Source: an optimization exercise on an open RTL-to-GDS flow (aim: small area, a short achievable clock period and few clock cycles per item). Production flows keep margins and buffers that such runs may drop. RTL that was checked went through simulation tests only; none was proved equivalent to the original. The series may have gaps, and a smaller design here may also do less where the tests do not look. For runs 8 and 9, only the layout was checked, not whether the RTL still works.

### design/flow/config.mk
export PLATFORM = sky130hd
export DESIGN_NAME = shift_sub_mod_mul
export DESIGN_NICKNAME = shift_sub_mod_mul
export VERILOG_FILES = /design/flow/design.v
export SDC_FILE = /design/flow/constraint.sdc
export NUM_CORES = 4
export LEC_CHECK = 0
export CAP_MARGIN = 20
export CORE_MARGIN = 2
export CORE_UTILIZATION = 35
export SETUP_SLACK_MARGIN = 0.5
export SLEW_MARGIN = 20
### design/flow/constraint.sdc
create_clock -name core_clock -period 14.0 [get_ports {i_clk}]
set_input_delay 2.8000 -clock core_clock [delete_from_list [all_inputs] [get_ports {i_clk}]]
set_output_delay 2.8000 -clock core_clock [all_outputs]
set_load 0.01 [all_outputs]
### design/flow/design.v
`timescale 1ns / 1ps
module shift_sub_mod_mul #(
	parameter Data_Width = 256
)(
	input  logic 				  	          i_clk		,                    
	input  logic 				  	          i_rst_n	,                    
	input  logic 				  	          i_load	,                    
  input  logic [Data_Width - 1 : 0] i_a		  ,                    
  input  logic [Data_Width - 1 : 0] i_b		  ,                    
  input  logic [Data_Width - 1 : 0] i_m		  ,                    
	output logic 				  	          o_ready	,                    
	output logic  				  	        o_busy	,                    
  output logic [Data_Width - 1 : 0] o_p                          
);
logic [Data_Width + 1 : 0] a_reg	 ;									 
logic [Data_Width - 1 : 0] b_reg	 ;									 
logic [Data_Width + 1 : 0] m_reg	 ;									 
logic [Data_Width + 1 : 0] p_reg	 ;									 
logic [Data_Width + 1 : 0] x1, x2	 ;
logic [Data_Width + 1 : 0] p1, p2, p3;								
always_ff @(posedge i_clk or negedge i_rst_n) begin
	if (!i_rst_n) 
	begin
        a_reg   <= 'b0;
        b_reg   <= 'b0;
        m_reg   <= 'b0;
        p_reg   <= 'b0;
        o_busy  <= 'b0;
        o_ready <= 'b0;
    end 
    else 
    begin
		o_ready <= 1'b0;
        if (i_load) 
        begin
            a_reg  <= {2'b00,i_a};
            b_reg  <= i_b		 ;
            m_reg  <= {2'b00,i_m};
            p_reg  <= 'b0		 ;
            o_busy <= 1'b1		 ;
        end 
        else 
        begin
            if (o_busy) 
            begin
				if (b_reg == 0) 
                begin
					o_ready <= 1;
                    o_busy  <= 0;
				end 
                else 
                begin
					a_reg <= x2;
                    b_reg <= {1'b0, b_reg[Data_Width - 1 : 1]};
                    p_reg <= p3;
				end
            end
        end
    end
end
assign p1  = b_reg[0] ? (p_reg + a_reg) : p_reg;
assign p2  = p1 - m_reg;														
assign p3  = p2[Data_Width + 1] ? p1 : p2;
assign x1  = {a_reg[Data_Width : 0],1'b0} - m_reg;								
assign x2  = x1[Data_Width + 1] ? {a_reg[Data_Width : 0] , 1'b0} : x1;
  assign o_p = p3[Data_Width - 1 : 0];
endmodule
### design/flow/run.sh
#!/bin/bash
# synth_recipe.tcl (not shown) runs the flow's synth.tcl, then flattens the netlist and writes it again
# the make line also repeats each setting of config.mk as NAME=value (left out here)
make -C /OpenROAD-flow-scripts/flow DESIGN_CONFIG=/design/flow/config.mk WORK_HOME=/design/flow/orfs CLKGATE_MAP_FILE= SYNTH_SCRIPT=/design/flow/synth_recipe.tcl finish
Fig. 1: run 1, M1 wires
Supply wires on this layer in grey.
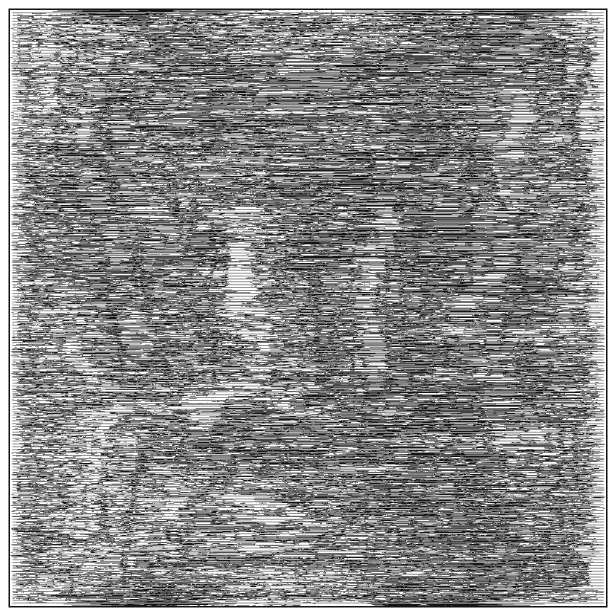
- share of all routed wire: 42%
- nets with wire on the layer: 16439
- main direction: horizontal
- longest straight run: 197 µm
drt total wl: 717000 µm
vias: 125000
met1 Resource Use GR: 0.583

Fig. 2: run 1, signal wires on met2
The bar under the picture is 200 µm long. Cells faint in the background.
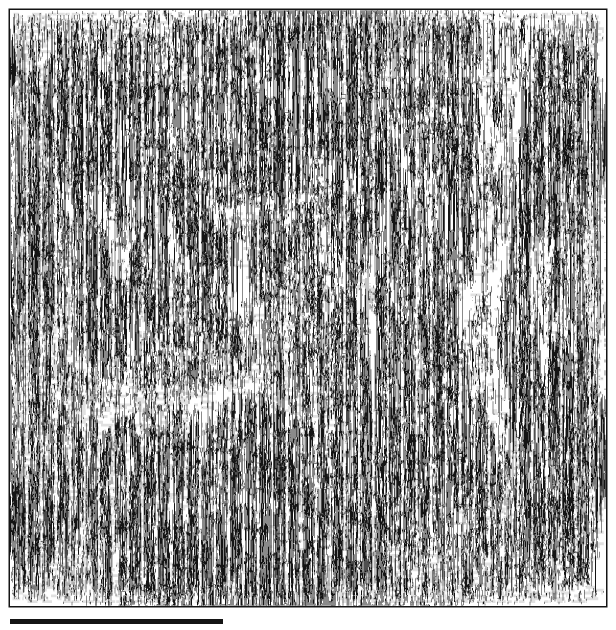
- nets with wire on the layer: 14544
- wire length on this layer: 297 mm
- longest straight run: 245 µm

Fig. 3: run 1, met3 routing
The bar under the picture is 200 µm long. Cells faint in the background.
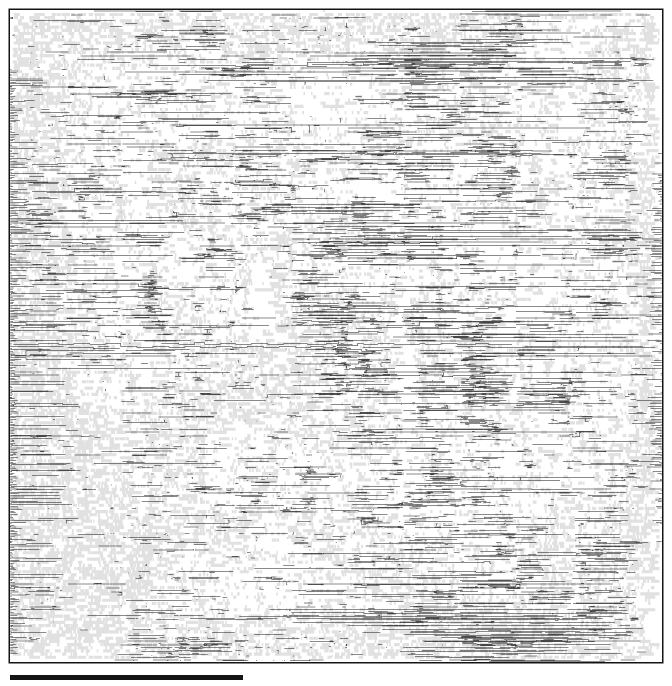
- longest straight run: 312 µm
- main direction: horizontal
- wire length on this layer: 67.0 mm
- share of all routed wire: 9.4%
- nets with wire on the layer: 2838
M3 GR Usage: 0.0972

==> results.toml, run 1 <==
[run_status]
status = "timing/DRC/antenna clean"

[worst_hold_path]
hold-path-cell-count = 2
hp-start = "b_reg[47]$_DFFE_PN0P_"
whs_endpoint = "b_reg[46]$_DFFE_PN0P_"
hp-class = "reg -> reg"

[grt]
met2_usage = 0.637
grt_max_degree = 147
grt_antenna_before_repair = 104
grt_usage = 0.436
first_global_vias = 118000
grt.overflow.total = 0
gr-max-usage-layer = "met2"
grt_pass1_wl_um = 967000

[final_layout]
area_delta_synth_final_pct = 20.9
nets = 17200
postLayoutCellArea_mm2 = 0.131
multi_input_gates = 12400
seq_area_mm2 = 0.0258
layout-drive-gt1-share = 0.0880
num_antenna_cells = 62
seq_share = 0.197
multi_input_area_mm2 = 0.0780
clkbuf_count = 195
multi_input_area_share = 0.596
final_cell_mix = "2147 x nand2_1, 1746 x a21oi_1, 1547 x o21ai_0, 1302 x nor2_1, 1028 x dfrtp_1"
inverters = 604
final_util = 0.424
clkCellAreaFrac = 0.0375
bufAreaShareNonClock = 0.111
mostFrequentLayoutCell = "nand2_1"
instances_no_fill = 20000
buffers = 1512
seq_cells = 1030
fill_cells = 32600

[cts]
worst_skew_pair.late_latency_ns = 0.93
ctsHoldBuffers = 0
clk_pin_slew_ns = 0.06
cts_resized = 93
clock-sinks = 1030
cts_buffers = 145
clock_tree.root_cell = "clkbuf_16"
postCtsSetupBuffers = 17
cts-htree-levels = 4
cts_tree = "done"
ctsLongestPathBuffers = 4

[setup_path]
path_buf_inv = 11
end_kind = "output port"
worstSetupPathType = "reg -> out"
ff2ff_setup_slack_ns = 3.86
cpMaxStageDelayCell = "ha_1"
arrival_ns = 10.70
endpoint = "o_p[54]"
r2r_cells = 41
crit_required_ns = 11.20
start_kind = "flip-flop"
worstReg2RegStart = "p_reg[0]$_DFFE_PN0P_"
critPathMaxFanout = 45
crit_family = "compound AO/OA/AOI/OAI gates"
cp.depth = 41
startpoint = "p_reg[0]$_DFFE_PN0P_"
r2r-end = "p_reg[55]$_DFFE_PN0P_"
max_stage_delay_ns = 0.46

[sta]
setup_violations = 0
clock_skew_ns = 0.109
finalCritPeriodShare = 0.965
finalHoldViolations = 0
rsz0062_at_grt = "yes"
slew_violations = 0
max_freq_mhz = 74.1
final.setup.tns_ns = 0
setup_slack_ns = 0.497
worst_pin_slew_ns = 1.37
period_needed_ns = 13.50
fin_hold_ws_ns = 0.554
relSlewSlack = 0.0816

[logic_synthesis]
synth_top_family_by_area = "compound AO/OA/AOI/OAI gates"
yosysMostFrequentCell = "nand2_1"
synth-seq-cells = 1030
synth_area_per_cell_um2 = 7.26
synth_top_area_share = 0.238
syn_inst = 14900
synth_area_leaders = "dfrtp_1 24%, ha_1 8.9%, a21oi_1 8.2%, nand2_1 7.5%, o21ai_0 7.3%"
synth_mux_area_frac = 0.0667
yosys-top-cells-count = "2152 x nand2_1, 1773 x a21oi_1, 1581 x o21ai_0, 1321 x nor2_1, 1030 x dfrtp_1"
synth_compound_area_frac = 0.284
yosysSeqAreaShare = 0.238
synth_cell_type_count = 102
synth-simple-area-share = 0.209
yosysTopAreaCell = "dfrtp_1"
synthArstFlopShare = 1.00
synth_xor_xnor_area_share = 0.0608
synth_edf_count = 0
synth_nets = 16500
synth_area_mm2 = 0.108
synthFlopType = "dfrtp_1"
synthAdderAreaFrac = 0.0896
yosys_warnings = 1

[die]
core_area_mm2 = 0.308
io_pins = 1029
die_area_mm2 = 0.314
start_util = 0.351
taps = 4120
fp-row-count = 204
fp.dieW_um = 560
die_height_um = 560

[detailed_routing]
drtIter0Drc = 16300
wl_per_cell_um = 35.9
route.met2.wl_um = 297000
wl_met1_um = 301000
top_layer_used = "met5"
drc = 0
viasPerCell = 6.27
dr.pass1.iters = 7
ant_nets = 0
wl_met3_um = 67000

[place]
post-place-ws_ns = 0.118
dp_hpwl_um = 608000
dpl.cell_count = 19600
place_congestion = 1.10
placedInstanceArea_mm2 = 0.124
port-buffer-count = 1028

[job]
cap_violations = 0
Testbench counts for the RTL of run 1, summed over its fixed seeds: cycles 49,215, ops 192.
Fig. 4: run 1, met4 routing
Supply wires on this layer in grey.
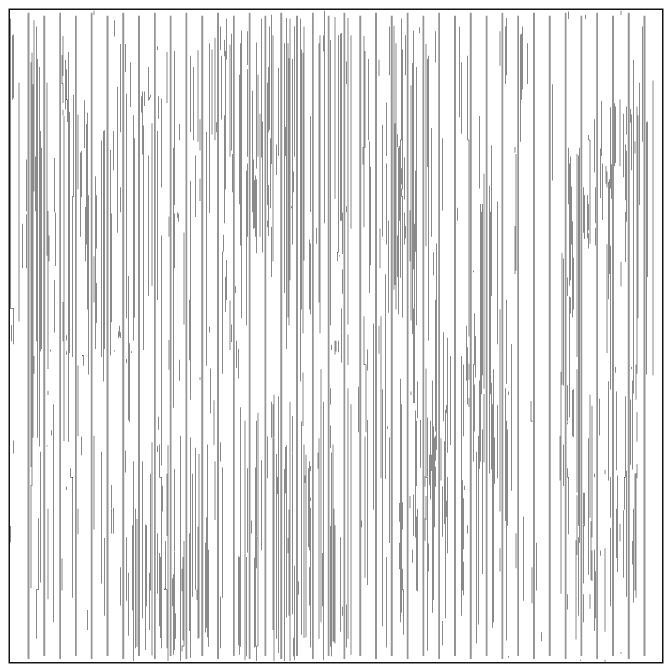

==> run 2: a larger rewrite; changed files in full <==
==> design/flow/design.v <==
`timescale 1ns / 1ps
module shift_sub_mod_mul #(
  parameter Data_Width = 256
)(
  input  logic                      i_clk,
  input  logic                      i_rst_n,
  input  logic                      i_load,
  input  logic [Data_Width - 1 : 0] i_a,
  input  logic [Data_Width - 1 : 0] i_b,
  input  logic [Data_Width - 1 : 0] i_m,
  output logic                      o_ready,
  output logic                      o_busy,
  output logic [Data_Width - 1 : 0] o_p
);
  localparam int N = Data_Width;
  localparam int W = Data_Width + 2;
  logic [N-1:0] a_r, b_r, m_r;
  logic [W-1:0] s_r, c_r;
  logic       ph_first, ph_step, ph_res, ph_rot, addm;
  logic       sel_shl, sel_res;    
  logic [8:0] cnt, sh;
  logic [W-1:0]  x, y, z, yy;
  logic [W-1:0]  s1, c1, s2, c2;
  logic [5:0]    h;
  logic          stepq, qn, q1, q2;
  logic signed [6:0] t0, t1, t2;
  assign x = ({W{sel_shl}} & {s_r[W-2:0], ph_rot & s_r[W-1]}) | ({W{sel_res}} & s_r);
  assign y = ({W{sel_shl}} & {c_r[W-2:0], 1'b0})              | ({W{sel_res}} & c_r);
  assign z = b_r[N-1] ? {2'b00, a_r} : '0;
  assign h = (ph_first ? 6'd0 : s_r[W-2:W-7]) + (ph_first ? 6'd0 : c_r[W-2:W-7])
           + z[W-1:W-6];
  always_comb begin
    case (m_r[N-2:N-3])
      2'd0:    begin t0 = -7'sd6;  t1 = 7'sd4; t2 = 7'sd12; end
      2'd1:    begin t0 = -7'sd6;  t1 = 7'sd6; t2 = 7'sd16; end
      2'd2:    begin t0 = -7'sd7;  t1 = 7'sd7; t2 = 7'sd19; end
      default: begin t0 = -7'sd10; t1 = 7'sd6; t2 = 7'sd20; end
    endcase
  end
  logic signed [6:0] hs;
  assign hs    = {h[5], h};
  assign stepq = ph_first | ph_step;
  assign qn    = (stepq & (hs < t0)) | addm;
  assign q2    = stepq & (hs >= t2);
  assign q1    = stepq & ~(hs < t0) & ~(hs >= t2) & (hs >= t1);
  assign yy = q1 ? ~{2'b00, m_r} :
              q2 ? ~{1'b0, m_r, 1'b0} :
              qn ?  {2'b00, m_r} : '0;
  assign s1 = x ^ y ^ z;
  assign c1 = {((x & y) | (x & z) | (y & z)), 1'b0} | {{(W-1){1'b0}}, q1 | q2};
  assign s2 = s1 ^ c1 ^ yy;
  assign c2 = {((s1 & c1) | (s1 & yy) | (c1 & yy)), 1'b0};
  always_ff @(posedge i_clk) begin
    s_r <= s2;
    c_r <= c2;
    if (i_load) begin
      a_r <= i_a;
      b_r <= i_b;
      m_r <= i_m;
    end else begin
      b_r <= {b_r[N-2:0], 1'b0};
      if (!m_r[N-1]) m_r <= {m_r[N-2:0], 1'b0};
    end
  end
  logic         la_cz, la_neg;
  assign la_cz  = ~|c1;
  assign la_neg = s1[W-1];
  logic       n_first, n_step, n_res, n_rot, n_addm, n_ready, n_busy;
  logic [8:0] n_cnt, n_sh;
  always_comb begin
    n_first = ph_first;
    n_step  = ph_step;
    n_res   = ph_res;
    n_rot   = ph_rot;
    n_addm  = addm;
    n_cnt   = cnt;
    n_sh    = sh;
    n_ready = 1'b0;
    n_busy  = o_busy;
    if (i_load) begin
      n_first = 1'b1;
      n_step  = 1'b0;
      n_res   = 1'b0;
      n_rot   = 1'b0;
      n_addm  = 1'b0;
      n_cnt   = '0;
      n_sh    = '0;
      n_busy  = 1'b1;
    end else begin
      if (ph_first) begin
        if (m_r[N-1]) begin
          n_first = 1'b0;
          n_step  = 1'b1;
          n_cnt   = 9'd1;
        end else begin
          n_sh = sh + 9'd1;
        end
      end
      if (ph_step) begin
        n_cnt = cnt + 9'd1;
        if (cnt == 9'd255) begin
          n_step = 1'b0;
          n_res  = 1'b1;
        end
      end
      if (ph_res) begin
        if (addm) begin
          n_addm = 1'b0;
        end else if (la_cz) begin
          if (la_neg) begin
            n_addm = 1'b1;
          end else if (sh == 9'd0) begin
            n_res   = 1'b0;
            n_ready = 1'b1;
            n_busy  = 1'b0;
          end else begin
            n_res = 1'b0;
            n_rot = 1'b1;
            n_cnt = sh;
          end
        end
      end
      if (ph_rot) begin
        n_cnt = cnt + 9'd1;
        if (cnt == 9'd257) begin
          n_rot   = 1'b0;
          n_ready = 1'b1;
          n_busy  = 1'b0;
        end
      end
    end
  end
  always_ff @(posedge i_clk or negedge i_rst_n) begin
    if (!i_rst_n) begin
      ph_first <= 1'b0;
      ph_step  <= 1'b0;
      ph_res   <= 1'b0;
      ph_rot   <= 1'b0;
      addm     <= 1'b0;
      cnt      <= '0;
      sh       <= '0;
      o_busy   <= 1'b0;
      o_ready  <= 1'b0;
      sel_shl  <= 1'b0;
      sel_res  <= 1'b1;
    end else begin
      ph_first <= n_first;
      ph_step  <= n_step;
      ph_res   <= n_res;
      ph_rot   <= n_rot;
      addm     <= n_addm;
      cnt      <= n_cnt;
      sh       <= n_sh;
      o_busy   <= n_busy;
      o_ready  <= n_ready;
      sel_shl  <= n_step | n_rot;
      sel_res  <= ~n_first & ~n_step & ~n_rot;
    end
  end
  assign o_p = s_r[N-1:0];
endmodule
==> design/flow/config.mk <==
export PLATFORM = sky130hd
export DESIGN_NAME = shift_sub_mod_mul
export DESIGN_NICKNAME = shift_sub_mod_mul
export VERILOG_FILES = /design/flow/design.v
export SDC_FILE = /design/flow/constraint.sdc
export NUM_CORES = 4
export LEC_CHECK = 0
export ABC_CLOCK_PERIOD_IN_PS = 4000
export CAP_MARGIN = 30
export CORE_MARGIN = 2
export CORE_UTILIZATION = 35
export SETUP_SLACK_MARGIN = 5
export SLEW_MARGIN = 40
Fig. 5: run 2, met4 routing
Supply wires on this layer in grey.
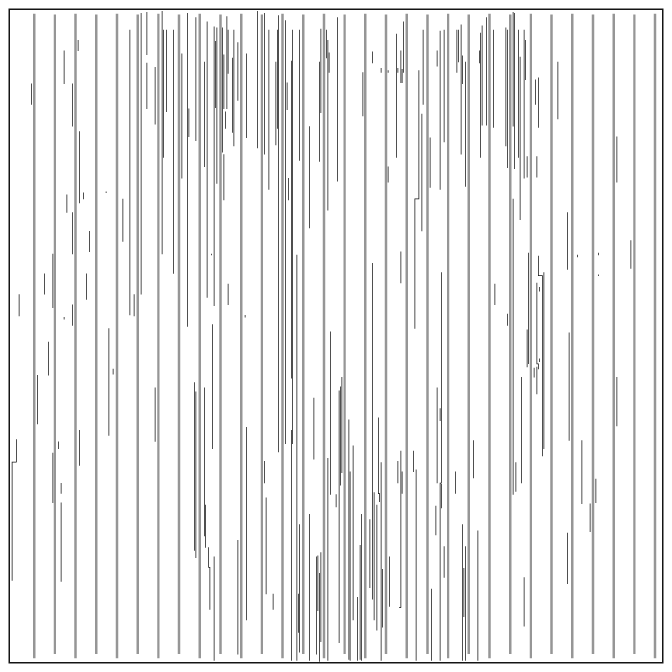
- nets with wire on the layer: 163
- main direction: vertical
- share of all routed wire: 5.7%
- longest straight run: 286 µm
- wire length on this layer: 12700 µm
drt total wl: 221000 µm
vias: 42900

Fig. 6: run 2, met3 routing
The bar under the picture is 100 µm long. Cells faint in the background.
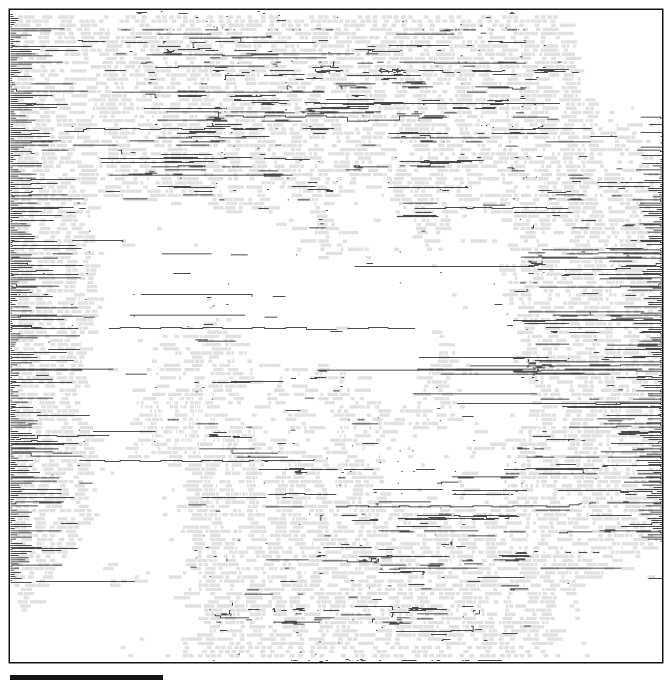
- nets with wire on the layer: 948
- wire length on this layer: 17800 µm
- main direction: horizontal
- share of all routed wire: 8.0%
M3 GR Usage: 0.0608

Fig. 7: run 2, signal routing as the flow saved it
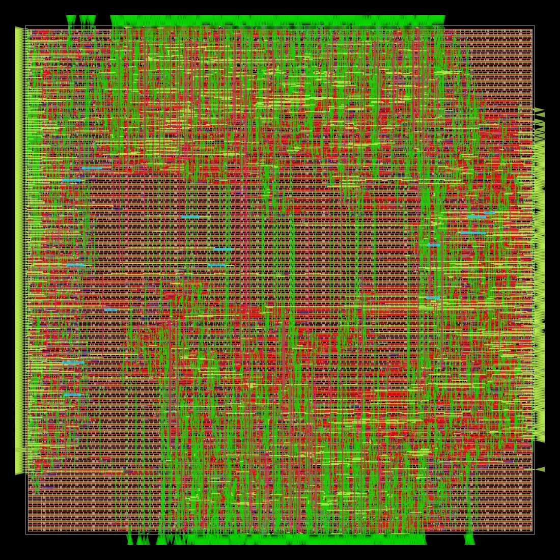
DR WL met3: 17800 µm
Total GRT Usage: 0.236

==> run 2 against run 1 <==
Compared with the run above:
- count of clock-buffer cells in the layout is 22 higher
- non-clock buffer count decreased by 435
- final cell count is 61% lower
- core utilization up 1.5 points
- setup slack improved by 6.5 ns
- synthesized area decreased by 42%
- hold slack got worse by 0.10 ns
- clock skew down 0.076 ns
==> results.toml, run 2 <==
[setup_path]
arrival_ns = 7.63
crit_required_ns = 14.67
end_kind = "flip-flop"
cp.depth = 16
r2r-end = "s_r[160]$_DFF_P_"
critPathMaxFanout = 74
worstReg2RegStart = "b_r[255]$_DFF_P_"
r2r_cells = 16
startpoint = "b_r[255]$_DFF_P_"
worstSetupPathType = "reg -> reg"
path_buf_inv = 3
crit_family = "adder cells"
ff2ff_setup_slack_ns = 7.04
start_kind = "flip-flop"
max_stage_delay_ns = 0.76
endpoint = "s_r[160]$_DFF_P_"

[job]
cap_violations = 0

[logic_synthesis]
synth_mux_area_frac = 0.0468
synthFlopType = "dfxtp_1"
synth_cell_type_count = 67
synth_area_leaders = "dfxtp_1 25%, edfxtp_1 24%, fa_1 16%, a22o_1 11%, mux2_2 4.6%"
synth-simple-area-share = 0.0468
synth_edf_count = 511
yosysSeqAreaShare = 0.501
synth_top_family_by_area = "compound AO/OA/AOI/OAI gates"
synthAdderAreaFrac = 0.170
synth_nets = 5900
synth_area_per_cell_um2 = 13.7
yosys-top-cells-count = "772 x dfxtp_1, 767 x a22o_1, 517 x fa_1, 511 x edfxtp_1, 267 x buf_4"
synth_area_mm2 = 0.0628
yosys_warnings = 1
synth-seq-cells = 1310
synthArstFlopShare = 0.0206
synth_compound_area_frac = 0.176
syn_inst = 4588
yosysTopAreaCell = "dfxtp_1"
yosysMostFrequentCell = "dfxtp_1"
synth_xor_xnor_area_share = 0.00235
synth_top_area_share = 0.246

[sta]
max_freq_mhz = 144
clock_skew_ns = 0.0327
finalCritPeriodShare = 0.497
setup_violations = 0
rsz0062_at_grt = "no"
fin_hold_ws_ns = 0.450
relSlewSlack = 0.345
slew_violations = 0
setup_slack_ns = 7.04
worst_pin_slew_ns = 0.982
period_needed_ns = 6.96
final.setup.tns_ns = 0

[detailed_routing]
drtIter0Drc = 3550
drc = 0
wl_met1_um = 85000
ant_nets = 0
dr.pass1.iters = 6
route.met2.wl_um = 106000
wl_per_cell_um = 28.6
top_layer_used = "met5"
viasPerCell = 5.54

[cts]
clock-sinks = 1310
ctsLongestPathBuffers = 3
cts_resized = 0
worst_skew_pair.late_latency_ns = 0.83
cts_tree = "done"
postCtsSetupBuffers = 0
cts_buffers = 152
ctsHoldBuffers = 0
clock_tree.root_cell = "clkbuf_16"
clk_pin_slew_ns = 0.06
cts-htree-levels = 4

[final_layout]
area_delta_synth_final_pct = 25.0
multi_input_gates = 2641
seq_cells = 1310
final_util = 0.440
bufAreaShareNonClock = 0.139
seq_area_mm2 = 0.0315
instances_no_fill = 7742
num_antenna_cells = 48
mostFrequentLayoutCell = "clkdlybuf4s50_1"
seq_share = 0.401
buffers = 1077
fill_cells = 16300
multi_input_area_share = 0.356
nets = 6522
multi_input_area_mm2 = 0.0279
inverters = 28
clkCellAreaFrac = 0.0634
postLayoutCellArea_mm2 = 0.0785
final_cell_mix = "1027 x clkdlybuf4s50_1, 771 x dfxtp_1, 767 x a22o_1, 517 x fa_1, 511 x edfxtp_1"
clkbuf_count = 217
layout-drive-gt1-share = 0.108

[die]
fp.dieW_um = 428
die_height_um = 428
core_area_mm2 = 0.178
io_pins = 1029
fp-row-count = 155
taps = 2355
start_util = 0.352
die_area_mm2 = 0.183

[place]
dpl.cell_count = 7409
dp_hpwl_um = 166000
post-place-ws_ns = 7.03
place_congestion = 0.888
port-buffer-count = 1028
placedInstanceArea_mm2 = 0.0733

[worst_hold_path]
whs_endpoint = "b_r[23]$_DFF_P_"
hold-path-cell-count = 1
hp-class = "reg -> reg"
hp-start = "b_r[22]$_DFF_P_"

[grt]
grt.overflow.total = 0
gr-usage-met1 = 0.288
grt_antenna_before_repair = 85
grt_max_degree = 185
gr-max-usage-layer = "met2"
grt_pass1_wl_um = 314000
first_global_vias = 43900
met2_usage = 0.377

[run_status]
status = "timing/DRC/antenna clean"
Testbench counts for the RTL of run 2, summed over its fixed seeds: cycles 50,673, ops 192.
Fig. 8: run 2, signal wires on met2
The bar under the picture is 100 µm long. Cells faint in the background.
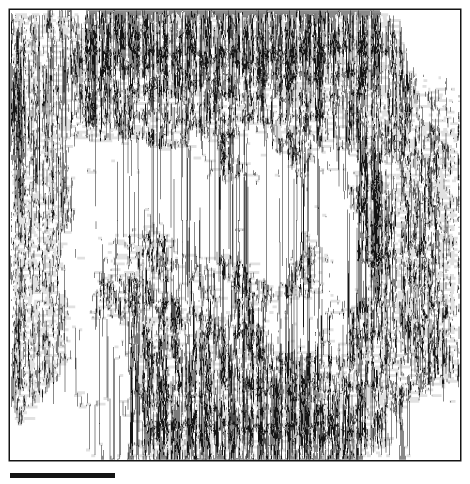

==> inputs of run 3 (changes only) <==
--- a/design/flow/config.mk
+++ b/design/flow/config.mk
@@ -5,9 +5,8 @@
 export SDC_FILE = /design/flow/constraint.sdc
 export NUM_CORES = 4
 export LEC_CHECK = 0
-export ABC_CLOCK_PERIOD_IN_PS = 4000
 export CAP_MARGIN = 30
 export CORE_MARGIN = 2
 export CORE_UTILIZATION = 35
-export SETUP_SLACK_MARGIN = 5
+export SETUP_SLACK_MARGIN = 0.5
 export SLEW_MARGIN = 40
Fig. 9: run 3, signal wires on met2
The bar under the picture is 100 µm long. Cells faint in the background.
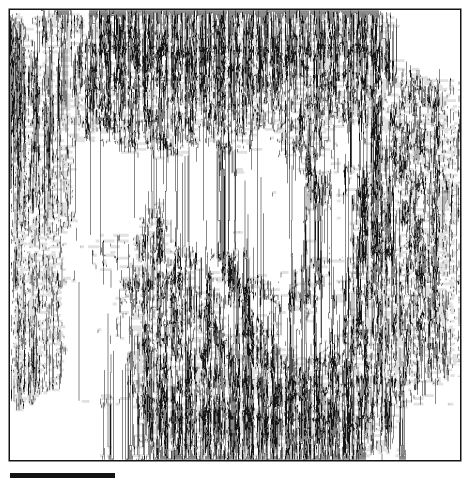
vias: 43200
drt total wl: 223000 µm
GR Util met2: 0.383

Fig. 10: run 3, M1 wires
Supply wires on this layer in grey.
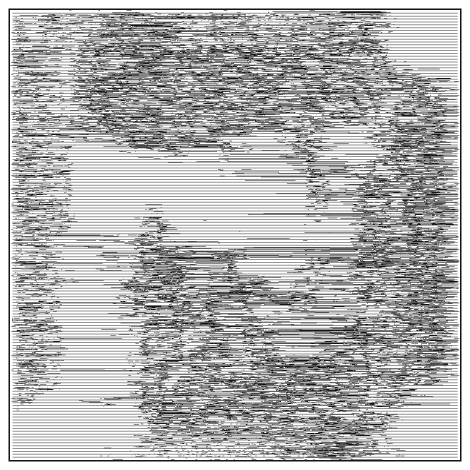
- longest straight run: 164 µm
- nets with wire on the layer: 5918

Fig. 11: run 3, met4 routing
Supply wires on this layer in grey.
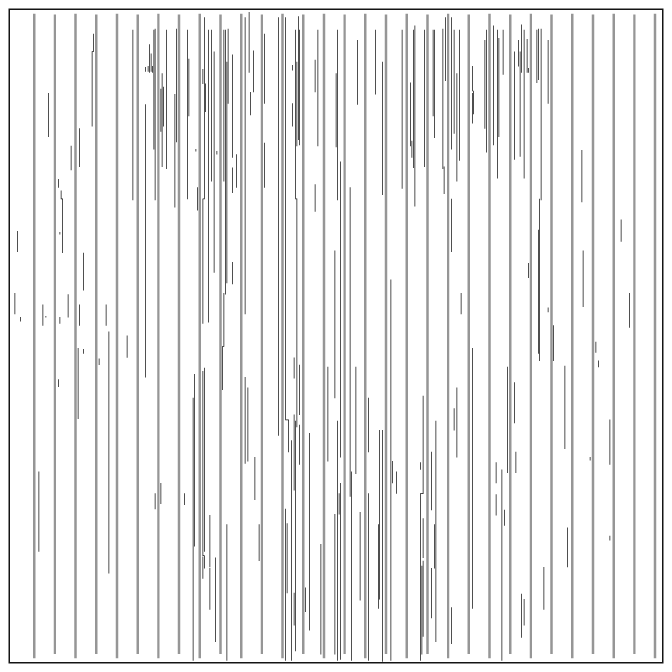
- nets with wire on the layer: 168
- share of all routed wire: 5.5%

==> run 3 against run 2 <==
Compared with the run above:
- count of clock-buffer cells in the layout rose by 7
- largest cell class unchanged
- highest routed layer unchanged
- cell area decreased by 0.20%
- sequential share of layout area grew 0.080 points
- critical endpoint is now s_r[180]$_DFF_P_
- critical path type unchanged
- via count up 0.80%
- routed wire length is 0.55% higher
- maximum frequency grew 9.6%
- clock skew is 0.010 ns higher
==> results.toml, run 3 <==
[grt]
gr-max-usage-layer = "met2"
grt_pass1_wl_um = 316000
grt_max_degree = 148
grt_antenna_before_repair = 88
grt_usage = 0.238
grt.overflow.total = 0

[logic_synthesis]
synth-seq-cells = 1310
yosysMostFrequentCell = "dfxtp_1"
synth_edf_count = 511
synth-simple-area-share = 0.0468
synthAdderAreaFrac = 0.170
synth_nets = 5900
synth_top_family_by_area = "compound AO/OA/AOI/OAI gates"
synthFlopType = "dfxtp_1"
synth_top_area_share = 0.246
yosysTopAreaCell = "dfxtp_1"
synth_area_per_cell_um2 = 13.7

[place]
dp_hpwl_um = 167000
port-buffer-count = 1028

[setup_path]
cp.depth = 16
worstSetupPathType = "reg -> reg"
critPathMaxFanout = 70
r2r_cells = 16
r2r-end = "s_r[180]$_DFF_P_"
worstReg2RegStart = "b_r[255]$_DFF_P_"
max_stage_delay_ns = 0.75

[sta]
period_needed_ns = 6.35
worst_pin_slew_ns = 1.05
slew_violations = 0
setup_slack_ns = 7.65
rsz0062_at_grt = "no"
relSlewSlack = 0.296

[detailed_routing]
top_layer_used = "met5"
wl_met3_um = 16700
ant_nets = 0
viasPerCell = 5.58

[cts]
cts_resized = 0
cts_buffers = 153
clk_pin_slew_ns = 0.06
worst_skew_pair.late_latency_ns = 0.81
cts-htree-levels = 4

[die]
fp.dieW_um = 428
taps = 2355
die_height_um = 428

[job]
cap_violations = 0

[final_layout]
postLayoutCellArea_mm2 = 0.0783
clkCellAreaFrac = 0.0627
final_cell_mix = "1027 x clkdlybuf4s50_1, 771 x dfxtp_1, 767 x a22o_1, 517 x fa_1, 511 x edfxtp_1"
multi_input_area_mm2 = 0.0278
final_util = 0.439
bufAreaShareNonClock = 0.139
nets = 6531
seq_cells = 1310
mostFrequentLayoutCell = "clkdlybuf4s50_1"
seq_share = 0.402

[run_status]
status = "timing/DRC/antenna clean"

[worst_hold_path]
whs_endpoint = "b_r[159]$_DFF_P_"
Fig. 12: run 3, met3 routing
The bar under the picture is 100 µm long. Cells faint in the background.
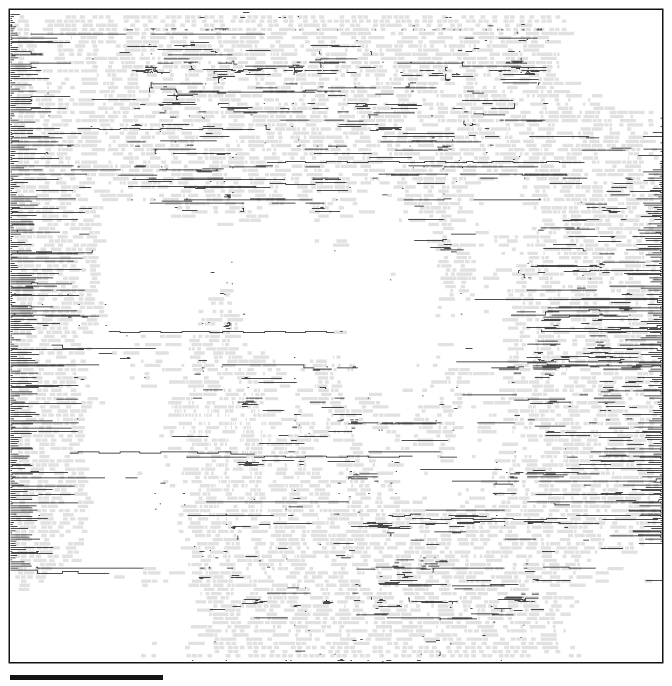

==> inputs of run 4 (changes only) <==
==> design/flow/flow/run.sh (new file) <==
#!/bin/bash
bash standard.sh SETUP_SLACK_MARGIN=8 finish > standard_run.log 2>&1
==> design/flow/standard.sh (new file) <==
#!/bin/bash
# synth_recipe.tcl (not shown) runs the flow's synth.tcl, then flattens the netlist and writes it again
# the make line also repeats each setting of config.mk as NAME=value (left out here)
make -C /OpenROAD-flow-scripts/flow DESIGN_CONFIG=/design/flow/config.mk WORK_HOME=/design/flow/orfs CLKGATE_MAP_FILE= SYNTH_SCRIPT=/design/flow/synth_recipe.tcl "${@:-finish}"
removed: design/flow/run.sh
Fig. 13: run 4, met3 routing
The bar under the picture is 100 µm long. Cells faint in the background.
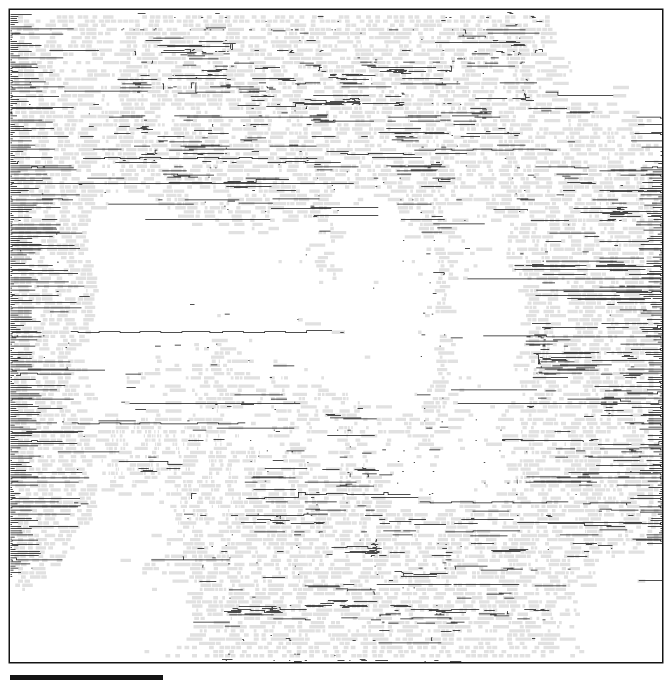
- longest straight run: 224 µm
- nets with wire on the layer: 986
- main direction: horizontal
- wire length on this layer: 17300 µm
- share of all routed wire: 7.7%
drt total wl: 225000 µm
M3 GR Usage: 0.0569
vias: 43400

Fig. 14: run 4, signal routing as the flow saved it
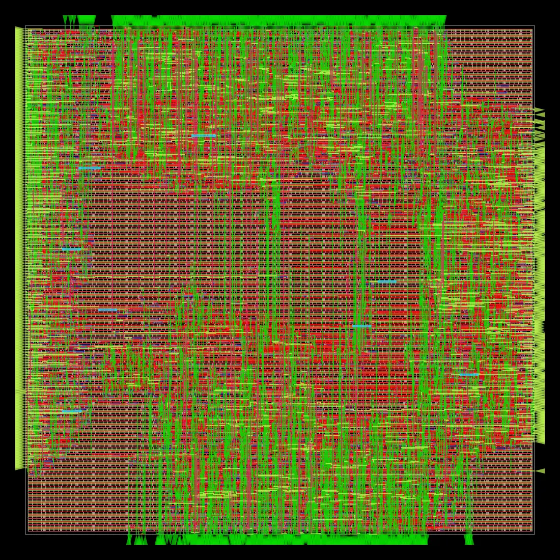
DR WL met3: 17300 µm
WL per Instance: 29.0 µm
top layer used by detailed routing: met5

Fig. 15: run 4, signal wires on met2
The bar under the picture is 100 µm long. Cells faint in the background.
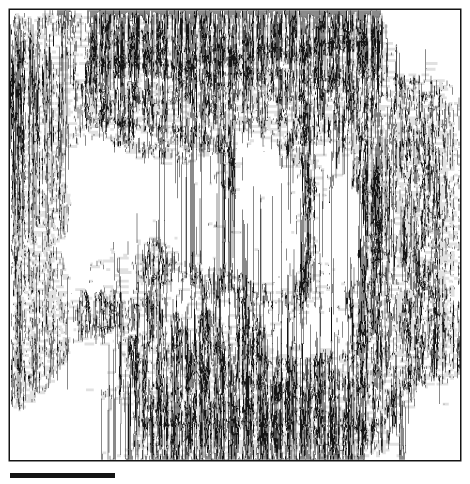
- nets with wire on the layer: 5903
- share of all routed wire: 48%
- longest straight run: 178 µm
- wire length on this layer: 108 mm
GR Util met2: 0.378

==> run 4 against run 3 <==
Compared with the run above:
- still clean
- first-iteration DRC count is 5.1% lower
- hold slack better by 0.0022 ns
- final cell count is 0.19% higher
- routed wire length is 1.1% higher
- cell area is 0.63% higher
- critical endpoint is now s_r[184]$_DFF_P_
==> results.toml, run 4 <==
[run_status]
status = "timing/DRC/antenna clean"

[setup_path]
startpoint = "b_r[255]$_DFF_P_"
crit_family = "adder cells"
crit_required_ns = 14.65
arrival_ns = 6.38
end_kind = "flip-flop"
ff2ff_setup_slack_ns = 8.27
endpoint = "s_r[184]$_DFF_P_"
worstReg2RegStart = "b_r[255]$_DFF_P_"
cpMaxStageDelayCell = "buf_4"
cp.depth = 15
max_stage_delay_ns = 0.68

[detailed_routing]
drtIter0Drc = 3695
dr.pass1.iters = 6
ant_nets = 0
drc = 0
wl_met1_um = 87000
viasPerCell = 5.59
route.met2.wl_um = 108000

[logic_synthesis]
synth_nets = 5900
synth-seq-cells = 1310
synthAdderAreaFrac = 0.170
synth-simple-area-share = 0.0468
synth_area_per_cell_um2 = 13.7
synth_area_leaders = "dfxtp_1 25%, edfxtp_1 24%, fa_1 16%, a22o_1 11%, mux2_2 4.6%"
synth_xor_xnor_area_share = 0.00235
yosysSeqAreaShare = 0.501
synth_edf_count = 511
synth_top_family_by_area = "compound AO/OA/AOI/OAI gates"
yosys-top-cells-count = "772 x dfxtp_1, 767 x a22o_1, 517 x fa_1, 511 x edfxtp_1, 267 x buf_4"
synth_area_mm2 = 0.0628
synthFlopType = "dfxtp_1"
synth_cell_type_count = 67
syn_inst = 4588
synth_mux_area_frac = 0.0468
yosysTopAreaCell = "dfxtp_1"
synth_compound_area_frac = 0.176
synth_top_area_share = 0.246
yosys_warnings = 1
yosysMostFrequentCell = "dfxtp_1"
synthArstFlopShare = 0.0206

[final_layout]
nets = 6538
multi_input_gates = 2642
multi_input_area_mm2 = 0.0279
seq_cells = 1310
final_util = 0.442
seq_share = 0.400
multi_input_area_share = 0.354
buffers = 1091
area_delta_synth_final_pct = 25.5
final_cell_mix = "1027 x clkdlybuf4s50_1, 771 x dfxtp_1, 767 x a22o_1, 517 x fa_1, 511 x edfxtp_1"
mostFrequentLayoutCell = "clkdlybuf4s50_1"
clkCellAreaFrac = 0.0648
seq_area_mm2 = 0.0315
layout-drive-gt1-share = 0.112
inverters = 28
instances_no_fill = 7765
clkbuf_count = 218

[cts]
clk_pin_slew_ns = 0.06
ctsLongestPathBuffers = 3
ctsHoldBuffers = 0
worst_skew_pair.late_latency_ns = 0.81
postCtsSetupBuffers = 0
cts_resized = 7
clock-sinks = 1310

[worst_hold_path]
hp-class = "reg -> reg"
whs_endpoint = "b_r[60]$_DFF_P_"

[die]
taps = 2355
fp.dieW_um = 428
start_util = 0.352
core_area_mm2 = 0.178
io_pins = 1029
die_height_um = 428
die_area_mm2 = 0.183

[sta]
final.setup.tns_ns = 0
setup_slack_ns = 8.27
finalHoldViolations = 0
finalCritPeriodShare = 0.409
setup_violations = 0
fin_hold_ws_ns = 0.448
rsz0062_at_grt = "no"
slew_violations = 0
max_freq_mhz = 175
worst_pin_slew_ns = 0.981
clock_skew_ns = 0.0350
period_needed_ns = 5.73

[job]
cap_violations = 0

[place]
dp_hpwl_um = 166000
port-buffer-count = 1028
dpl.cell_count = 7415
post-place-ws_ns = 7.76
placedInstanceArea_mm2 = 0.0733
place_congestion = 0.898

[grt]
grt_antenna_before_repair = 84
grt_pass1_wl_um = 315000
grt_usage = 0.236
gr-usage-met1 = 0.289
grt_max_degree = 184
first_global_vias = 44000
Fig. 16: run 4, M1 wires
Supply wires on this layer in grey.
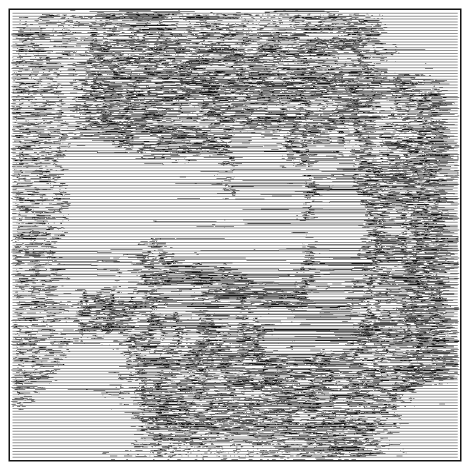

==> inputs of run 5 (changes only) <==
==> design/flow/flow/run.sh (replaced) <==
#!/bin/bash
bash standard.sh SETUP_SLACK_MARGIN=9.5 finish > standard_run.log 2>&1
Fig. 17: run 5, M1 wires
Supply wires on this layer in grey.
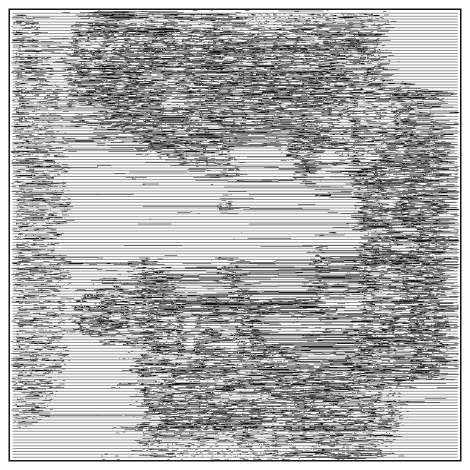
- share of all routed wire: 38%
- longest straight run: 118 µm
- wire length on this layer: 94.2 mm
- main direction: horizontal

Fig. 18: run 5, met3 routing
The bar under the picture is 100 µm long. Cells faint in the background.
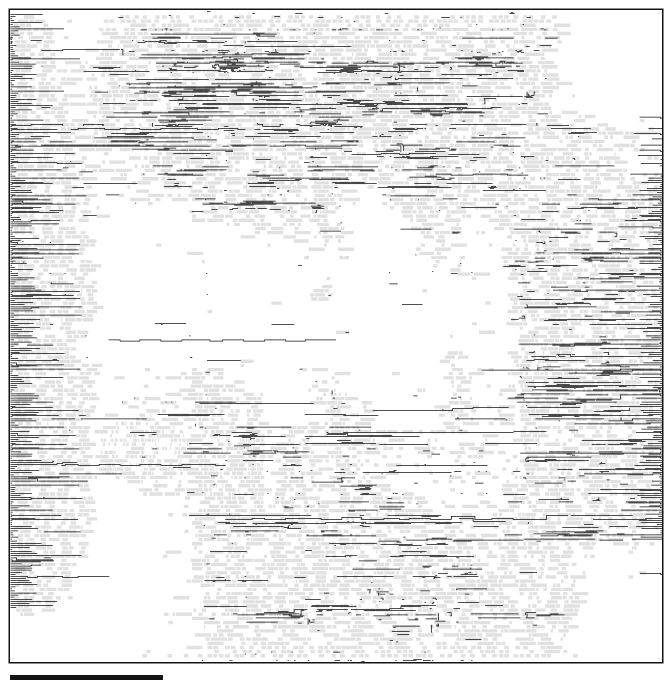
- main direction: horizontal
- wire length on this layer: 21.5 mm
- nets with wire on the layer: 1126
- share of all routed wire: 8.6%
- longest straight run: 128 µm
M3 GR Usage: 0.0640
drt total wl: 250000 µm
vias: 45400

==> run 5 against run 4 <==
Compared with the run above:
- core utilization rose by 1.8 points
- non-clock buffer count is 114 higher
- first-iteration DRC count increased by 20%
- final cell count rose by 1.6%
- count of clock-buffer cells in the layout rose by 3
- cell area up 4.0%
- routed wire length rose by 11%
- critical endpoint is now s_r[169]$_DFF_P_
- hold slack gained 0.0024 ns
- highest routed layer unchanged
- register-to-register slack improved by 1.1 ns
==> results.toml, run 5 <==
[logic_synthesis]
synth_mux_area_frac = 0.0468
synth_nets = 5900
synth_edf_count = 511
synth-seq-cells = 1310
synthFlopType = "dfxtp_1"
yosys_warnings = 1
synth-simple-area-share = 0.0468
synth_area_per_cell_um2 = 13.7
synth_area_mm2 = 0.0628
yosys-top-cells-count = "772 x dfxtp_1, 767 x a22o_1, 517 x fa_1, 511 x edfxtp_1, 267 x buf_4"
synth_xor_xnor_area_share = 0.00235
synth_cell_type_count = 67
syn_inst = 4588
synth_top_area_share = 0.246
synth_compound_area_frac = 0.176
synthAdderAreaFrac = 0.170
yosysTopAreaCell = "dfxtp_1"
synth_area_leaders = "dfxtp_1 25%, edfxtp_1 24%, fa_1 16%, a22o_1 11%, mux2_2 4.6%"

[die]
fp-row-count = 155
start_util = 0.352
taps = 2355
die_area_mm2 = 0.183
die_height_um = 428
core_area_mm2 = 0.178
io_pins = 1029

[sta]
max_freq_mhz = 215
rsz0062_at_grt = "yes"
setup_violations = 0
period_needed_ns = 4.65
slew_violations = 0
fin_hold_ws_ns = 0.450
final.setup.tns_ns = 0
clock_skew_ns = 0.0423
worst_pin_slew_ns = 0.839
finalHoldViolations = 0

[setup_path]
startpoint = "ph_first$_DFF_PN0_"
arrival_ns = 5.33
path_buf_inv = 6
critPathMaxFanout = 10
max_stage_delay_ns = 0.51
crit_family = "adder cells"
r2r-end = "s_r[169]$_DFF_P_"
ff2ff_setup_slack_ns = 9.35
crit_required_ns = 14.68
cp.depth = 18
endpoint = "s_r[169]$_DFF_P_"
start_kind = "flip-flop"
end_kind = "flip-flop"

[final_layout]
layout-drive-gt1-share = 0.167
multi_input_area_share = 0.354
seq_share = 0.385
multi_input_area_mm2 = 0.0290
seq_area_mm2 = 0.0315
fill_cells = 15800
buffers = 1205
final_util = 0.459
final_cell_mix = "769 x clkdlybuf4s50_1, 767 x a22o_1, 735 x dfxtp_1, 511 x edfxtp_1, 459 x fa_1"
bufAreaShareNonClock = 0.161
postLayoutCellArea_mm2 = 0.0820
clkbuf_count = 221
multi_input_gates = 2643
num_antenna_cells = 67
nets = 6653

[detailed_routing]
drtIter0Drc = 4451
wl_met3_um = 21500
route.met2.wl_um = 116000
wl_per_cell_um = 31.6
ant_nets = 0
viasPerCell = 5.76
drc = 0
dr.pass1.iters = 6
wl_met1_um = 94200

[place]
dp_hpwl_um = 169000
placedInstanceArea_mm2 = 0.0733
post-place-ws_ns = 7.38
dpl.cell_count = 7418
port-buffer-count = 1028
place_congestion = 0.896

[run_status]
status = "timing/DRC/antenna clean"

[worst_hold_path]
hp-class = "reg -> reg"
hp-start = "b_r[187]$_DFF_P_"
hold-path-cell-count = 1

[cts]
worst_skew_pair.late_latency_ns = 0.82
cts_resized = 475
clk_pin_slew_ns = 0.06
clock_tree.root_cell = "clkbuf_16"
postCtsSetupBuffers = 60
ctsHoldBuffers = 0
cts_buffers = 153

[job]
cap_violations = 0

[grt]
grt_max_degree = 162
gr-max-usage-layer = "met2"
met2_usage = 0.409
gr-usage-met1 = 0.316
grt_pass1_wl_um = 339000
Fig. 19: run 5, met4 routing
Supply wires on this layer in grey.
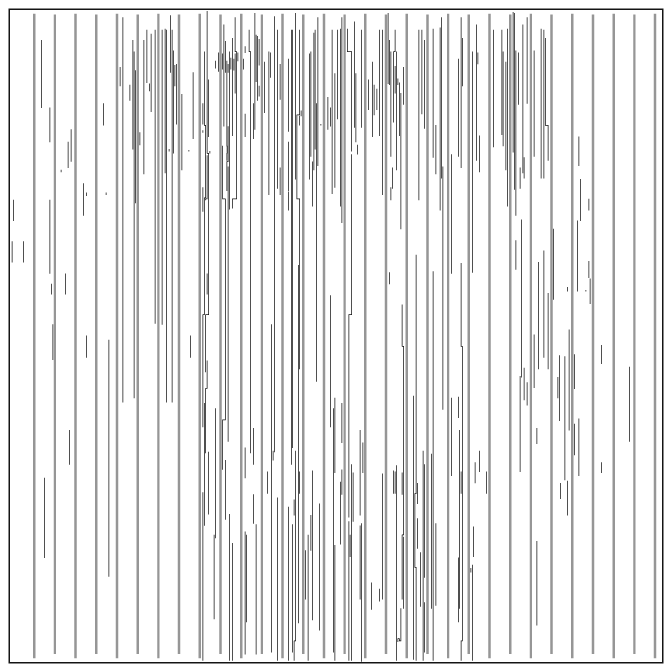
- nets with wire on the layer: 230
- wire length on this layer: 17700 µm
- share of all routed wire: 7.1%

Fig. 20: run 5, signal routing as the flow saved it
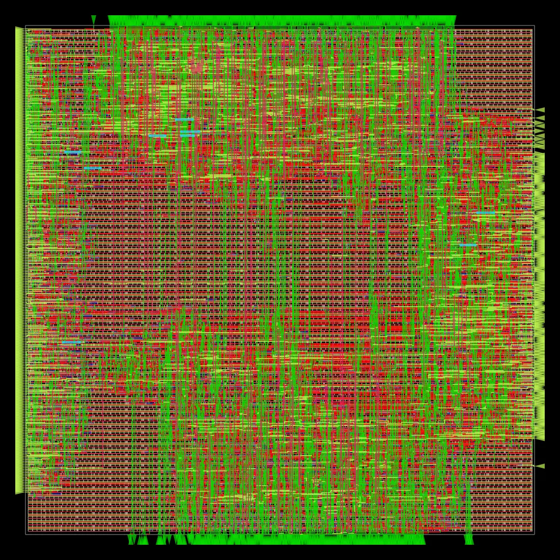

==> inputs of run 6 (changes only) <==
==> design/flow/flow/run.sh (replaced) <==
#!/bin/bash
bash standard.sh SETUP_SLACK_MARGIN=9.5 "BUFFER_PORTS_ARGS=-buffer_cell sky130_fd_sc_hd__buf_1" finish > standard_run.log 2>&1
Fig. 21: run 6, signal routing as the flow saved it
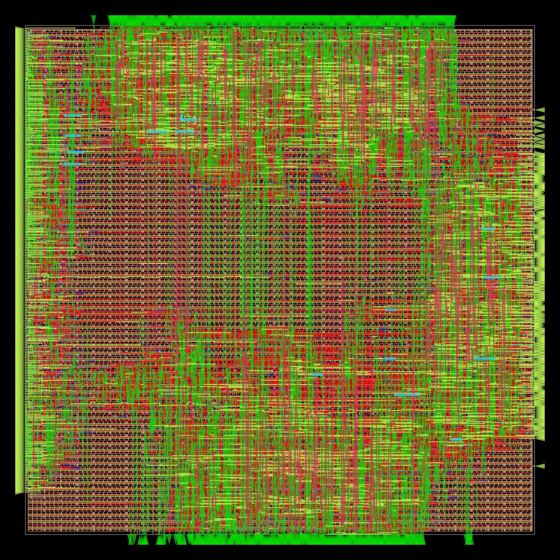
Total GRT Usage: 0.279
WL per Instance: 33.6 µm
drt total wl: 271000 µm
metal2 WL: 123000 µm

Fig. 22: run 6, met3 routing
The bar under the picture is 100 µm long. Cells faint in the background.
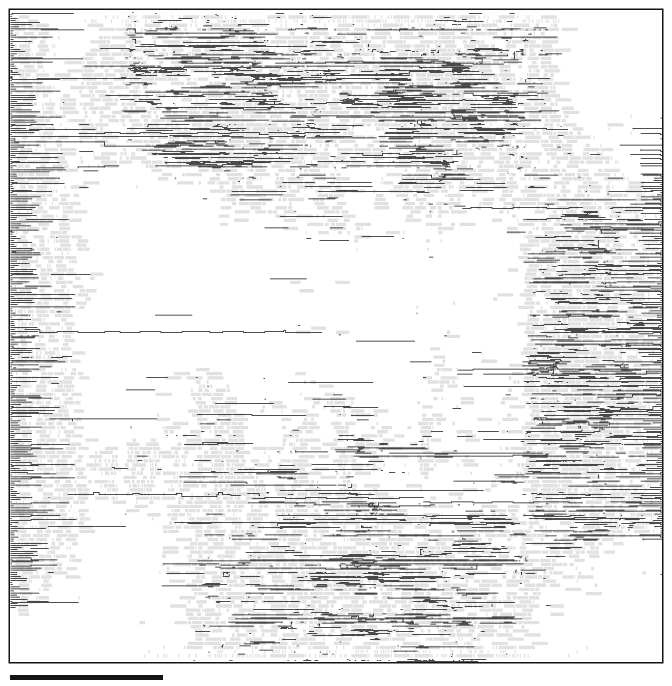
M3 GR Usage: 0.0769
vias: 47800

Fig. 23: run 6, M1 wires
Supply wires on this layer in grey.
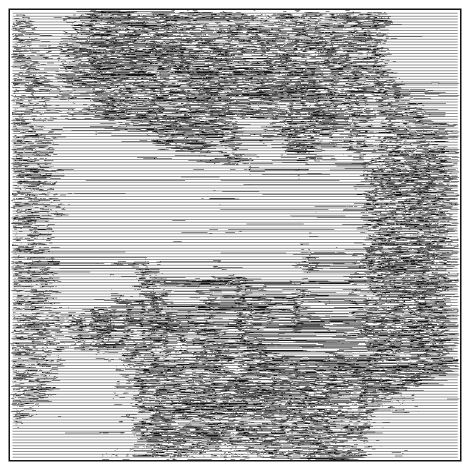
met1 Resource Use GR: 0.332

==> run 6 against run 5 <==
Compared with the run above:
- critical path type unchanged
- setup slack got worse by 0.13 ns
- still clean on timing, DRC and antenna
- hold slack got worse by 0.019 ns
- flip-flop and latch count did not move
- synthesized cell count did not move
- first-iteration DRC count rose by 20%
- sequential share of layout area rose by 0.14 points
- global-route usage rose by 2.0 points
- final cell count rose by 2.3%
==> results.toml, run 6 <==
[sta]
setup_slack_ns = 9.22
worst_pin_slew_ns = 0.805
final.setup.tns_ns = 0
finalCritPeriodShare = 0.341
period_needed_ns = 4.78
finalHoldViolations = 0
setup_violations = 0
fin_hold_ws_ns = 0.431
max_freq_mhz = 209
slew_violations = 0
clock_skew_ns = 0.0465
rsz0062_at_grt = "yes"
relSlewSlack = 0.463

[detailed_routing]
wl_met1_um = 95200
drc = 0
top_layer_used = "met5"
drtIter0Drc = 5336
wl_met3_um = 29100
ant_nets = 0
dr.pass1.iters = 10
viasPerCell = 5.92

[logic_synthesis]
synth_area_mm2 = 0.0628
synth-simple-area-share = 0.0468
synth-seq-cells = 1310
synthArstFlopShare = 0.0206
synth_cell_type_count = 67
synthAdderAreaFrac = 0.170
yosysSeqAreaShare = 0.501
synth_nets = 5900
synth_top_family_by_area = "compound AO/OA/AOI/OAI gates"
synth_area_leaders = "dfxtp_1 25%, edfxtp_1 24%, fa_1 16%, a22o_1 11%, mux2_2 4.6%"
yosysTopAreaCell = "dfxtp_1"
synthFlopType = "dfxtp_1"
yosys_warnings = 1
synth_area_per_cell_um2 = 13.7
synth_edf_count = 511
syn_inst = 4588
yosys-top-cells-count = "772 x dfxtp_1, 767 x a22o_1, 517 x fa_1, 511 x edfxtp_1, 267 x buf_4"
synth_mux_area_frac = 0.0468
yosysMostFrequentCell = "dfxtp_1"
synth_compound_area_frac = 0.176
synth_xor_xnor_area_share = 0.00235
synth_top_area_share = 0.246

[grt]
grt_pass1_wl_um = 361000
grt.overflow.total = 0
grt_antenna_before_repair = 108
first_global_vias = 47200
grt_max_degree = 151
met2_usage = 0.430
gr-max-usage-layer = "met2"

[setup_path]
arrival_ns = 5.52
r2r_cells = 18
start_kind = "flip-flop"
max_stage_delay_ns = 0.59
cpMaxStageDelayCell = "fa_2"
critPathMaxFanout = 18
r2r-end = "s_r[188]$_DFF_P_"
cp.depth = 18
endpoint = "s_r[188]$_DFF_P_"
worstSetupPathType = "reg -> reg"
worstReg2RegStart = "ph_first$_DFF_PN0_"
crit_required_ns = 14.75
ff2ff_setup_slack_ns = 9.22
crit_family = "adder cells"
end_kind = "flip-flop"
cp_cell_sequence = "buf_12, nor2b_4, fa_1, ha_4, fa_2, ha_4, a21o_1, a31oi_2, maj3_2, o21a_4, buf_4, nand2b_4, and2_4, buf_4, buf_12, buf_16, a31o_1, fa_2"
path_buf_inv = 5
startpoint = "ph_first$_DFF_PN0_"

[worst_hold_path]
hp-class = "reg -> reg"
hp-start = "b_r[173]$_DFF_P_"
hold-path-cell-count = 1
whs_endpoint = "b_r[174]$_DFF_P_"

[die]
die_height_um = 428
core_area_mm2 = 0.178
start_util = 0.352
taps = 2355
fp.dieW_um = 428
die_area_mm2 = 0.183
fp-row-count = 155
io_pins = 1029

[final_layout]
mostFrequentLayoutCell = "buf_1"
instances_no_fill = 8075
regMostFlops = "s_r"
fill_cells = 15900
nets = 6827
largest_reg_flops = 258
final_util = 0.457
final_cell_mix = "1023 x buf_1, 768 x dfxtp_1, 766 x a22o_1, 511 x edfxtp_1, 278 x fa_1"
seq_share = 0.386
multi_input_area_share = 0.378
multi_input_area_mm2 = 0.0308
area_delta_synth_final_pct = 29.9
clkbuf_count = 231
area_dominant_class = "flip-flops and latches"
multi_input_gates = 2648
clkCellAreaFrac = 0.0616
postLayoutCellArea_mm2 = 0.0815
num_antenna_cells = 76
bufAreaShareNonClock = 0.134
seq_cells = 1310
inverters = 28
seq_area_mm2 = 0.0315
buffers = 1375
layout-drive-gt1-share = 0.246

[place]
dpl.cell_count = 7415
placedInstanceArea_mm2 = 0.0669
dp_hpwl_um = 164000
place_congestion = 0.903
post-place-ws_ns = 7.21
port-buffer-count = 1028

[cts]
ctsHoldBuffers = 0
ctsLongestPathBuffers = 3
postCtsSetupBuffers = 114
clock-sinks = 1310
worst_skew_pair.late_latency_ns = 0.82
cts-htree-levels = 4
cts_resized = 549
cts_tree = "done"
clock_tree.root_cell = "clkbuf_16"
cts_buffers = 152
clk_pin_slew_ns = 0.07

[job]
cap_violations = 0

[run_status]
status = "timing/DRC/antenna clean"
Fig. 24: run 6, signal wires on met2
The bar under the picture is 100 µm long. Cells faint in the background.
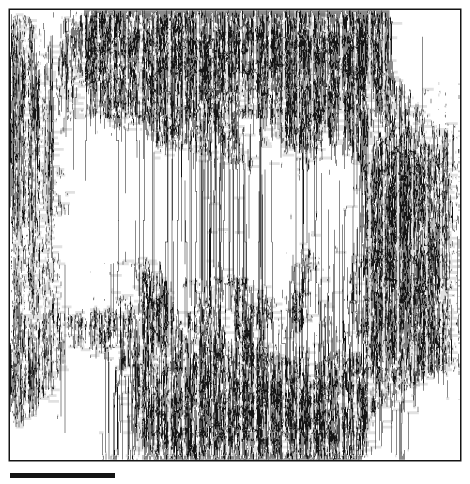

==> run 7: a larger rewrite; changed files in full <==
removed: design/flow/flow/run.sh
removed: design/flow/standard.sh
==> design/flow/design.v <==
`timescale 1ns / 1ps
module shift_sub_mod_mul #(
  parameter Data_Width = 256
)(
  input  logic                      i_clk,
  input  logic                      i_rst_n,
  input  logic                      i_load,
  input  logic [Data_Width - 1 : 0] i_a,
  input  logic [Data_Width - 1 : 0] i_b,
  input  logic [Data_Width - 1 : 0] i_m,
  output logic                      o_ready,
  output logic                      o_busy,
  output logic [Data_Width - 1 : 0] o_p
);
  localparam int N = Data_Width;
  localparam int W = Data_Width + 2;
  logic [N-1:0] a_r, b_r, m_r;
  logic [W-1:0] s_r, c_r;
  logic [6:0]   h_r;               
  logic       ph_first, ph_step, ph_res, ph_rot, addm;
  logic       sel_shl, sel_res;    
  logic [7:0] cnt, sh;
  function automatic logic [1:0] qdec(input logic [6:0] h, input logic [3:0] mi);
    logic signed [7:0] hs, t0, t1, t2;
    hs = {h[6], h};
    case (mi)
      4'd5:    begin t0 = -8'sd6;  t1 = 8'sd6;  t2 = 8'sd16; end
      4'd6:    begin t0 = -8'sd6;  t1 = 8'sd8;  t2 = 8'sd20; end
      4'd7:    begin t0 = -8'sd6;  t1 = 8'sd10; t2 = 8'sd24; end
      4'd8:    begin t0 = -8'sd6;  t1 = 8'sd12; t2 = 8'sd28; end
      4'd9:    begin t0 = -8'sd7;  t1 = 8'sd13; t2 = 8'sd31; end
      4'd10:   begin t0 = -8'sd9;  t1 = 8'sd13; t2 = 8'sd33; end
      4'd11:   begin t0 = -8'sd11; t1 = 8'sd13; t2 = 8'sd35; end
      4'd12:   begin t0 = -8'sd13; t1 = 8'sd13; t2 = 8'sd37; end
      4'd13:   begin t0 = -8'sd15; t1 = 8'sd13; t2 = 8'sd39; end
      4'd14:   begin t0 = -8'sd17; t1 = 8'sd13; t2 = 8'sd41; end
      4'd15:   begin t0 = -8'sd19; t1 = 8'sd13; t2 = 8'sd43; end
      default: begin t0 = -8'sd6;  t1 = 8'sd4;  t2 = 8'sd12; end
    endcase
    if (hs < t0)      qdec = 2'd0;
    else if (hs < t1) qdec = 2'd1;
    else if (hs < t2) qdec = 2'd2;
    else              qdec = 2'd3;
  endfunction
  logic [7:0] yt_n, yt_1, yt_2;
  assign yt_n = {1'b0, m_r[N-1:N-7]};
  assign yt_1 = ~{1'b0, m_r[N-1:N-7]};
  assign yt_2 = ~m_r[N-1:N-8];
  function automatic logic [6:0] hsel(input logic [7:0] base, input logic [3:0] q,
                                      input logic [7:0] yn, input logic [7:0] y1,
                                      input logic [7:0] y2);
    logic [7:0] f0, f1, f2, f3;
    f0 = base + yn;
    f1 = base;
    f2 = base + y1;
    f3 = base + y2;
    hsel = ({7{q[0]}} & f0[7:1]) | ({7{q[1]}} & f1[7:1]) |
           ({7{q[2]}} & f2[7:1]) | ({7{q[3]}} & f3[7:1]);
  endfunction
  logic          stepq;
  logic [3:0]    mi;
  logic [3:0]    q1, q2;            
  logic [W-1:0]  x1, y1, z1, yy1, s1a, c1a, s1, c1;
  logic [W-1:0]  x2, y2, z2, z3, yy2, s2a, c2a, s2, c2;
  logic [7:0]    base2, base3;
  logic [6:0]    h2, h3;
  assign stepq = ph_first | ph_step;
  assign mi    = m_r[N-1:N-4];
  assign z1 = b_r[N-1] ? {2'b00, a_r} : '0;
  assign z2 = b_r[N-2] ? {2'b00, a_r} : '0;
  assign z3 = b_r[N-3] ? {2'b00, a_r} : '0;
  assign x1 = ({W{sel_shl}} & {s_r[W-2:0], ph_rot & s_r[W-1]}) | ({W{sel_res}} & {1'b0, s_r[W-1:1]});
  assign y1 = ({W{sel_shl}} & {c_r[W-2:0], 1'b0})              | ({W{sel_res}} & {1'b0, c_r[W-1:1]});
  always_comb begin
    logic [1:0] d;
    d  = qdec(h_r, mi);
    q1 = stepq ? (4'b0001 << d) : 4'b0010;
  end
  assign yy1 = q1[2] ? ~{2'b00, m_r} :
               q1[3] ? ~{1'b0, m_r, 1'b0} :
               q1[0] ?  {2'b00, m_r} : '0;
  assign s1a = x1 ^ y1 ^ z1;
  assign c1a = {((x1 & y1) | (x1 & z1) | (y1 & z1)), 1'b0} | {{(W-1){1'b0}}, q1[2] | q1[3]};
  assign s1  = s1a ^ c1a ^ yy1;
  assign c1  = {((s1a & c1a) | (s1a & yy1) | (c1a & yy1)), 1'b0};
  assign base2 = s1a[W-2:W-9] + c1a[W-2:W-9] + z2[W-1:W-8];
  assign h2    = hsel(base2, q1, yt_n, yt_1, yt_2);
  always_comb begin
    logic [1:0] d;
    d  = qdec(h2, mi);
    q2 = stepq ? (4'b0001 << d) : (addm ? 4'b0001 : 4'b0010);
  end
  assign x2 = {s1[W-2:0], (ph_rot & s1[W-1]) | (sel_res & s_r[0])};
  assign y2 = {c1[W-2:0], 1'b0};
  assign yy2 = q2[2] ? ~{2'b00, m_r} :
               q2[3] ? ~{1'b0, m_r, 1'b0} :
               q2[0] ?  {2'b00, m_r} : '0;
  assign s2a = x2 ^ y2 ^ z2;
  assign c2a = {((x2 & y2) | (x2 & z2) | (y2 & z2)), 1'b0} | {{(W-1){1'b0}}, q2[2] | q2[3]};
  assign s2  = s2a ^ c2a ^ yy2;
  assign c2  = {((s2a & c2a) | (s2a & yy2) | (c2a & yy2)), 1'b0};
  assign base3 = s2a[W-2:W-9] + c2a[W-2:W-9] + z3[W-1:W-8];
  assign h3    = hsel(base3, q2, yt_n, yt_1, yt_2);
  logic la_cz, la_neg;
  assign la_cz  = ~|c1a;
  assign la_neg = s1a[W-2];
  logic       n_first, n_step, n_res, n_rot, n_addm, n_ready, n_busy;
  logic [7:0] n_cnt, n_sh;
  always_comb begin
    n_first = ph_first;
    n_step  = ph_step;
    n_res   = ph_res;
    n_rot   = ph_rot;
    n_addm  = addm;
    n_cnt   = cnt;
    n_sh    = sh;
    n_ready = 1'b0;
    n_busy  = o_busy;
    if (i_load) begin
      n_first = 1'b1;
      n_step  = 1'b0;
      n_res   = 1'b0;
      n_rot   = 1'b0;
      n_addm  = 1'b0;
      n_cnt   = '0;
      n_sh    = '0;
      n_busy  = 1'b1;
    end else begin
      if (ph_first) begin
        if (m_r[N-1:N-2] != 2'b00) begin
          n_first = 1'b0;
          n_step  = 1'b1;
          n_cnt   = 8'd1;
        end else begin
          n_sh = sh + 8'd2;
        end
      end
      if (ph_step) begin
        n_cnt = cnt + 8'd1;
        if (cnt == 8'd127) begin
          n_step = 1'b0;
          n_res  = 1'b1;
        end
      end
      if (ph_res) begin
        if (addm) begin
          n_addm = 1'b0;
        end else if (la_cz) begin
          if (la_neg) begin
            n_addm = 1'b1;
          end else if (sh == 8'd0) begin
            n_res   = 1'b0;
            n_ready = 1'b1;
            n_busy  = 1'b0;
          end else begin
            n_res = 1'b0;
            n_rot = 1'b1;
            n_cnt = {1'b0, sh[7:1]};
          end
        end
      end
      if (ph_rot) begin
        n_cnt = cnt + 8'd1;
        if (cnt == 8'd128) begin
          n_rot   = 1'b0;
          n_ready = 1'b1;
          n_busy  = 1'b0;
        end
      end
    end
  end
  always_ff @(posedge i_clk or negedge i_rst_n) begin
    if (!i_rst_n) begin
      ph_first <= 1'b0;
      ph_step  <= 1'b0;
      ph_res   <= 1'b0;
      ph_rot   <= 1'b0;
      addm     <= 1'b0;
      cnt      <= '0;
      sh       <= '0;
      o_busy   <= 1'b0;
      o_ready  <= 1'b0;
      sel_shl  <= 1'b0;
      sel_res  <= 1'b1;
    end else begin
      ph_first <= n_first;
      ph_step  <= n_step;
      ph_res   <= n_res;
      ph_rot   <= n_rot;
      addm     <= n_addm;
      cnt      <= n_cnt;
      sh       <= n_sh;
      o_busy   <= n_busy;
      o_ready  <= n_ready;
      sel_shl  <= n_step | n_rot;
      sel_res  <= ~n_first & ~n_step & ~n_rot;
    end
  end
  always_ff @(posedge i_clk) begin
    s_r <= s2;
    c_r <= c2;
    if (i_load) begin
      a_r <= i_a;
      b_r <= i_b;
      m_r <= i_m;
      h_r <= i_b[N-1] ? {2'b00, i_a[N-1:N-5]} : 7'd0;
    end else begin
      b_r <= {b_r[N-3:0], 2'b00};
      if (m_r[N-1:N-2] == 2'b00) m_r <= {m_r[N-3:0], 2'b00};
      if (n_first) h_r <= b_r[N-3] ? {2'b00, a_r[N-1:N-5]} : 7'd0;
      else         h_r <= h3;
    end
  end
  assign o_p = s_r[N-1:0];
endmodule
==> design/flow/run.sh <==
#!/bin/bash
# synth_recipe.tcl (not shown) runs the flow's synth.tcl, then flattens the netlist and writes it again
# the make line also repeats each setting of config.mk as NAME=value (left out here)
make -C /OpenROAD-flow-scripts/flow DESIGN_CONFIG=/design/flow/config.mk WORK_HOME=/design/flow/orfs CLKGATE_MAP_FILE= SYNTH_SCRIPT=/design/flow/synth_recipe.tcl finish
Fig. 25: run 7, signal wires on met2
The bar under the picture is 200 µm long. Cells faint in the background.
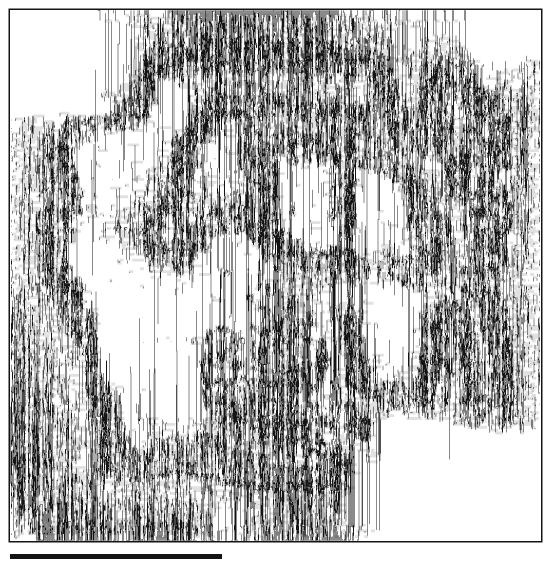
- main direction: vertical
- wire length on this layer: 154 mm
- nets with wire on the layer: 9084
- share of all routed wire: 47%
GR Util met2: 0.410
drt total wl: 328000 µm
vias: 64800

Fig. 26: run 7, met3 routing
The bar under the picture is 200 µm long. Cells faint in the background.
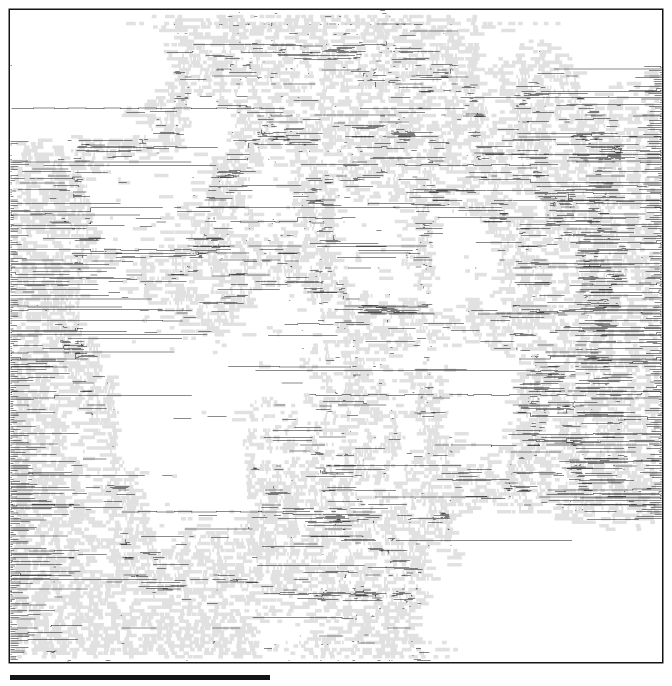
- wire length on this layer: 31.0 mm
- main direction: horizontal
- nets with wire on the layer: 1322
- share of all routed wire: 9.5%
M3 GR Usage: 0.0701

Fig. 27: run 7, M1 wires
Supply wires on this layer in grey.
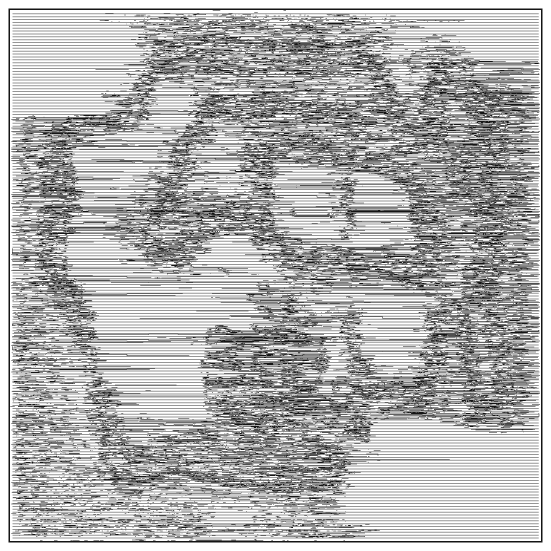
- longest straight run: 226 µm
- wire length on this layer: 121 mm
met1 Resource Use GR: 0.305

==> run 7 against run 6 <==
Compared with the run above:
- critical path type unchanged
- global-route usage decreased by 2.2 points
- synthesized area increased by 38%
- register-to-register slack got worse by 4.5 ns
- flip-flop and latch count increased by 17
==> results.toml, run 7 <==
[run_status]
status = "timing/DRC/antenna clean"

[cts]
cts_buffers = 163
worst_skew_pair.late_latency_ns = 0.87
cts_tree = "done"
ctsHoldBuffers = 0
clk_pin_slew_ns = 0.06

[final_layout]
seq_cells = 1327
area_delta_synth_final_pct = 20.6
final_util = 0.424
multi_input_area_share = 0.450
seq_area_mm2 = 0.0318
nets = 10300
layout-drive-gt1-share = 0.104
area_dominant_class = "multi-input gates"
regMostFlops = "s_r"
inverters = 1088
buffers = 1109

[setup_path]
path_buf_inv = 2
worstSetupPathType = "reg -> reg"
critPathMaxFanout = 89
ff2ff_setup_slack_ns = 4.68
end_kind = "flip-flop"
max_stage_delay_ns = 1.13
start_kind = "flip-flop"
crit_family = "compound AO/OA/AOI/OAI gates"
crit_required_ns = 14.69
arrival_ns = 10.01
r2r-end = "s_r[204]$_DFF_P_"
cpMaxStageDelayCell = "dfstp_4"

[logic_synthesis]
synth_edf_count = 512
synthArstFlopShare = 0.0181
synth_area_mm2 = 0.0866
synthAdderAreaFrac = 0.253
synth_area_leaders = "fa_1 24%, dfxtp_1 18%, edfxtp_1 18%, mux2_2 6.6%, nand2_1 5.8%"
yosysTopAreaCell = "fa_1"
synth_cell_type_count = 75
yosysSeqAreaShare = 0.367
synth_compound_area_frac = 0.123
yosysMostFrequentCell = "nand2_1"
syn_inst = 7901

[worst_hold_path]
hold-path-cell-count = 1
hp-class = "reg -> reg"
whs_endpoint = "b_r[110]$_DFF_P_"

[detailed_routing]
drc = 0
wl_met3_um = 31000
wl_per_cell_um = 27.6
wl_met1_um = 121000
ant_nets = 0
dr.pass1.iters = 6
viasPerCell = 5.46
top_layer_used = "met5"
route.met2.wl_um = 154000

[sta]
finalCritPeriodShare = 0.666
finalHoldViolations = 0
period_needed_ns = 9.32
final.setup.tns_ns = 0
rsz0062_at_grt = "no"
setup_violations = 0
relSlewSlack = 0.401
clock_skew_ns = 0.0712

[place]
port-buffer-count = 1028
place_congestion = 0.941
dpl.cell_count = 11500
dp_hpwl_um = 245000

[grt]
grt.overflow.total = 0
grt_pass1_wl_um = 474000

[die]
core_area_mm2 = 0.246
die_height_um = 501
start_util = 0.352
taps = 3220
Testbench counts for the RTL of run 7, summed over its fixed seeds: cycles 25,687, ops 192.
Fig. 28: run 7, met4 routing
Supply wires on this layer in grey.
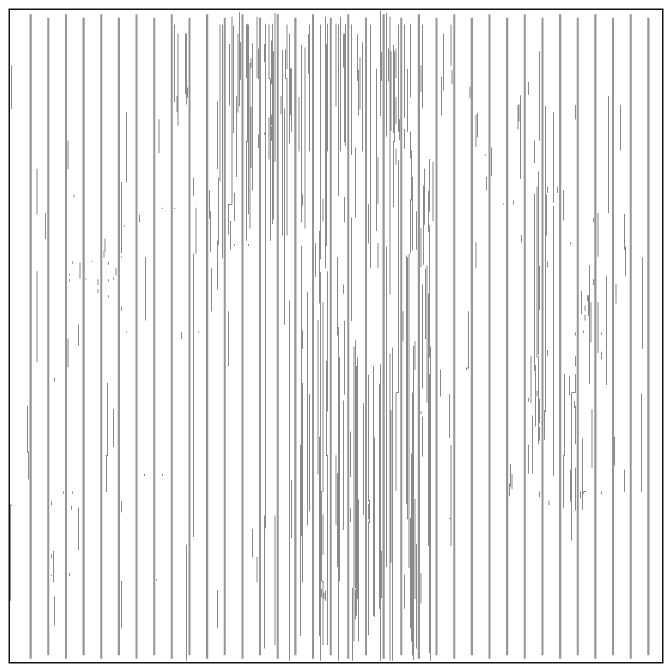

==> run 8: a larger rewrite; changed files in full <==
removed: design/flow/run.sh
==> design/flow/design.v <==
`timescale 1ns / 1ps
module shift_sub_mod_mul #(
  parameter Data_Width = 256
)(
  input  logic                      i_clk,
  input  logic                      i_rst_n,
  input  logic                      i_load,
  input  logic [Data_Width - 1 : 0] i_a,
  input  logic [Data_Width - 1 : 0] i_b,
  input  logic [Data_Width - 1 : 0] i_m,
  output logic                      o_ready,
  output logic                      o_busy,
  output logic [Data_Width - 1 : 0] o_p
);
  localparam int N = Data_Width;
  localparam int W = Data_Width + 2;
  logic [N-1:0] a_r, b_r, m_r;
  logic [W-1:0] s_r, c_r;
  logic       ph_first, ph_step, ph_res, ph_rot, addm;
  logic       sel_shl, sel_res;    
  logic [7:0] cnt, sh;
  function automatic logic [1:0] qdec(input logic [6:0] h, input logic [3:0] mi);
    logic signed [7:0] hs, t0, t1, t2;
    hs = {h[6], h};
    case (mi)
      4'd5:    begin t0 = -8'sd6;  t1 = 8'sd6;  t2 = 8'sd16; end
      4'd6:    begin t0 = -8'sd6;  t1 = 8'sd8;  t2 = 8'sd20; end
      4'd7:    begin t0 = -8'sd6;  t1 = 8'sd10; t2 = 8'sd24; end
      4'd8:    begin t0 = -8'sd6;  t1 = 8'sd12; t2 = 8'sd28; end
      4'd9:    begin t0 = -8'sd7;  t1 = 8'sd13; t2 = 8'sd31; end
      4'd10:   begin t0 = -8'sd9;  t1 = 8'sd13; t2 = 8'sd33; end
      4'd11:   begin t0 = -8'sd11; t1 = 8'sd13; t2 = 8'sd35; end
      4'd12:   begin t0 = -8'sd13; t1 = 8'sd13; t2 = 8'sd37; end
      4'd13:   begin t0 = -8'sd15; t1 = 8'sd13; t2 = 8'sd39; end
      4'd14:   begin t0 = -8'sd17; t1 = 8'sd13; t2 = 8'sd41; end
      4'd15:   begin t0 = -8'sd19; t1 = 8'sd13; t2 = 8'sd43; end
      default: begin t0 = -8'sd6;  t1 = 8'sd4;  t2 = 8'sd12; end
    endcase
    if (hs < t0)      qdec = 2'd0;
    else if (hs < t1) qdec = 2'd1;
    else if (hs < t2) qdec = 2'd2;
    else              qdec = 2'd3;
  endfunction
  function automatic logic [W-1:0] ymul(input logic [3:0] q, input logic [N-1:0] m);
    ymul = q[2] ? ~{2'b00, m} :
           q[3] ? ~{1'b0, m, 1'b0} :
           q[0] ?  {2'b00, m} : '0;
  endfunction
  function automatic logic [3:0] onehot(input logic [1:0] d);
    onehot = 4'b0001 << d;
  endfunction
  logic [3:0]    q1_r;
  logic          stepq;
  logic [3:0]    mi;
  logic [3:0]    q1, q2;
  logic [W-1:0]  x1, y1, z1, yy1, s1a, c1a, s1, c1;
  logic [W-1:0]  x2, y2, z2, z3, yy2, s2a, c2a, s2, c2;
  logic [W-1:0]  ym [4];
  assign stepq = ph_first | ph_step;
  assign mi    = m_r[N-1:N-4];
  assign z1 = b_r[N-1] ? {2'b00, a_r} : '0;
  assign z2 = b_r[N-2] ? {2'b00, a_r} : '0;
  assign z3 = b_r[N-3] ? {2'b00, a_r} : '0;
  always_comb for (int k = 0; k < 4; k++) ym[k] = ymul(4'b0001 << k, m_r);
  assign x1 = ({W{sel_shl}} & {s_r[W-2:0], ph_rot & s_r[W-1]}) | ({W{sel_res}} & {1'b0, s_r[W-1:1]});
  assign y1 = ({W{sel_shl}} & {c_r[W-2:0], 1'b0})              | ({W{sel_res}} & {1'b0, c_r[W-1:1]});
  assign q1  = q1_r;
  assign yy1 = ymul(q1, m_r);
  assign s1a = x1 ^ y1 ^ z1;
  assign c1a = {((x1 & y1) | (x1 & z1) | (y1 & z1)), 1'b0} | {{(W-1){1'b0}}, q1[2] | q1[3]};
  assign s1  = s1a ^ c1a ^ yy1;
  assign c1  = {((s1a & c1a) | (s1a & yy1) | (c1a & yy1)), 1'b0};
  logic [8:0] xw2, yw2, xw3, yw3;
  logic [8:0] base2, base3;
  logic [1:0] d2 [4];
  logic [1:0] d3 [4][4];
  assign xw2 = ph_first ? 9'd0 : s_r[W-3:W-11];
  assign yw2 = ph_first ? 9'd0 : c_r[W-3:W-11];
  assign xw3 = ph_first ? 9'd0 : s_r[W-4:W-12];
  assign yw3 = ph_first ? 9'd0 : c_r[W-4:W-12];
  assign base2 = xw2 + yw2 + z1[W-2:W-10] + z2[W-1:W-9];
  assign base3 = xw3 + yw3 + z1[W-3:W-11] + z2[W-2:W-10] + z3[W-1:W-9];
  always_comb begin
    logic [8:0] t;
    for (int i = 0; i < 4; i++) begin
      t = base2 + ym[i][W-2:W-10];
      d2[i] = qdec(t[8:2], mi);
      for (int k = 0; k < 4; k++) begin
        t = base3 + ym[i][W-3:W-11] + ym[k][W-2:W-10];
        d3[i][k] = qdec(t[8:2], mi);
      end
    end
  end
  always_comb begin
    logic [1:0] d;
    d = '0;
    for (int i = 0; i < 4; i++) if (q1[i]) d = d | d2[i];
    q2 = stepq ? onehot(d) : (addm ? 4'b0001 : 4'b0010);
  end
  logic [3:0] q3;
  always_comb begin
    logic [1:0] d;
    d = '0;
    for (int i = 0; i < 4; i++)
      for (int k = 0; k < 4; k++)
        if (q1[i] & q2[k]) d = d | d3[i][k];
    q3 = onehot(d);
  end
  assign x2 = {s1[W-2:0], (ph_rot & s1[W-1]) | (sel_res & s_r[0])};
  assign y2 = {c1[W-2:0], 1'b0};
  assign yy2 = ymul(q2, m_r);
  assign s2a = x2 ^ y2 ^ z2;
  assign c2a = {((x2 & y2) | (x2 & z2) | (y2 & z2)), 1'b0} | {{(W-1){1'b0}}, q2[2] | q2[3]};
  assign s2  = s2a ^ c2a ^ yy2;
  assign c2  = {((s2a & c2a) | (s2a & yy2) | (c2a & yy2)), 1'b0};
  logic la_cz, la_neg;
  assign la_cz  = ~|c1a;
  assign la_neg = s1a[W-2];
  logic       n_first, n_step, n_res, n_rot, n_addm, n_ready, n_busy;
  logic [7:0] n_cnt, n_sh;
  always_comb begin
    n_first = ph_first;
    n_step  = ph_step;
    n_res   = ph_res;
    n_rot   = ph_rot;
    n_addm  = addm;
    n_cnt   = cnt;
    n_sh    = sh;
    n_ready = 1'b0;
    n_busy  = o_busy;
    if (i_load) begin
      n_first = 1'b1;
      n_step  = 1'b0;
      n_res   = 1'b0;
      n_rot   = 1'b0;
      n_addm  = 1'b0;
      n_cnt   = '0;
      n_sh    = '0;
      n_busy  = 1'b1;
    end else begin
      if (ph_first) begin
        if (m_r[N-1:N-2] != 2'b00) begin
          n_first = 1'b0;
          n_step  = 1'b1;
          n_cnt   = 8'd1;
        end else begin
          n_sh = sh + 8'd2;
        end
      end
      if (ph_step) begin
        n_cnt = cnt + 8'd1;
        if (cnt == 8'd127) begin
          n_step = 1'b0;
          n_res  = 1'b1;
        end
      end
      if (ph_res) begin
        if (addm) begin
          n_addm = 1'b0;
        end else if (la_cz) begin
          if (la_neg) begin
            n_addm = 1'b1;
          end else if (sh == 8'd0) begin
            n_res   = 1'b0;
            n_ready = 1'b1;
            n_busy  = 1'b0;
          end else begin
            n_res = 1'b0;
            n_rot = 1'b1;
            n_cnt = {1'b0, sh[7:1]};
          end
        end
      end
      if (ph_rot) begin
        n_cnt = cnt + 8'd1;
        if (cnt == 8'd128) begin
          n_rot   = 1'b0;
          n_ready = 1'b1;
          n_busy  = 1'b0;
        end
      end
    end
  end
  always_ff @(posedge i_clk or negedge i_rst_n) begin
    if (!i_rst_n) begin
      ph_first <= 1'b0;
      ph_step  <= 1'b0;
      ph_res   <= 1'b0;
      ph_rot   <= 1'b0;
      addm     <= 1'b0;
      cnt      <= '0;
      sh       <= '0;
      o_busy   <= 1'b0;
      o_ready  <= 1'b0;
      sel_shl  <= 1'b0;
      sel_res  <= 1'b1;
    end else begin
      ph_first <= n_first;
      ph_step  <= n_step;
      ph_res   <= n_res;
      ph_rot   <= n_rot;
      addm     <= n_addm;
      cnt      <= n_cnt;
      sh       <= n_sh;
      o_busy   <= n_busy;
      o_ready  <= n_ready;
      sel_shl  <= n_step | n_rot;
      sel_res  <= ~n_first & ~n_step & ~n_rot;
    end
  end
  always_ff @(posedge i_clk) begin
    s_r <= s2;
    c_r <= c2;
    if (i_load) begin
      a_r <= i_a;
      b_r <= i_b;
      m_r <= i_m;
      q1_r <= onehot(qdec(i_b[N-1] ? {2'b00, i_a[N-1:N-5]} : 7'd0, i_m[N-1:N-4]));
    end else begin
      b_r <= {b_r[N-3:0], 2'b00};
      if (m_r[N-1:N-2] == 2'b00) m_r <= {m_r[N-3:0], 2'b00};
      if (n_first)
        q1_r <= onehot(qdec(b_r[N-3] ? {2'b00, a_r[N-1:N-5]} : 7'd0,
                            (m_r[N-1:N-2] == 2'b00) ? m_r[N-3:N-6] : m_r[N-1:N-4]));
      else if (n_step)
        q1_r <= q3;
      else
        q1_r <= 4'b0010;
    end
  end
  assign o_p = s_r[N-1:0];
endmodule
==> design/flow/flow/run.sh <==
#!/bin/bash
bash standard.sh SETUP_SLACK_MARGIN=9.5 finish > standard_run.log 2>&1
==> design/flow/standard.sh <==
#!/bin/bash
# synth_recipe.tcl (not shown) runs the flow's synth.tcl, then flattens the netlist and writes it again
# the make line also repeats each setting of config.mk as NAME=value (left out here)
make -C /OpenROAD-flow-scripts/flow DESIGN_CONFIG=/design/flow/config.mk WORK_HOME=/design/flow/orfs CLKGATE_MAP_FILE= SYNTH_SCRIPT=/design/flow/synth_recipe.tcl "${@:-finish}"
Fig. 29: run 8, met4 routing
Supply wires on this layer in grey.
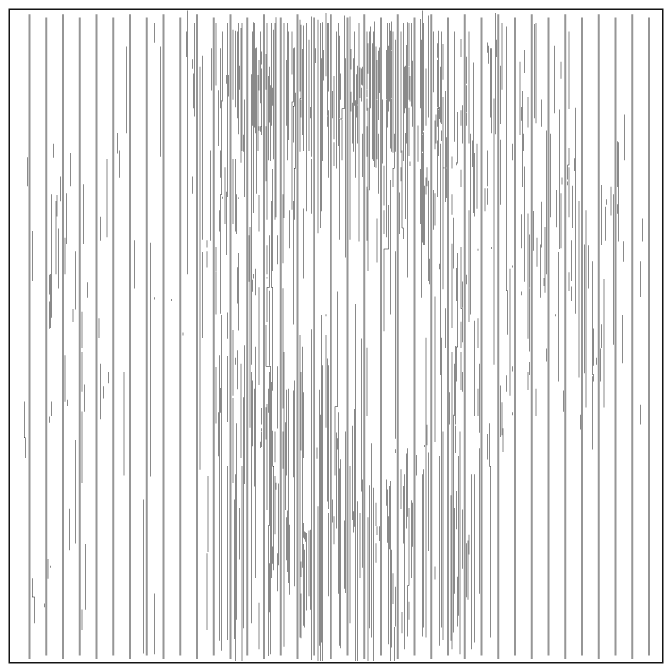
vias: 81000
drt total wl: 427000 µm

Fig. 30: run 8, signal wires on met2
The bar under the picture is 200 µm long. Cells faint in the background.
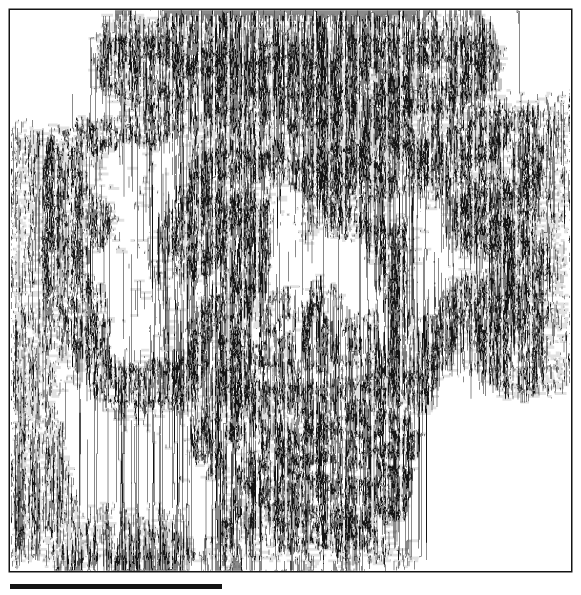
GR Util met2: 0.457

Fig. 31: run 8, met3 routing
The bar under the picture is 200 µm long. Cells faint in the background.
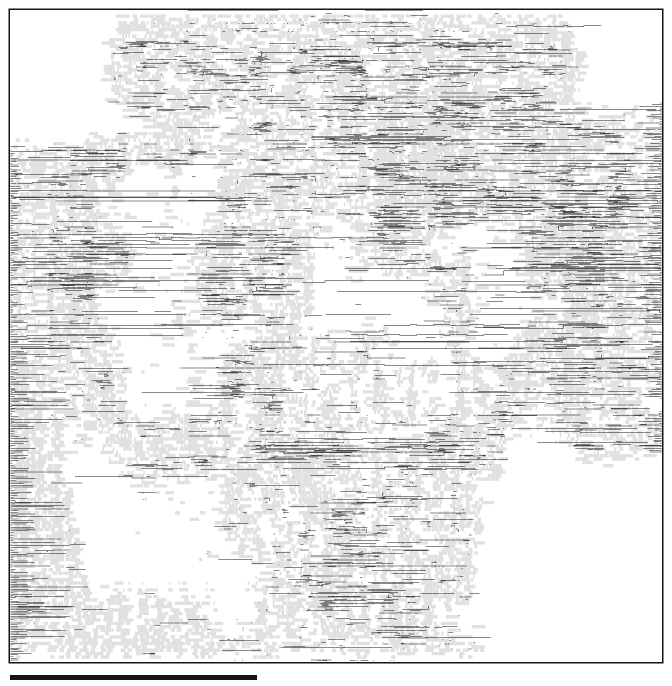
- longest straight run: 170 µm
- share of all routed wire: 10%
- wire length on this layer: 43.0 mm
- main direction: horizontal
M3 GR Usage: 0.0776

==> run 8 against run 7 <==
Compared with the run above:
- cell area rose by 22%
- clock skew rose by 0.0024 ns
- highest routed layer unchanged
- setup slack improved by 1.9 ns
- die area rose by 11%
- register-to-register slack improved by 1.9 ns
- critical path depth rose by 8
- final cell count rose by 19%
- first-iteration DRC count rose by 29%
- synthesized area rose by 11%
==> results.toml, run 8 <==
[final_layout]
seq_share = 0.251
multi_input_area_share = 0.476
num_antenna_cells = 48
fill_cells = 25000
final_util = 0.465
area_delta_synth_final_pct = 32.0
multi_input_gates = 5898
nets = 12600
seq_cells = 1324
bufAreaShareNonClock = 0.151
seq_area_mm2 = 0.0319
layout-drive-gt1-share = 0.216
mostFrequentLayoutCell = "inv_1"
buffers = 1588
area_dominant_class = "multi-input gates"
largest_reg_flops = 258
inverters = 1406
instances_no_fill = 14200
regMostFlops = "s_r"
final_cell_mix = "1379 x inv_1, 787 x fa_1, 786 x nand2_1, 770 x clkdlybuf4s50_1, 712 x a22o_1"
clkbuf_count = 221
clkCellAreaFrac = 0.0436
postLayoutCellArea_mm2 = 0.127
multi_input_area_mm2 = 0.0606

[logic_synthesis]
synth_edf_count = 512
synth_xor_xnor_area_share = 0.0144
yosysSeqAreaShare = 0.330
synth-simple-area-share = 0.0838
synthFlopType = "dfxtp_1"
synth_top_area_share = 0.219
yosys_warnings = 4
synthAdderAreaFrac = 0.273
synth_compound_area_frac = 0.173
synth_top_family_by_area = "adder cells"
synth-seq-cells = 1324
yosys-top-cells-count = "1404 x inv_1, 1053 x fa_1, 914 x nand2_1, 850 x o21ai_0, 788 x dfxtp_1"
synth_area_mm2 = 0.0963
synth_mux_area_frac = 0.0310
synth_cell_type_count = 92
yosysMostFrequentCell = "inv_1"
syn_inst = 9410
synth_area_leaders = "fa_1 22%, dfxtp_1 16%, edfxtp_1 16%, a22o_1 6.8%, inv_1 5.5%"
synthArstFlopShare = 0.0181
synth_area_per_cell_um2 = 10.2
yosysTopAreaCell = "fa_1"
synth_nets = 11600

[cts]
postCtsSetupBuffers = 256
ctsHoldBuffers = 0
clock_tree.root_cell = "clkbuf_16"
cts_tree = "done"
clock-sinks = 1324
worst_skew_pair.late_latency_ns = 0.88
ctsLongestPathBuffers = 4
cts-htree-levels = 4
cts_buffers = 168
clk_pin_slew_ns = 0.07
cts_resized = 1714

[detailed_routing]
wl_met3_um = 43000
top_layer_used = "met5"
ant_nets = 0
drc = 0
wl_met1_um = 157000
viasPerCell = 5.72
dr.pass1.iters = 6
drtIter0Drc = 7629
route.met2.wl_um = 190000
wl_per_cell_um = 30.2

[die]
core_area_mm2 = 0.274
taps = 3589
io_pins = 1029
die_area_mm2 = 0.279
die_height_um = 529
fp.dieW_um = 529
fp-row-count = 192
start_util = 0.352

[sta]
slew_violations = 0
rsz0062_at_grt = "yes"
period_needed_ns = 7.44
fin_hold_ws_ns = 0.440
final.setup.tns_ns = 0
max_freq_mhz = 134
finalCritPeriodShare = 0.531
clock_skew_ns = 0.0737
setup_slack_ns = 6.56
setup_violations = 0
finalHoldViolations = 0
relSlewSlack = 0.356
worst_pin_slew_ns = 0.966

[grt]
grt.overflow.total = 0
first_global_vias = 82700
gr-usage-met1 = 0.355
grt_pass1_wl_um = 600000
grt_usage = 0.296
grt_max_degree = 168
gr-max-usage-layer = "met2"
grt_antenna_before_repair = 70

[setup_path]
endpoint = "q1_r[1]$_DFF_P_"
crit_family = "adder cells"
ff2ff_setup_slack_ns = 6.56
path_buf_inv = 3
cp.depth = 31
max_stage_delay_ns = 0.62
startpoint = "a_r[248]$_DFFE_PP_"
critPathMaxFanout = 7
worstReg2RegStart = "a_r[248]$_DFFE_PP_"
crit_required_ns = 14.81
start_kind = "flip-flop"
end_kind = "flip-flop"
arrival_ns = 8.25
r2r_cells = 31
r2r-end = "q1_r[1]$_DFF_P_"
cpMaxStageDelayCell = "fa_2"
crit_top_cell = "nor2_1"
worstSetupPathType = "reg -> reg"

[worst_hold_path]
whs_endpoint = "b_r[30]$_DFF_P_"
hp-class = "reg -> reg"
hold-path-cell-count = 1
hp-start = "b_r[28]$_DFF_P_"

[place]
dp_hpwl_um = 276000
port-buffer-count = 1028
dpl.cell_count = 13400
placedInstanceArea_mm2 = 0.109
post-place-ws_ns = 4.35
place_congestion = 0.941

[job]
cap_violations = 0

[run_status]
status = "timing/DRC/antenna clean"
Fig. 32: run 8, signal routing as the flow saved it
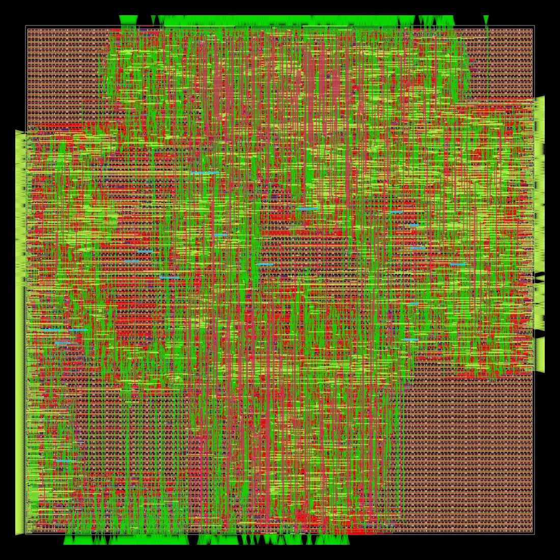

==> inputs of run 9 (changes only) <==
--- a/design/flow/design.v
+++ b/design/flow/design.v
@@ -70,40 +70,36 @@
   assign c1a = {((x1 & y1) | (x1 & z1) | (y1 & z1)), 1'b0} | {{(W-1){1'b0}}, q1[2] | q1[3]};
   assign s1  = s1a ^ c1a ^ yy1;
   assign c1  = {((s1a & c1a) | (s1a & yy1) | (c1a & yy1)), 1'b0};
-  logic [8:0] xw2, yw2, xw3, yw3;
+  logic [8:0] xw2, yw2, xw3, yw3, yq2, yq3;
   logic [8:0] base2, base3;
-  logic [1:0] d2 [4];
-  logic [1:0] d3 [4][4];
+  logic [1:0] d3 [4];
   assign xw2 = ph_first ? 9'd0 : s_r[W-3:W-11];
   assign yw2 = ph_first ? 9'd0 : c_r[W-3:W-11];
   assign xw3 = ph_first ? 9'd0 : s_r[W-4:W-12];
   assign yw3 = ph_first ? 9'd0 : c_r[W-4:W-12];
-  assign base2 = xw2 + yw2 + z1[W-2:W-10] + z2[W-1:W-9];
-  assign base3 = xw3 + yw3 + z1[W-3:W-11] + z2[W-2:W-10] + z3[W-1:W-9];
+  always_comb begin
+    yq2 = '0;
+    yq3 = '0;
+    for (int i = 0; i < 4; i++) begin
+      yq2 = yq2 | ({9{q1[i]}} & ym[i][W-2:W-10]);
+      yq3 = yq3 | ({9{q1[i]}} & ym[i][W-3:W-11]);
+    end
+  end
+  assign base2 = xw2 + yw2 + z1[W-2:W-10] + z2[W-1:W-9] + yq2;
+  assign base3 = xw3 + yw3 + z1[W-3:W-11] + z2[W-2:W-10] + z3[W-1:W-9] + yq3;
   always_comb begin
     logic [8:0] t;
-    for (int i = 0; i < 4; i++) begin
-      t = base2 + ym[i][W-2:W-10];
-      d2[i] = qdec(t[8:2], mi);
-      for (int k = 0; k < 4; k++) begin
-        t = base3 + ym[i][W-3:W-11] + ym[k][W-2:W-10];
-        d3[i][k] = qdec(t[8:2], mi);
-      end
-    end
-  end
+    for (int k = 0; k < 4; k++) begin
+      t = base3 + ym[k][W-2:W-10];
+      d3[k] = qdec(t[8:2], mi);
+    end
+  end
+  assign q2 = stepq ? onehot(qdec(base2[8:2], mi)) : (addm ? 4'b0001 : 4'b0010);
+  logic [3:0] q3;
   always_comb begin
     logic [1:0] d;
     d = '0;
-    for (int i = 0; i < 4; i++) if (q1[i]) d = d | d2[i];
-    q2 = stepq ? onehot(d) : (addm ? 4'b0001 : 4'b0010);
-  end
-  logic [3:0] q3;
-  always_comb begin
-    logic [1:0] d;
-    d = '0;
-    for (int i = 0; i < 4; i++)
-      for (int k = 0; k < 4; k++)
-        if (q1[i] & q2[k]) d = d | d3[i][k];
+    for (int k = 0; k < 4; k++) if (q2[k]) d = d | d3[k];
     q3 = onehot(d);
   end
   assign x2 = {s1[W-2:0], (ph_rot & s1[W-1]) | (sel_res & s_r[0])};
Fig. 33: run 9, signal routing as the flow saved it
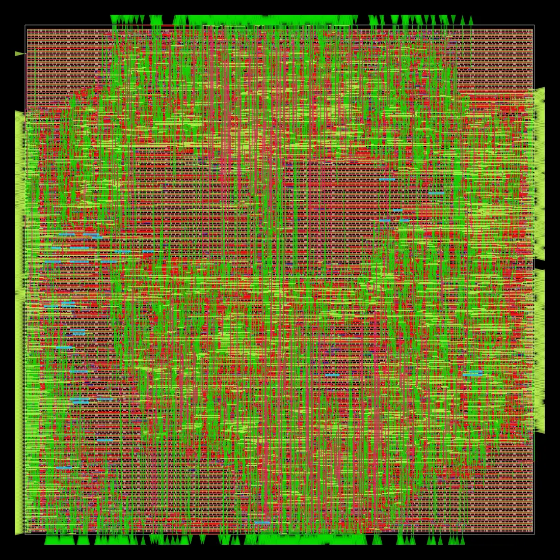
drt total wl: 384000 µm
metal2 WL: 175000 µm
Total GRT Usage: 0.291

Fig. 34: run 9, met3 routing
The bar under the picture is 200 µm long. Cells faint in the background.
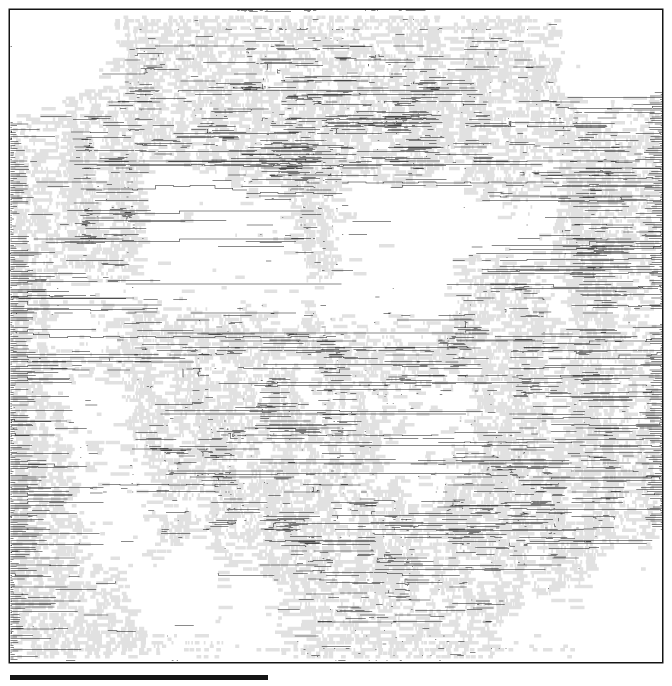
vias: 70100
M3 GR Usage: 0.0844

Fig. 35: run 9, met4 routing
Supply wires on this layer in grey.
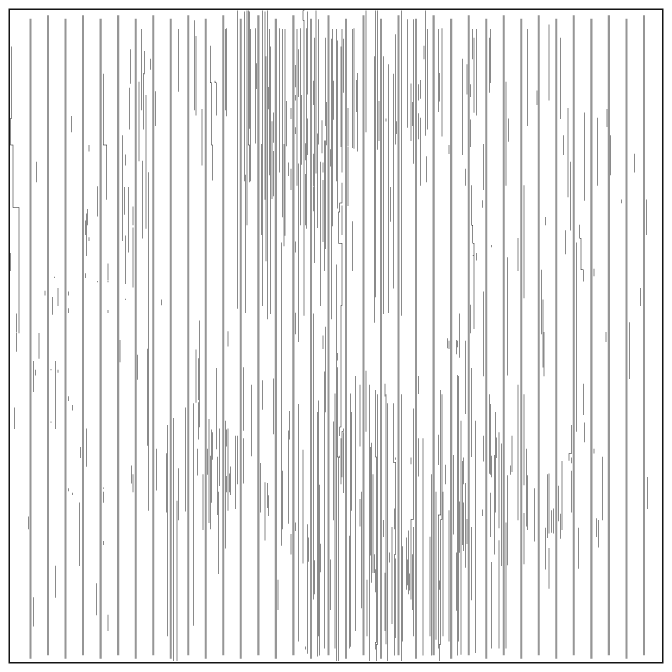

==> run 9 against run 8 <==
Compared with the run above:
- die area fell by 8.8%
- largest cell class unchanged
- critical endpoint is now s_r[203]$_DFF_P_
- clock skew fell by 0.013 ns
- via count decreased by 13%
==> results.toml, run 9 <==
[logic_synthesis]
synth_top_area_share = 0.243
yosys_warnings = 3
synth_area_mm2 = 0.0878
synth_mux_area_frac = 0.0358
synth_edf_count = 512
syn_inst = 8122
synthFlopType = "dfxtp_1"
yosys-top-cells-count = "1390 x inv_1, 1067 x fa_1, 787 x dfxtp_1, 582 x nand2_1, 517 x a22o_1"
synth_cell_type_count = 85
yosysMostFrequentCell = "inv_1"
synth-seq-cells = 1323
synth_area_leaders = "fa_1 24%, dfxtp_1 18%, edfxtp_1 18%, inv_1 5.9%, a22o_1 5.2%"
synth_compound_area_frac = 0.167
synth-simple-area-share = 0.0633
synth_area_per_cell_um2 = 10.8
synth_xor_xnor_area_share = 0.00580
yosysTopAreaCell = "fa_1"
synthArstFlopShare = 0.0181
yosysSeqAreaShare = 0.361

[setup_path]
max_stage_delay_ns = 0.59
ff2ff_setup_slack_ns = 7.67
crit_required_ns = 14.72
cp.depth = 28
worstSetupPathType = "reg -> reg"
r2r_cells = 28
path_buf_inv = 10
critPathMaxFanout = 7
crit_family = "adder cells"
end_kind = "flip-flop"
arrival_ns = 7.05
worstReg2RegStart = "ph_first$_DFF_PN0_"
r2r-end = "s_r[203]$_DFF_P_"
start_kind = "flip-flop"
endpoint = "s_r[203]$_DFF_P_"

[die]
start_util = 0.352
core_area_mm2 = 0.249
fp.dieW_um = 505
die_height_um = 505
taps = 3330
fp-row-count = 183
die_area_mm2 = 0.255

[grt]
first_global_vias = 73700
gr-max-usage-layer = "met2"
met2_usage = 0.458
grt_antenna_before_repair = 77
gr-usage-met1 = 0.357
grt_max_degree = 186
grt.overflow.total = 0
grt_pass1_wl_um = 540000

[sta]
finalHoldViolations = 0
relSlewSlack = 0.228
finalCritPeriodShare = 0.452
clock_skew_ns = 0.0608
worst_pin_slew_ns = 1.16
final.setup.tns_ns = 0
max_freq_mhz = 158
rsz0062_at_grt = "yes"
period_needed_ns = 6.33
setup_slack_ns = 7.67
fin_hold_ws_ns = 0.452
slew_violations = 0
setup_violations = 0

[final_layout]
instances_no_fill = 12600
area_dominant_class = "multi-input gates"
clkbuf_count = 227
fill_cells = 22200
num_antenna_cells = 36
bufAreaShareNonClock = 0.158
clkCellAreaFrac = 0.0473
seq_cells = 1323
inverters = 1392
multi_input_area_share = 0.452
area_delta_synth_final_pct = 37.8
multi_input_gates = 4651
regMostFlops = "s_r"
seq_share = 0.264
final_util = 0.485
seq_area_mm2 = 0.0319
nets = 11000

[run_status]
status = "timing/DRC/antenna clean"

[detailed_routing]
dr.pass1.iters = 6
top_layer_used = "met5"
wl_met3_um = 38700
wl_per_cell_um = 30.5
ant_nets = 0
viasPerCell = 5.58
drc = 0

[cts]
worst_skew_pair.late_latency_ns = 0.86
postCtsSetupBuffers = 197
clk_pin_slew_ns = 0.06
cts_tree = "done"
ctsHoldBuffers = 0
cts_buffers = 165
ctsLongestPathBuffers = 3
cts-htree-levels = 4
clock-sinks = 1323
cts_resized = 1107
clock_tree.root_cell = "clkbuf_16"

[worst_hold_path]
hold-path-cell-count = 1
hp-start = "b_r[221]$_DFF_P_"
whs_endpoint = "b_r[223]$_DFF_P_"
hp-class = "reg -> reg"

[place]
post-place-ws_ns = 5.91
placedInstanceArea_mm2 = 0.104
port-buffer-count = 1028
place_congestion = 0.934
Fig. 36: run 9, M1 wires
Supply wires on this layer in grey.
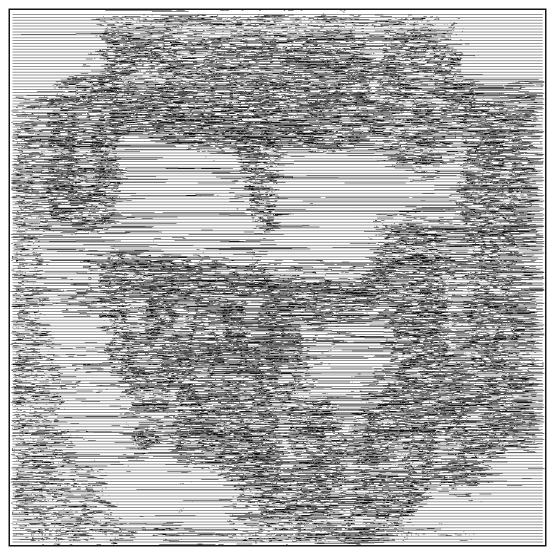

==> inputs of run 10 (changes only) <==
--- a/design/flow/design.v
+++ b/design/flow/design.v
@@ -14,7 +14,8 @@
 );
   localparam int N = Data_Width;
   localparam int W = Data_Width + 2;
-  logic [N-1:0] a_r, b_r, m_r;
+  logic [N-1:0] a_r, m_r;
+  logic [N+1:0] b_r;               
   logic [W-1:0] s_r, c_r;
   logic       ph_first, ph_step, ph_res, ph_rot, addm;
   logic       sel_shl, sel_res;    
@@ -54,13 +55,12 @@
   logic [3:0]    mi;
   logic [3:0]    q1, q2;
   logic [W-1:0]  x1, y1, z1, yy1, s1a, c1a, s1, c1;
-  logic [W-1:0]  x2, y2, z2, z3, yy2, s2a, c2a, s2, c2;
+  logic [W-1:0]  x2, y2, z2, yy2, s2a, c2a, s2, c2;
   logic [W-1:0]  ym [4];
   assign stepq = ph_first | ph_step;
   assign mi    = m_r[N-1:N-4];
-  assign z1 = b_r[N-1] ? {2'b00, a_r} : '0;
-  assign z2 = b_r[N-2] ? {2'b00, a_r} : '0;
-  assign z3 = b_r[N-3] ? {2'b00, a_r} : '0;
+  assign z1 = b_r[N+1] ? {2'b00, a_r} : '0;
+  assign z2 = b_r[N]   ? {2'b00, a_r} : '0;
   always_comb for (int k = 0; k < 4; k++) ym[k] = ymul(4'b0001 << k, m_r);
   assign x1 = ({W{sel_shl}} & {s_r[W-2:0], ph_rot & s_r[W-1]}) | ({W{sel_res}} & {1'b0, s_r[W-1:1]});
   assign y1 = ({W{sel_shl}} & {c_r[W-2:0], 1'b0})              | ({W{sel_res}} & {1'b0, c_r[W-1:1]});
@@ -70,37 +70,49 @@
   assign c1a = {((x1 & y1) | (x1 & z1) | (y1 & z1)), 1'b0} | {{(W-1){1'b0}}, q1[2] | q1[3]};
   assign s1  = s1a ^ c1a ^ yy1;
   assign c1  = {((s1a & c1a) | (s1a & yy1) | (c1a & yy1)), 1'b0};
-  logic [8:0] xw2, yw2, xw3, yw3, yq2, yq3;
-  logic [8:0] base2, base3;
+  logic [8:0] zy2_r, zy3_r;
+  logic [8:0] xw2, yw2, xw3, yw3;
+  logic [8:0] aw [8];
+  logic [8:0] base2;
   logic [1:0] d3 [4];
   assign xw2 = ph_first ? 9'd0 : s_r[W-3:W-11];
   assign yw2 = ph_first ? 9'd0 : c_r[W-3:W-11];
   assign xw3 = ph_first ? 9'd0 : s_r[W-4:W-12];
   assign yw3 = ph_first ? 9'd0 : c_r[W-4:W-12];
-  always_comb begin
-    yq2 = '0;
-    yq3 = '0;
-    for (int i = 0; i < 4; i++) begin
-      yq2 = yq2 | ({9{q1[i]}} & ym[i][W-2:W-10]);
-      yq3 = yq3 | ({9{q1[i]}} & ym[i][W-3:W-11]);
-    end
-  end
-  assign base2 = xw2 + yw2 + z1[W-2:W-10] + z2[W-1:W-9] + yq2;
-  assign base3 = xw3 + yw3 + z1[W-3:W-11] + z2[W-2:W-10] + z3[W-1:W-9] + yq3;
+  assign aw[0] = 9'd0;
+  assign aw[1] = {2'b00, a_r[N-1:N-7]};
+  assign aw[2] = {1'b0, a_r[N-1:N-8]};
+  assign aw[4] = a_r[N-1:N-9];
+  assign aw[3] = aw[1] + aw[2];
+  assign aw[5] = aw[1] + aw[4];
+  assign aw[6] = aw[2] + aw[4];
+  assign aw[7] = aw[3] + aw[4];
+  assign base2 = xw2 + yw2 + zy2_r;
   always_comb begin
     logic [8:0] t;
     for (int k = 0; k < 4; k++) begin
-      t = base3 + ym[k][W-2:W-10];
+      t = xw3 + yw3 + (zy3_r + ym[k][W-2:W-10]);
       d3[k] = qdec(t[8:2], mi);
     end
   end
   assign q2 = stepq ? onehot(qdec(base2[8:2], mi)) : (addm ? 4'b0001 : 4'b0010);
   logic [3:0] q3;
+  logic [8:0] zy2_n, zy3_n, za2_n, za3_n;
   always_comb begin
     logic [1:0] d;
     d = '0;
     for (int k = 0; k < 4; k++) if (q2[k]) d = d | d3[k];
     q3 = onehot(d);
+  end
+  assign za2_n = aw[{b_r[N-1], b_r[N-2]}];
+  assign za3_n = aw[{b_r[N-1], b_r[N-2], b_r[N-3]}];
+  always_comb begin
+    zy2_n = '0;
+    zy3_n = '0;
+    for (int k = 0; k < 4; k++) begin
+      zy2_n = zy2_n | ({9{q3[k]}} & (za2_n + ym[k][W-2:W-10]));
+      zy3_n = zy3_n | ({9{q3[k]}} & (za3_n + ym[k][W-3:W-11]));
+    end
   end
   assign x2 = {s1[W-2:0], (ph_rot & s1[W-1]) | (sel_res & s_r[0])};
   assign y2 = {c1[W-2:0], 1'b0};
@@ -145,7 +157,7 @@
       end
       if (ph_step) begin
         n_cnt = cnt + 8'd1;
-        if (cnt == 8'd127) begin
+        if (cnt == 8'd128) begin
           n_step = 1'b0;
           n_res  = 1'b1;
         end
@@ -209,19 +221,23 @@
     c_r <= c2;
     if (i_load) begin
       a_r <= i_a;
-      b_r <= i_b;
-      m_r <= i_m;
-      q1_r <= onehot(qdec(i_b[N-1] ? {2'b00, i_a[N-1:N-5]} : 7'd0, i_m[N-1:N-4]));
+      m_r   <= i_m;
+      b_r   <= {2'b00, i_b};
+      q1_r  <= 4'b0010;
+      zy2_r <= 9'd0;
+      zy3_r <= i_b[N-1] ? {2'b00, i_a[N-1:N-7]} : 9'd0;
     end else begin
-      b_r <= {b_r[N-3:0], 2'b00};
+      b_r <= {b_r[N-1:0], 2'b00};
       if (m_r[N-1:N-2] == 2'b00) m_r <= {m_r[N-3:0], 2'b00};
-      if (n_first)
-        q1_r <= onehot(qdec(b_r[N-3] ? {2'b00, a_r[N-1:N-5]} : 7'd0,
-                            (m_r[N-1:N-2] == 2'b00) ? m_r[N-3:N-6] : m_r[N-1:N-4]));
-      else if (n_step)
-        q1_r <= q3;
-      else
-        q1_r <= 4'b0010;
+      if (n_step) begin
+        q1_r  <= q3;
+        zy2_r <= zy2_n;
+        zy3_r <= zy3_n;
+      end else begin
+        q1_r  <= 4'b0010;
+        zy2_r <= 9'd0;
+        zy3_r <= b_r[N-3] ? {2'b00, a_r[N-1:N-7]} : 9'd0;
+      end
     end
   end
   assign o_p = s_r[N-1:0];
--- a/design/flow/config.mk
+++ b/design/flow/config.mk
@@ -7,6 +7,6 @@
 export LEC_CHECK = 0
 export CAP_MARGIN = 30
 export CORE_MARGIN = 2
-export CORE_UTILIZATION = 35
+export CORE_UTILIZATION = 55
 export SETUP_SLACK_MARGIN = 0.5
 export SLEW_MARGIN = 40
Fig. 37: run 10, M1 wires
Supply wires on this layer in grey.
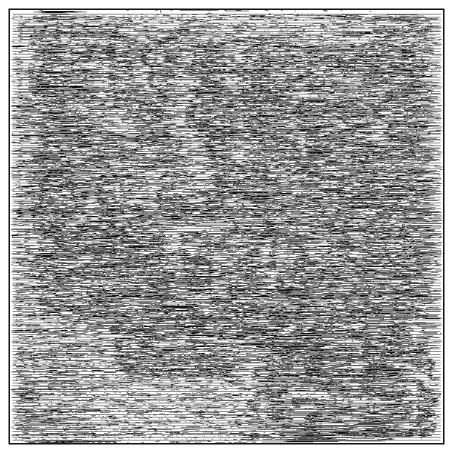
drt total wl: 368000 µm
met1 Resource Use GR: 0.526

Fig. 38: run 10, met4 routing
Supply wires on this layer in grey.
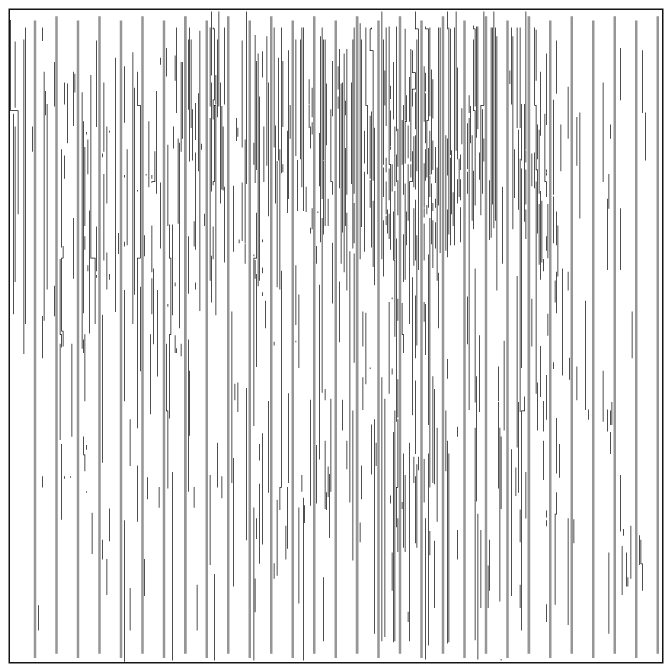
- main direction: vertical
- longest straight run: 199 µm
vias: 74700

==> run 10 against run 9 <==
Compared with the run above:
- still clean
- synthesized cell count up 7.9%
- register-to-register slack better by 0.63 ns
- critical endpoint is now zy2_r[1]$_SDFF_PP0_
==> results.toml, run 10 <==
[detailed_routing]
wl_met1_um = 130000
drc = 0
ant_nets = 0
wl_per_cell_um = 30.9
wl_met3_um = 50900
top_layer_used = "met5"
viasPerCell = 6.26
drtIter0Drc = 8464
route.met2.wl_um = 160000
dr.pass1.iters = 6

[final_layout]
clkbuf_count = 231
seq_area_mm2 = 0.0323
seq_cells = 1343
final_util = 0.704
area_delta_synth_final_pct = 26.9
layout-drive-gt1-share = 0.196
multi_input_area_mm2 = 0.0533
nets = 11600
num_antenna_cells = 41
multi_input_gates = 5252
instances_no_fill = 11900
multi_input_area_share = 0.459
clkCellAreaFrac = 0.0454
bufAreaShareNonClock = 0.148
seq_share = 0.278
postLayoutCellArea_mm2 = 0.116
area_dominant_class = "multi-input gates"
buffers = 1416
final_cell_mix = "1378 x inv_1, 943 x nand2_1, 784 x fa_1, 769 x clkdlybuf4s50_1, 689 x dfxtp_1"
inverters = 1389
mostFrequentLayoutCell = "inv_1"
fill_cells = 12300

[sta]
max_freq_mhz = 175
setup_violations = 0
final.setup.tns_ns = 0
period_needed_ns = 5.70
setup_slack_ns = 8.30
fin_hold_ws_ns = 0.442
worst_pin_slew_ns = 1.00
slew_violations = 0
finalHoldViolations = 0
clock_skew_ns = 0.0405
rsz0062_at_grt = "yes"
finalCritPeriodShare = 0.407
relSlewSlack = 0.330

[logic_synthesis]
synth_cell_type_count = 82
syn_inst = 8760
yosysSeqAreaShare = 0.351
synthArstFlopShare = 0.0179
yosys-top-cells-count = "1385 x inv_1, 1100 x nand2_1, 1058 x fa_1, 807 x dfxtp_1"
synth_compound_area_frac = 0.163
synthAdderAreaFrac = 0.256
synth_mux_area_frac = 0.0356
synth_area_per_cell_um2 = 10.5
yosysTopAreaCell = "fa_1"
synth_top_family_by_area = "adder cells"
synth-simple-area-share = 0.0842
synth_nets = 10800
synth-seq-cells = 1343
synth_top_area_share = 0.231
yosysMostFrequentCell = "inv_1"
synth_edf_count = 512
synthFlopType = "dfxtp_1"
synth_area_mm2 = 0.0916
synth_area_leaders = "fa_1 23%, dfxtp_1 18%, edfxtp_1 17%, inv_1 5.7%, a22o_1 4.9%"
synth_xor_xnor_area_share = 0.0105
yosys_warnings = 4

[cts]
postCtsSetupBuffers = 136
worst_skew_pair.late_latency_ns = 0.85
cts_resized = 1303
cts_tree = "done"
clock-sinks = 1343
clk_pin_slew_ns = 0.06
clock_tree.root_cell = "clkbuf_16"
cts-htree-levels = 4
ctsLongestPathBuffers = 3
cts_buffers = 157
ctsHoldBuffers = 0

[place]
dp_hpwl_um = 232000
place_congestion = 0.977
port-buffer-count = 1028
placedInstanceArea_mm2 = 0.102
post-place-ws_ns = 7.60
dpl.cell_count = 11300

[grt]
grt_max_degree = 194
grt.overflow.total = 0
grt_pass1_wl_um = 517000
first_global_vias = 75600
grt_antenna_before_repair = 71
grt_usage = 0.420
gr-max-usage-layer = "met2"
met2_usage = 0.626

[worst_hold_path]
hp-class = "reg -> reg"
whs_endpoint = "b_r[45]$_DFF_P_"
hp-start = "b_r[43]$_DFF_P_"
hold-path-cell-count = 1

[die]
fp-row-count = 149
io_pins = 1029
core_area_mm2 = 0.165
fp.dieW_um = 412
taps = 2189
start_util = 0.555
die_area_mm2 = 0.170
die_height_um = 412

[run_status]
status = "timing/DRC/antenna clean"

[setup_path]
max_stage_delay_ns = 0.49
crit_family = "compound AO/OA/AOI/OAI gates"
end_kind = "flip-flop"
critPathMaxFanout = 6
startpoint = "ph_first$_DFF_PN0_"
crit_required_ns = 14.73
r2r_cells = 27
ff2ff_setup_slack_ns = 8.30
cp.depth = 27
crit_top_cell = "o21a_1"
path_buf_inv = 5
worstReg2RegStart = "ph_first$_DFF_PN0_"
cpMaxStageDelayCell = "fa_1"
endpoint = "zy2_r[1]$_SDFF_PP0_"
start_kind = "flip-flop"
worstSetupPathType = "reg -> reg"
arrival_ns = 6.43
r2r-end = "zy2_r[1]$_SDFF_PP0_"

[job]
cap_violations = 0
Testbench counts for the RTL of run 10, summed over its fixed seeds: cycles 25,879, ops 192.
Fig. 39: run 10, met3 routing
The bar under the picture is 100 µm long. Cells faint in the background.
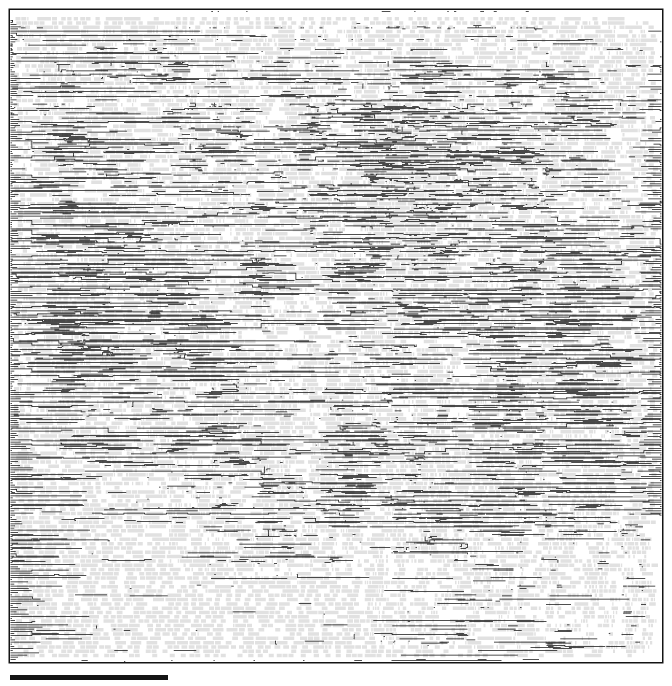
- nets with wire on the layer: 1678
- share of all routed wire: 14%
- main direction: horizontal
M3 GR Usage: 0.148

Fig. 40: run 10, signal routing as the flow saved it
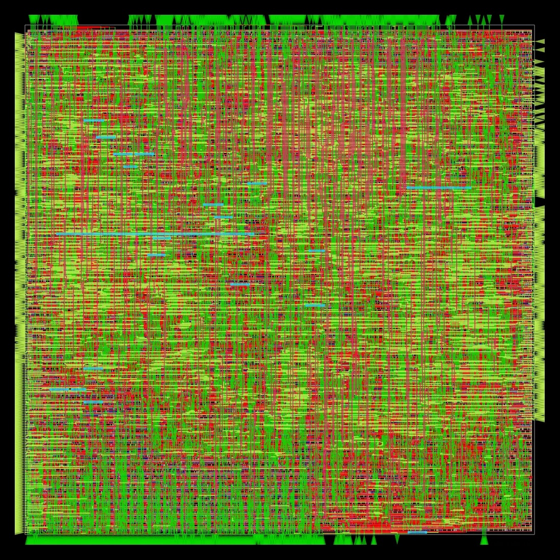

==> inputs of run 11 (changes only) <==
--- a/design/flow/config.mk
+++ b/design/flow/config.mk
@@ -7,6 +7,6 @@
 export LEC_CHECK = 0
 export CAP_MARGIN = 30
 export CORE_MARGIN = 2
-export CORE_UTILIZATION = 55
+export CORE_UTILIZATION = 35
 export SETUP_SLACK_MARGIN = 0.5
 export SLEW_MARGIN = 40
Fig. 41: run 11, signal routing as the flow saved it
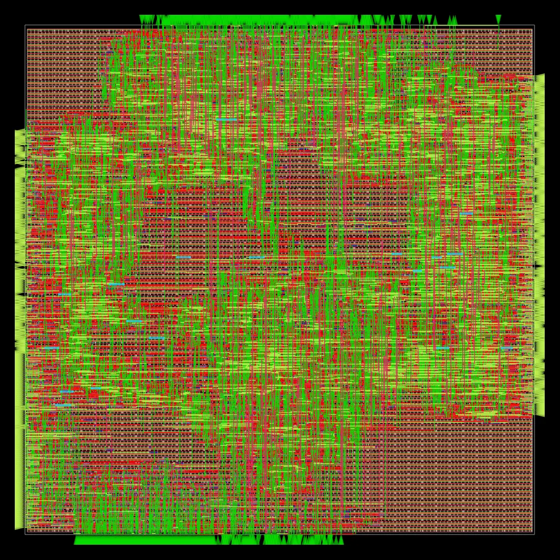
drt total wl: 391000 µm
WL per Instance: 29.4 µm
Total GRT Usage: 0.287
vias: 74300
Met1 Routed Length: 152000 µm

Fig. 42: run 11, M1 wires
Supply wires on this layer in grey.
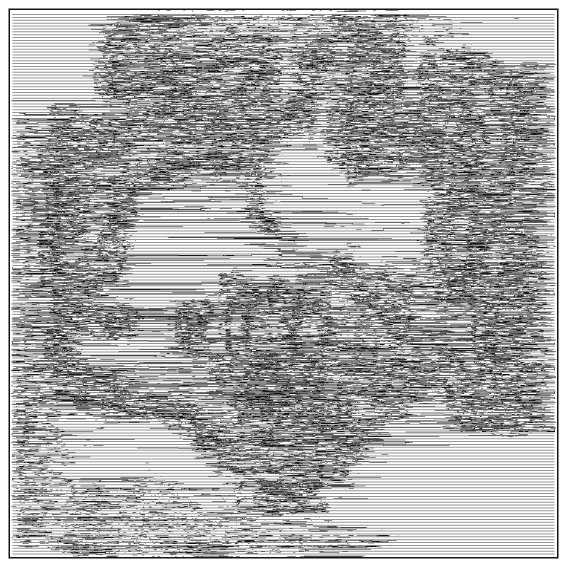
- nets with wire on the layer: 10776
- longest straight run: 148 µm
- main direction: horizontal
- wire length on this layer: 152 mm

Fig. 43: run 11, met3 routing
The bar under the picture is 200 µm long. Cells faint in the background.
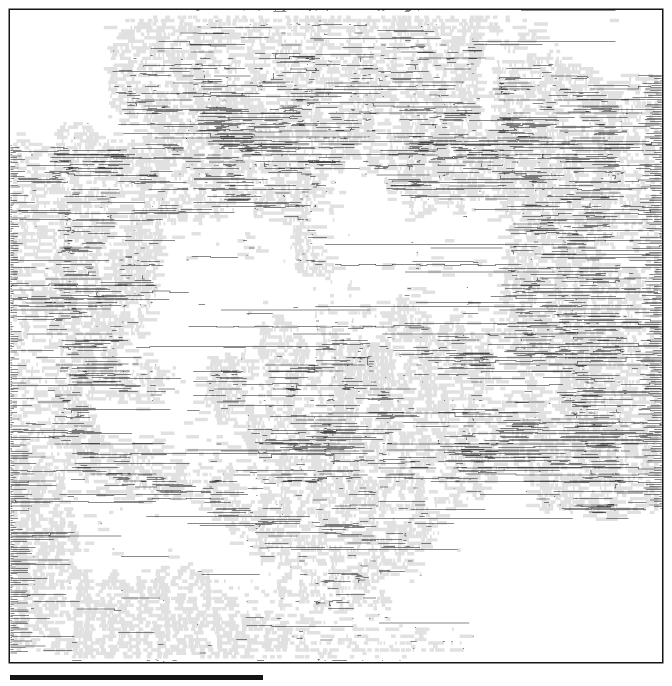
- longest straight run: 207 µm
- main direction: horizontal
- nets with wire on the layer: 1641

==> run 11 against run 10 <==
Compared with the run above:
- highest routed layer unchanged
- largest cell class unchanged
- die area up 57%
- routed wire length up 6.4%
- via count down 0.44%
- critical path depth down 2
- hold slack better by 0.0041 ns
- count of clock-buffer cells in the layout up 12
==> results.toml, run 11 <==
[grt]
grt.overflow.total = 0
gr-max-usage-layer = "met2"
grt_use_met3 = 0.0793

[detailed_routing]
ant_nets = 0
drtIter0Drc = 7790
route.met2.wl_um = 171000

[sta]
fin_hold_ws_ns = 0.446
relSlewSlack = 0.302
period_needed_ns = 5.53
slew_violations = 0
finalHoldViolations = 0
finalCritPeriodShare = 0.395
worst_pin_slew_ns = 1.05
setup_violations = 0
max_freq_mhz = 181
clock_skew_ns = 0.0754

[setup_path]
start_kind = "flip-flop"
worstSetupPathType = "reg -> reg"
path_buf_inv = 4
cp.depth = 25
cpMaxStageDelayCell = "or4_4"
arrival_ns = 6.23

[logic_synthesis]
syn_inst = 8760
yosysSeqAreaShare = 0.351
synth-simple-area-share = 0.0842
synthArstFlopShare = 0.0179
synth_nets = 10800
synthFlopType = "dfxtp_1"
synth_cell_type_count = 82
synth_mux_area_frac = 0.0356
synth_xor_xnor_area_share = 0.0105
synth_area_leaders = "fa_1 23%, dfxtp_1 18%, edfxtp_1 17%, inv_1 5.7%, a22o_1 4.9%"

[cts]
ctsLongestPathBuffers = 4
worst_skew_pair.late_latency_ns = 0.87
clock-sinks = 1343
clk_pin_slew_ns = 0.07
ctsHoldBuffers = 0
cts_buffers = 173
cts_resized = 1602
clock_tree.root_cell = "clkbuf_16"
cts-htree-levels = 4

[die]
die_area_mm2 = 0.266
core_area_mm2 = 0.260
fp.dieW_um = 516
die_height_um = 516

[final_layout]
num_antenna_cells = 31
seq_cells = 1343
area_dominant_class = "multi-input gates"
seq_area_mm2 = 0.0323
layout-drive-gt1-share = 0.234
multi_input_area_mm2 = 0.0545
inverters = 1390
clkCellAreaFrac = 0.0474
bufAreaShareNonClock = 0.151
seq_share = 0.268
instances_no_fill = 13300
fill_cells = 23700

[place]
dpl.cell_count = 12600

[job]
cap_violations = 0

[run_status]
status = "timing/DRC/antenna clean"

[worst_hold_path]
hp-class = "reg -> reg"

separate check: timing with driven ports:
The results above use ideal ports. As a check the final layouts listed here were re-extracted and re-timed, cells and wires unchanged.
Step 1 (the two cells are an assumption about what drives the block):
set clk [get_ports {i_clk}]
set_driving_cell -lib_cell sky130_fd_sc_hd__clkbuf_16 $clk
set_driving_cell -lib_cell sky130_fd_sc_hd__buf_2 [delete_from_list [all_inputs] $clk]
Step 2 also shifts input and output timing later by t, the mid clock arrival at the registers, as if the neighbouring blocks saw the same clock.
Slacks: ideal ports / drivers / drivers and shift; pairs: ideal ports / drivers.
run | t, ns | slack for setup (ns) | cell pins on the clock port's net
run 1 | 0.992 | 0.497 / 0.377 / 1.369 | 1
run 2 | 0.888 | 7.042 / 7.042 / 7.042 | 1
run 3 | 0.861 | 7.653 / 7.653 / 7.653 | 1
run 4 | 0.870 | 8.275 / 8.275 / 7.820 | 1
run 5 | 0.875 | 9.351 / 9.351 / 8.731 | 1
run 6 | 0.877 | 9.223 / 9.223 / 8.652 | 1
run 7 | 0.927 | 4.679 / 4.679 / 4.679 | 1
run 8 | 0.944 | 6.565 / 6.565 / 6.565 | 1
run 9 | 0.939 | 7.671 / 7.671 / 7.671 | 1
run 10 | 0.928 | 8.300 / 8.300 / 8.300 | 1
run 11 | 0.927 | 8.472 / 8.472 / 8.472 | 1
After both steps every run listed still meets setup and hold. For run 5, which loses most, drivers alone change the setup slack by 0.000 ns; drivers and shift together by -0.620 ns.
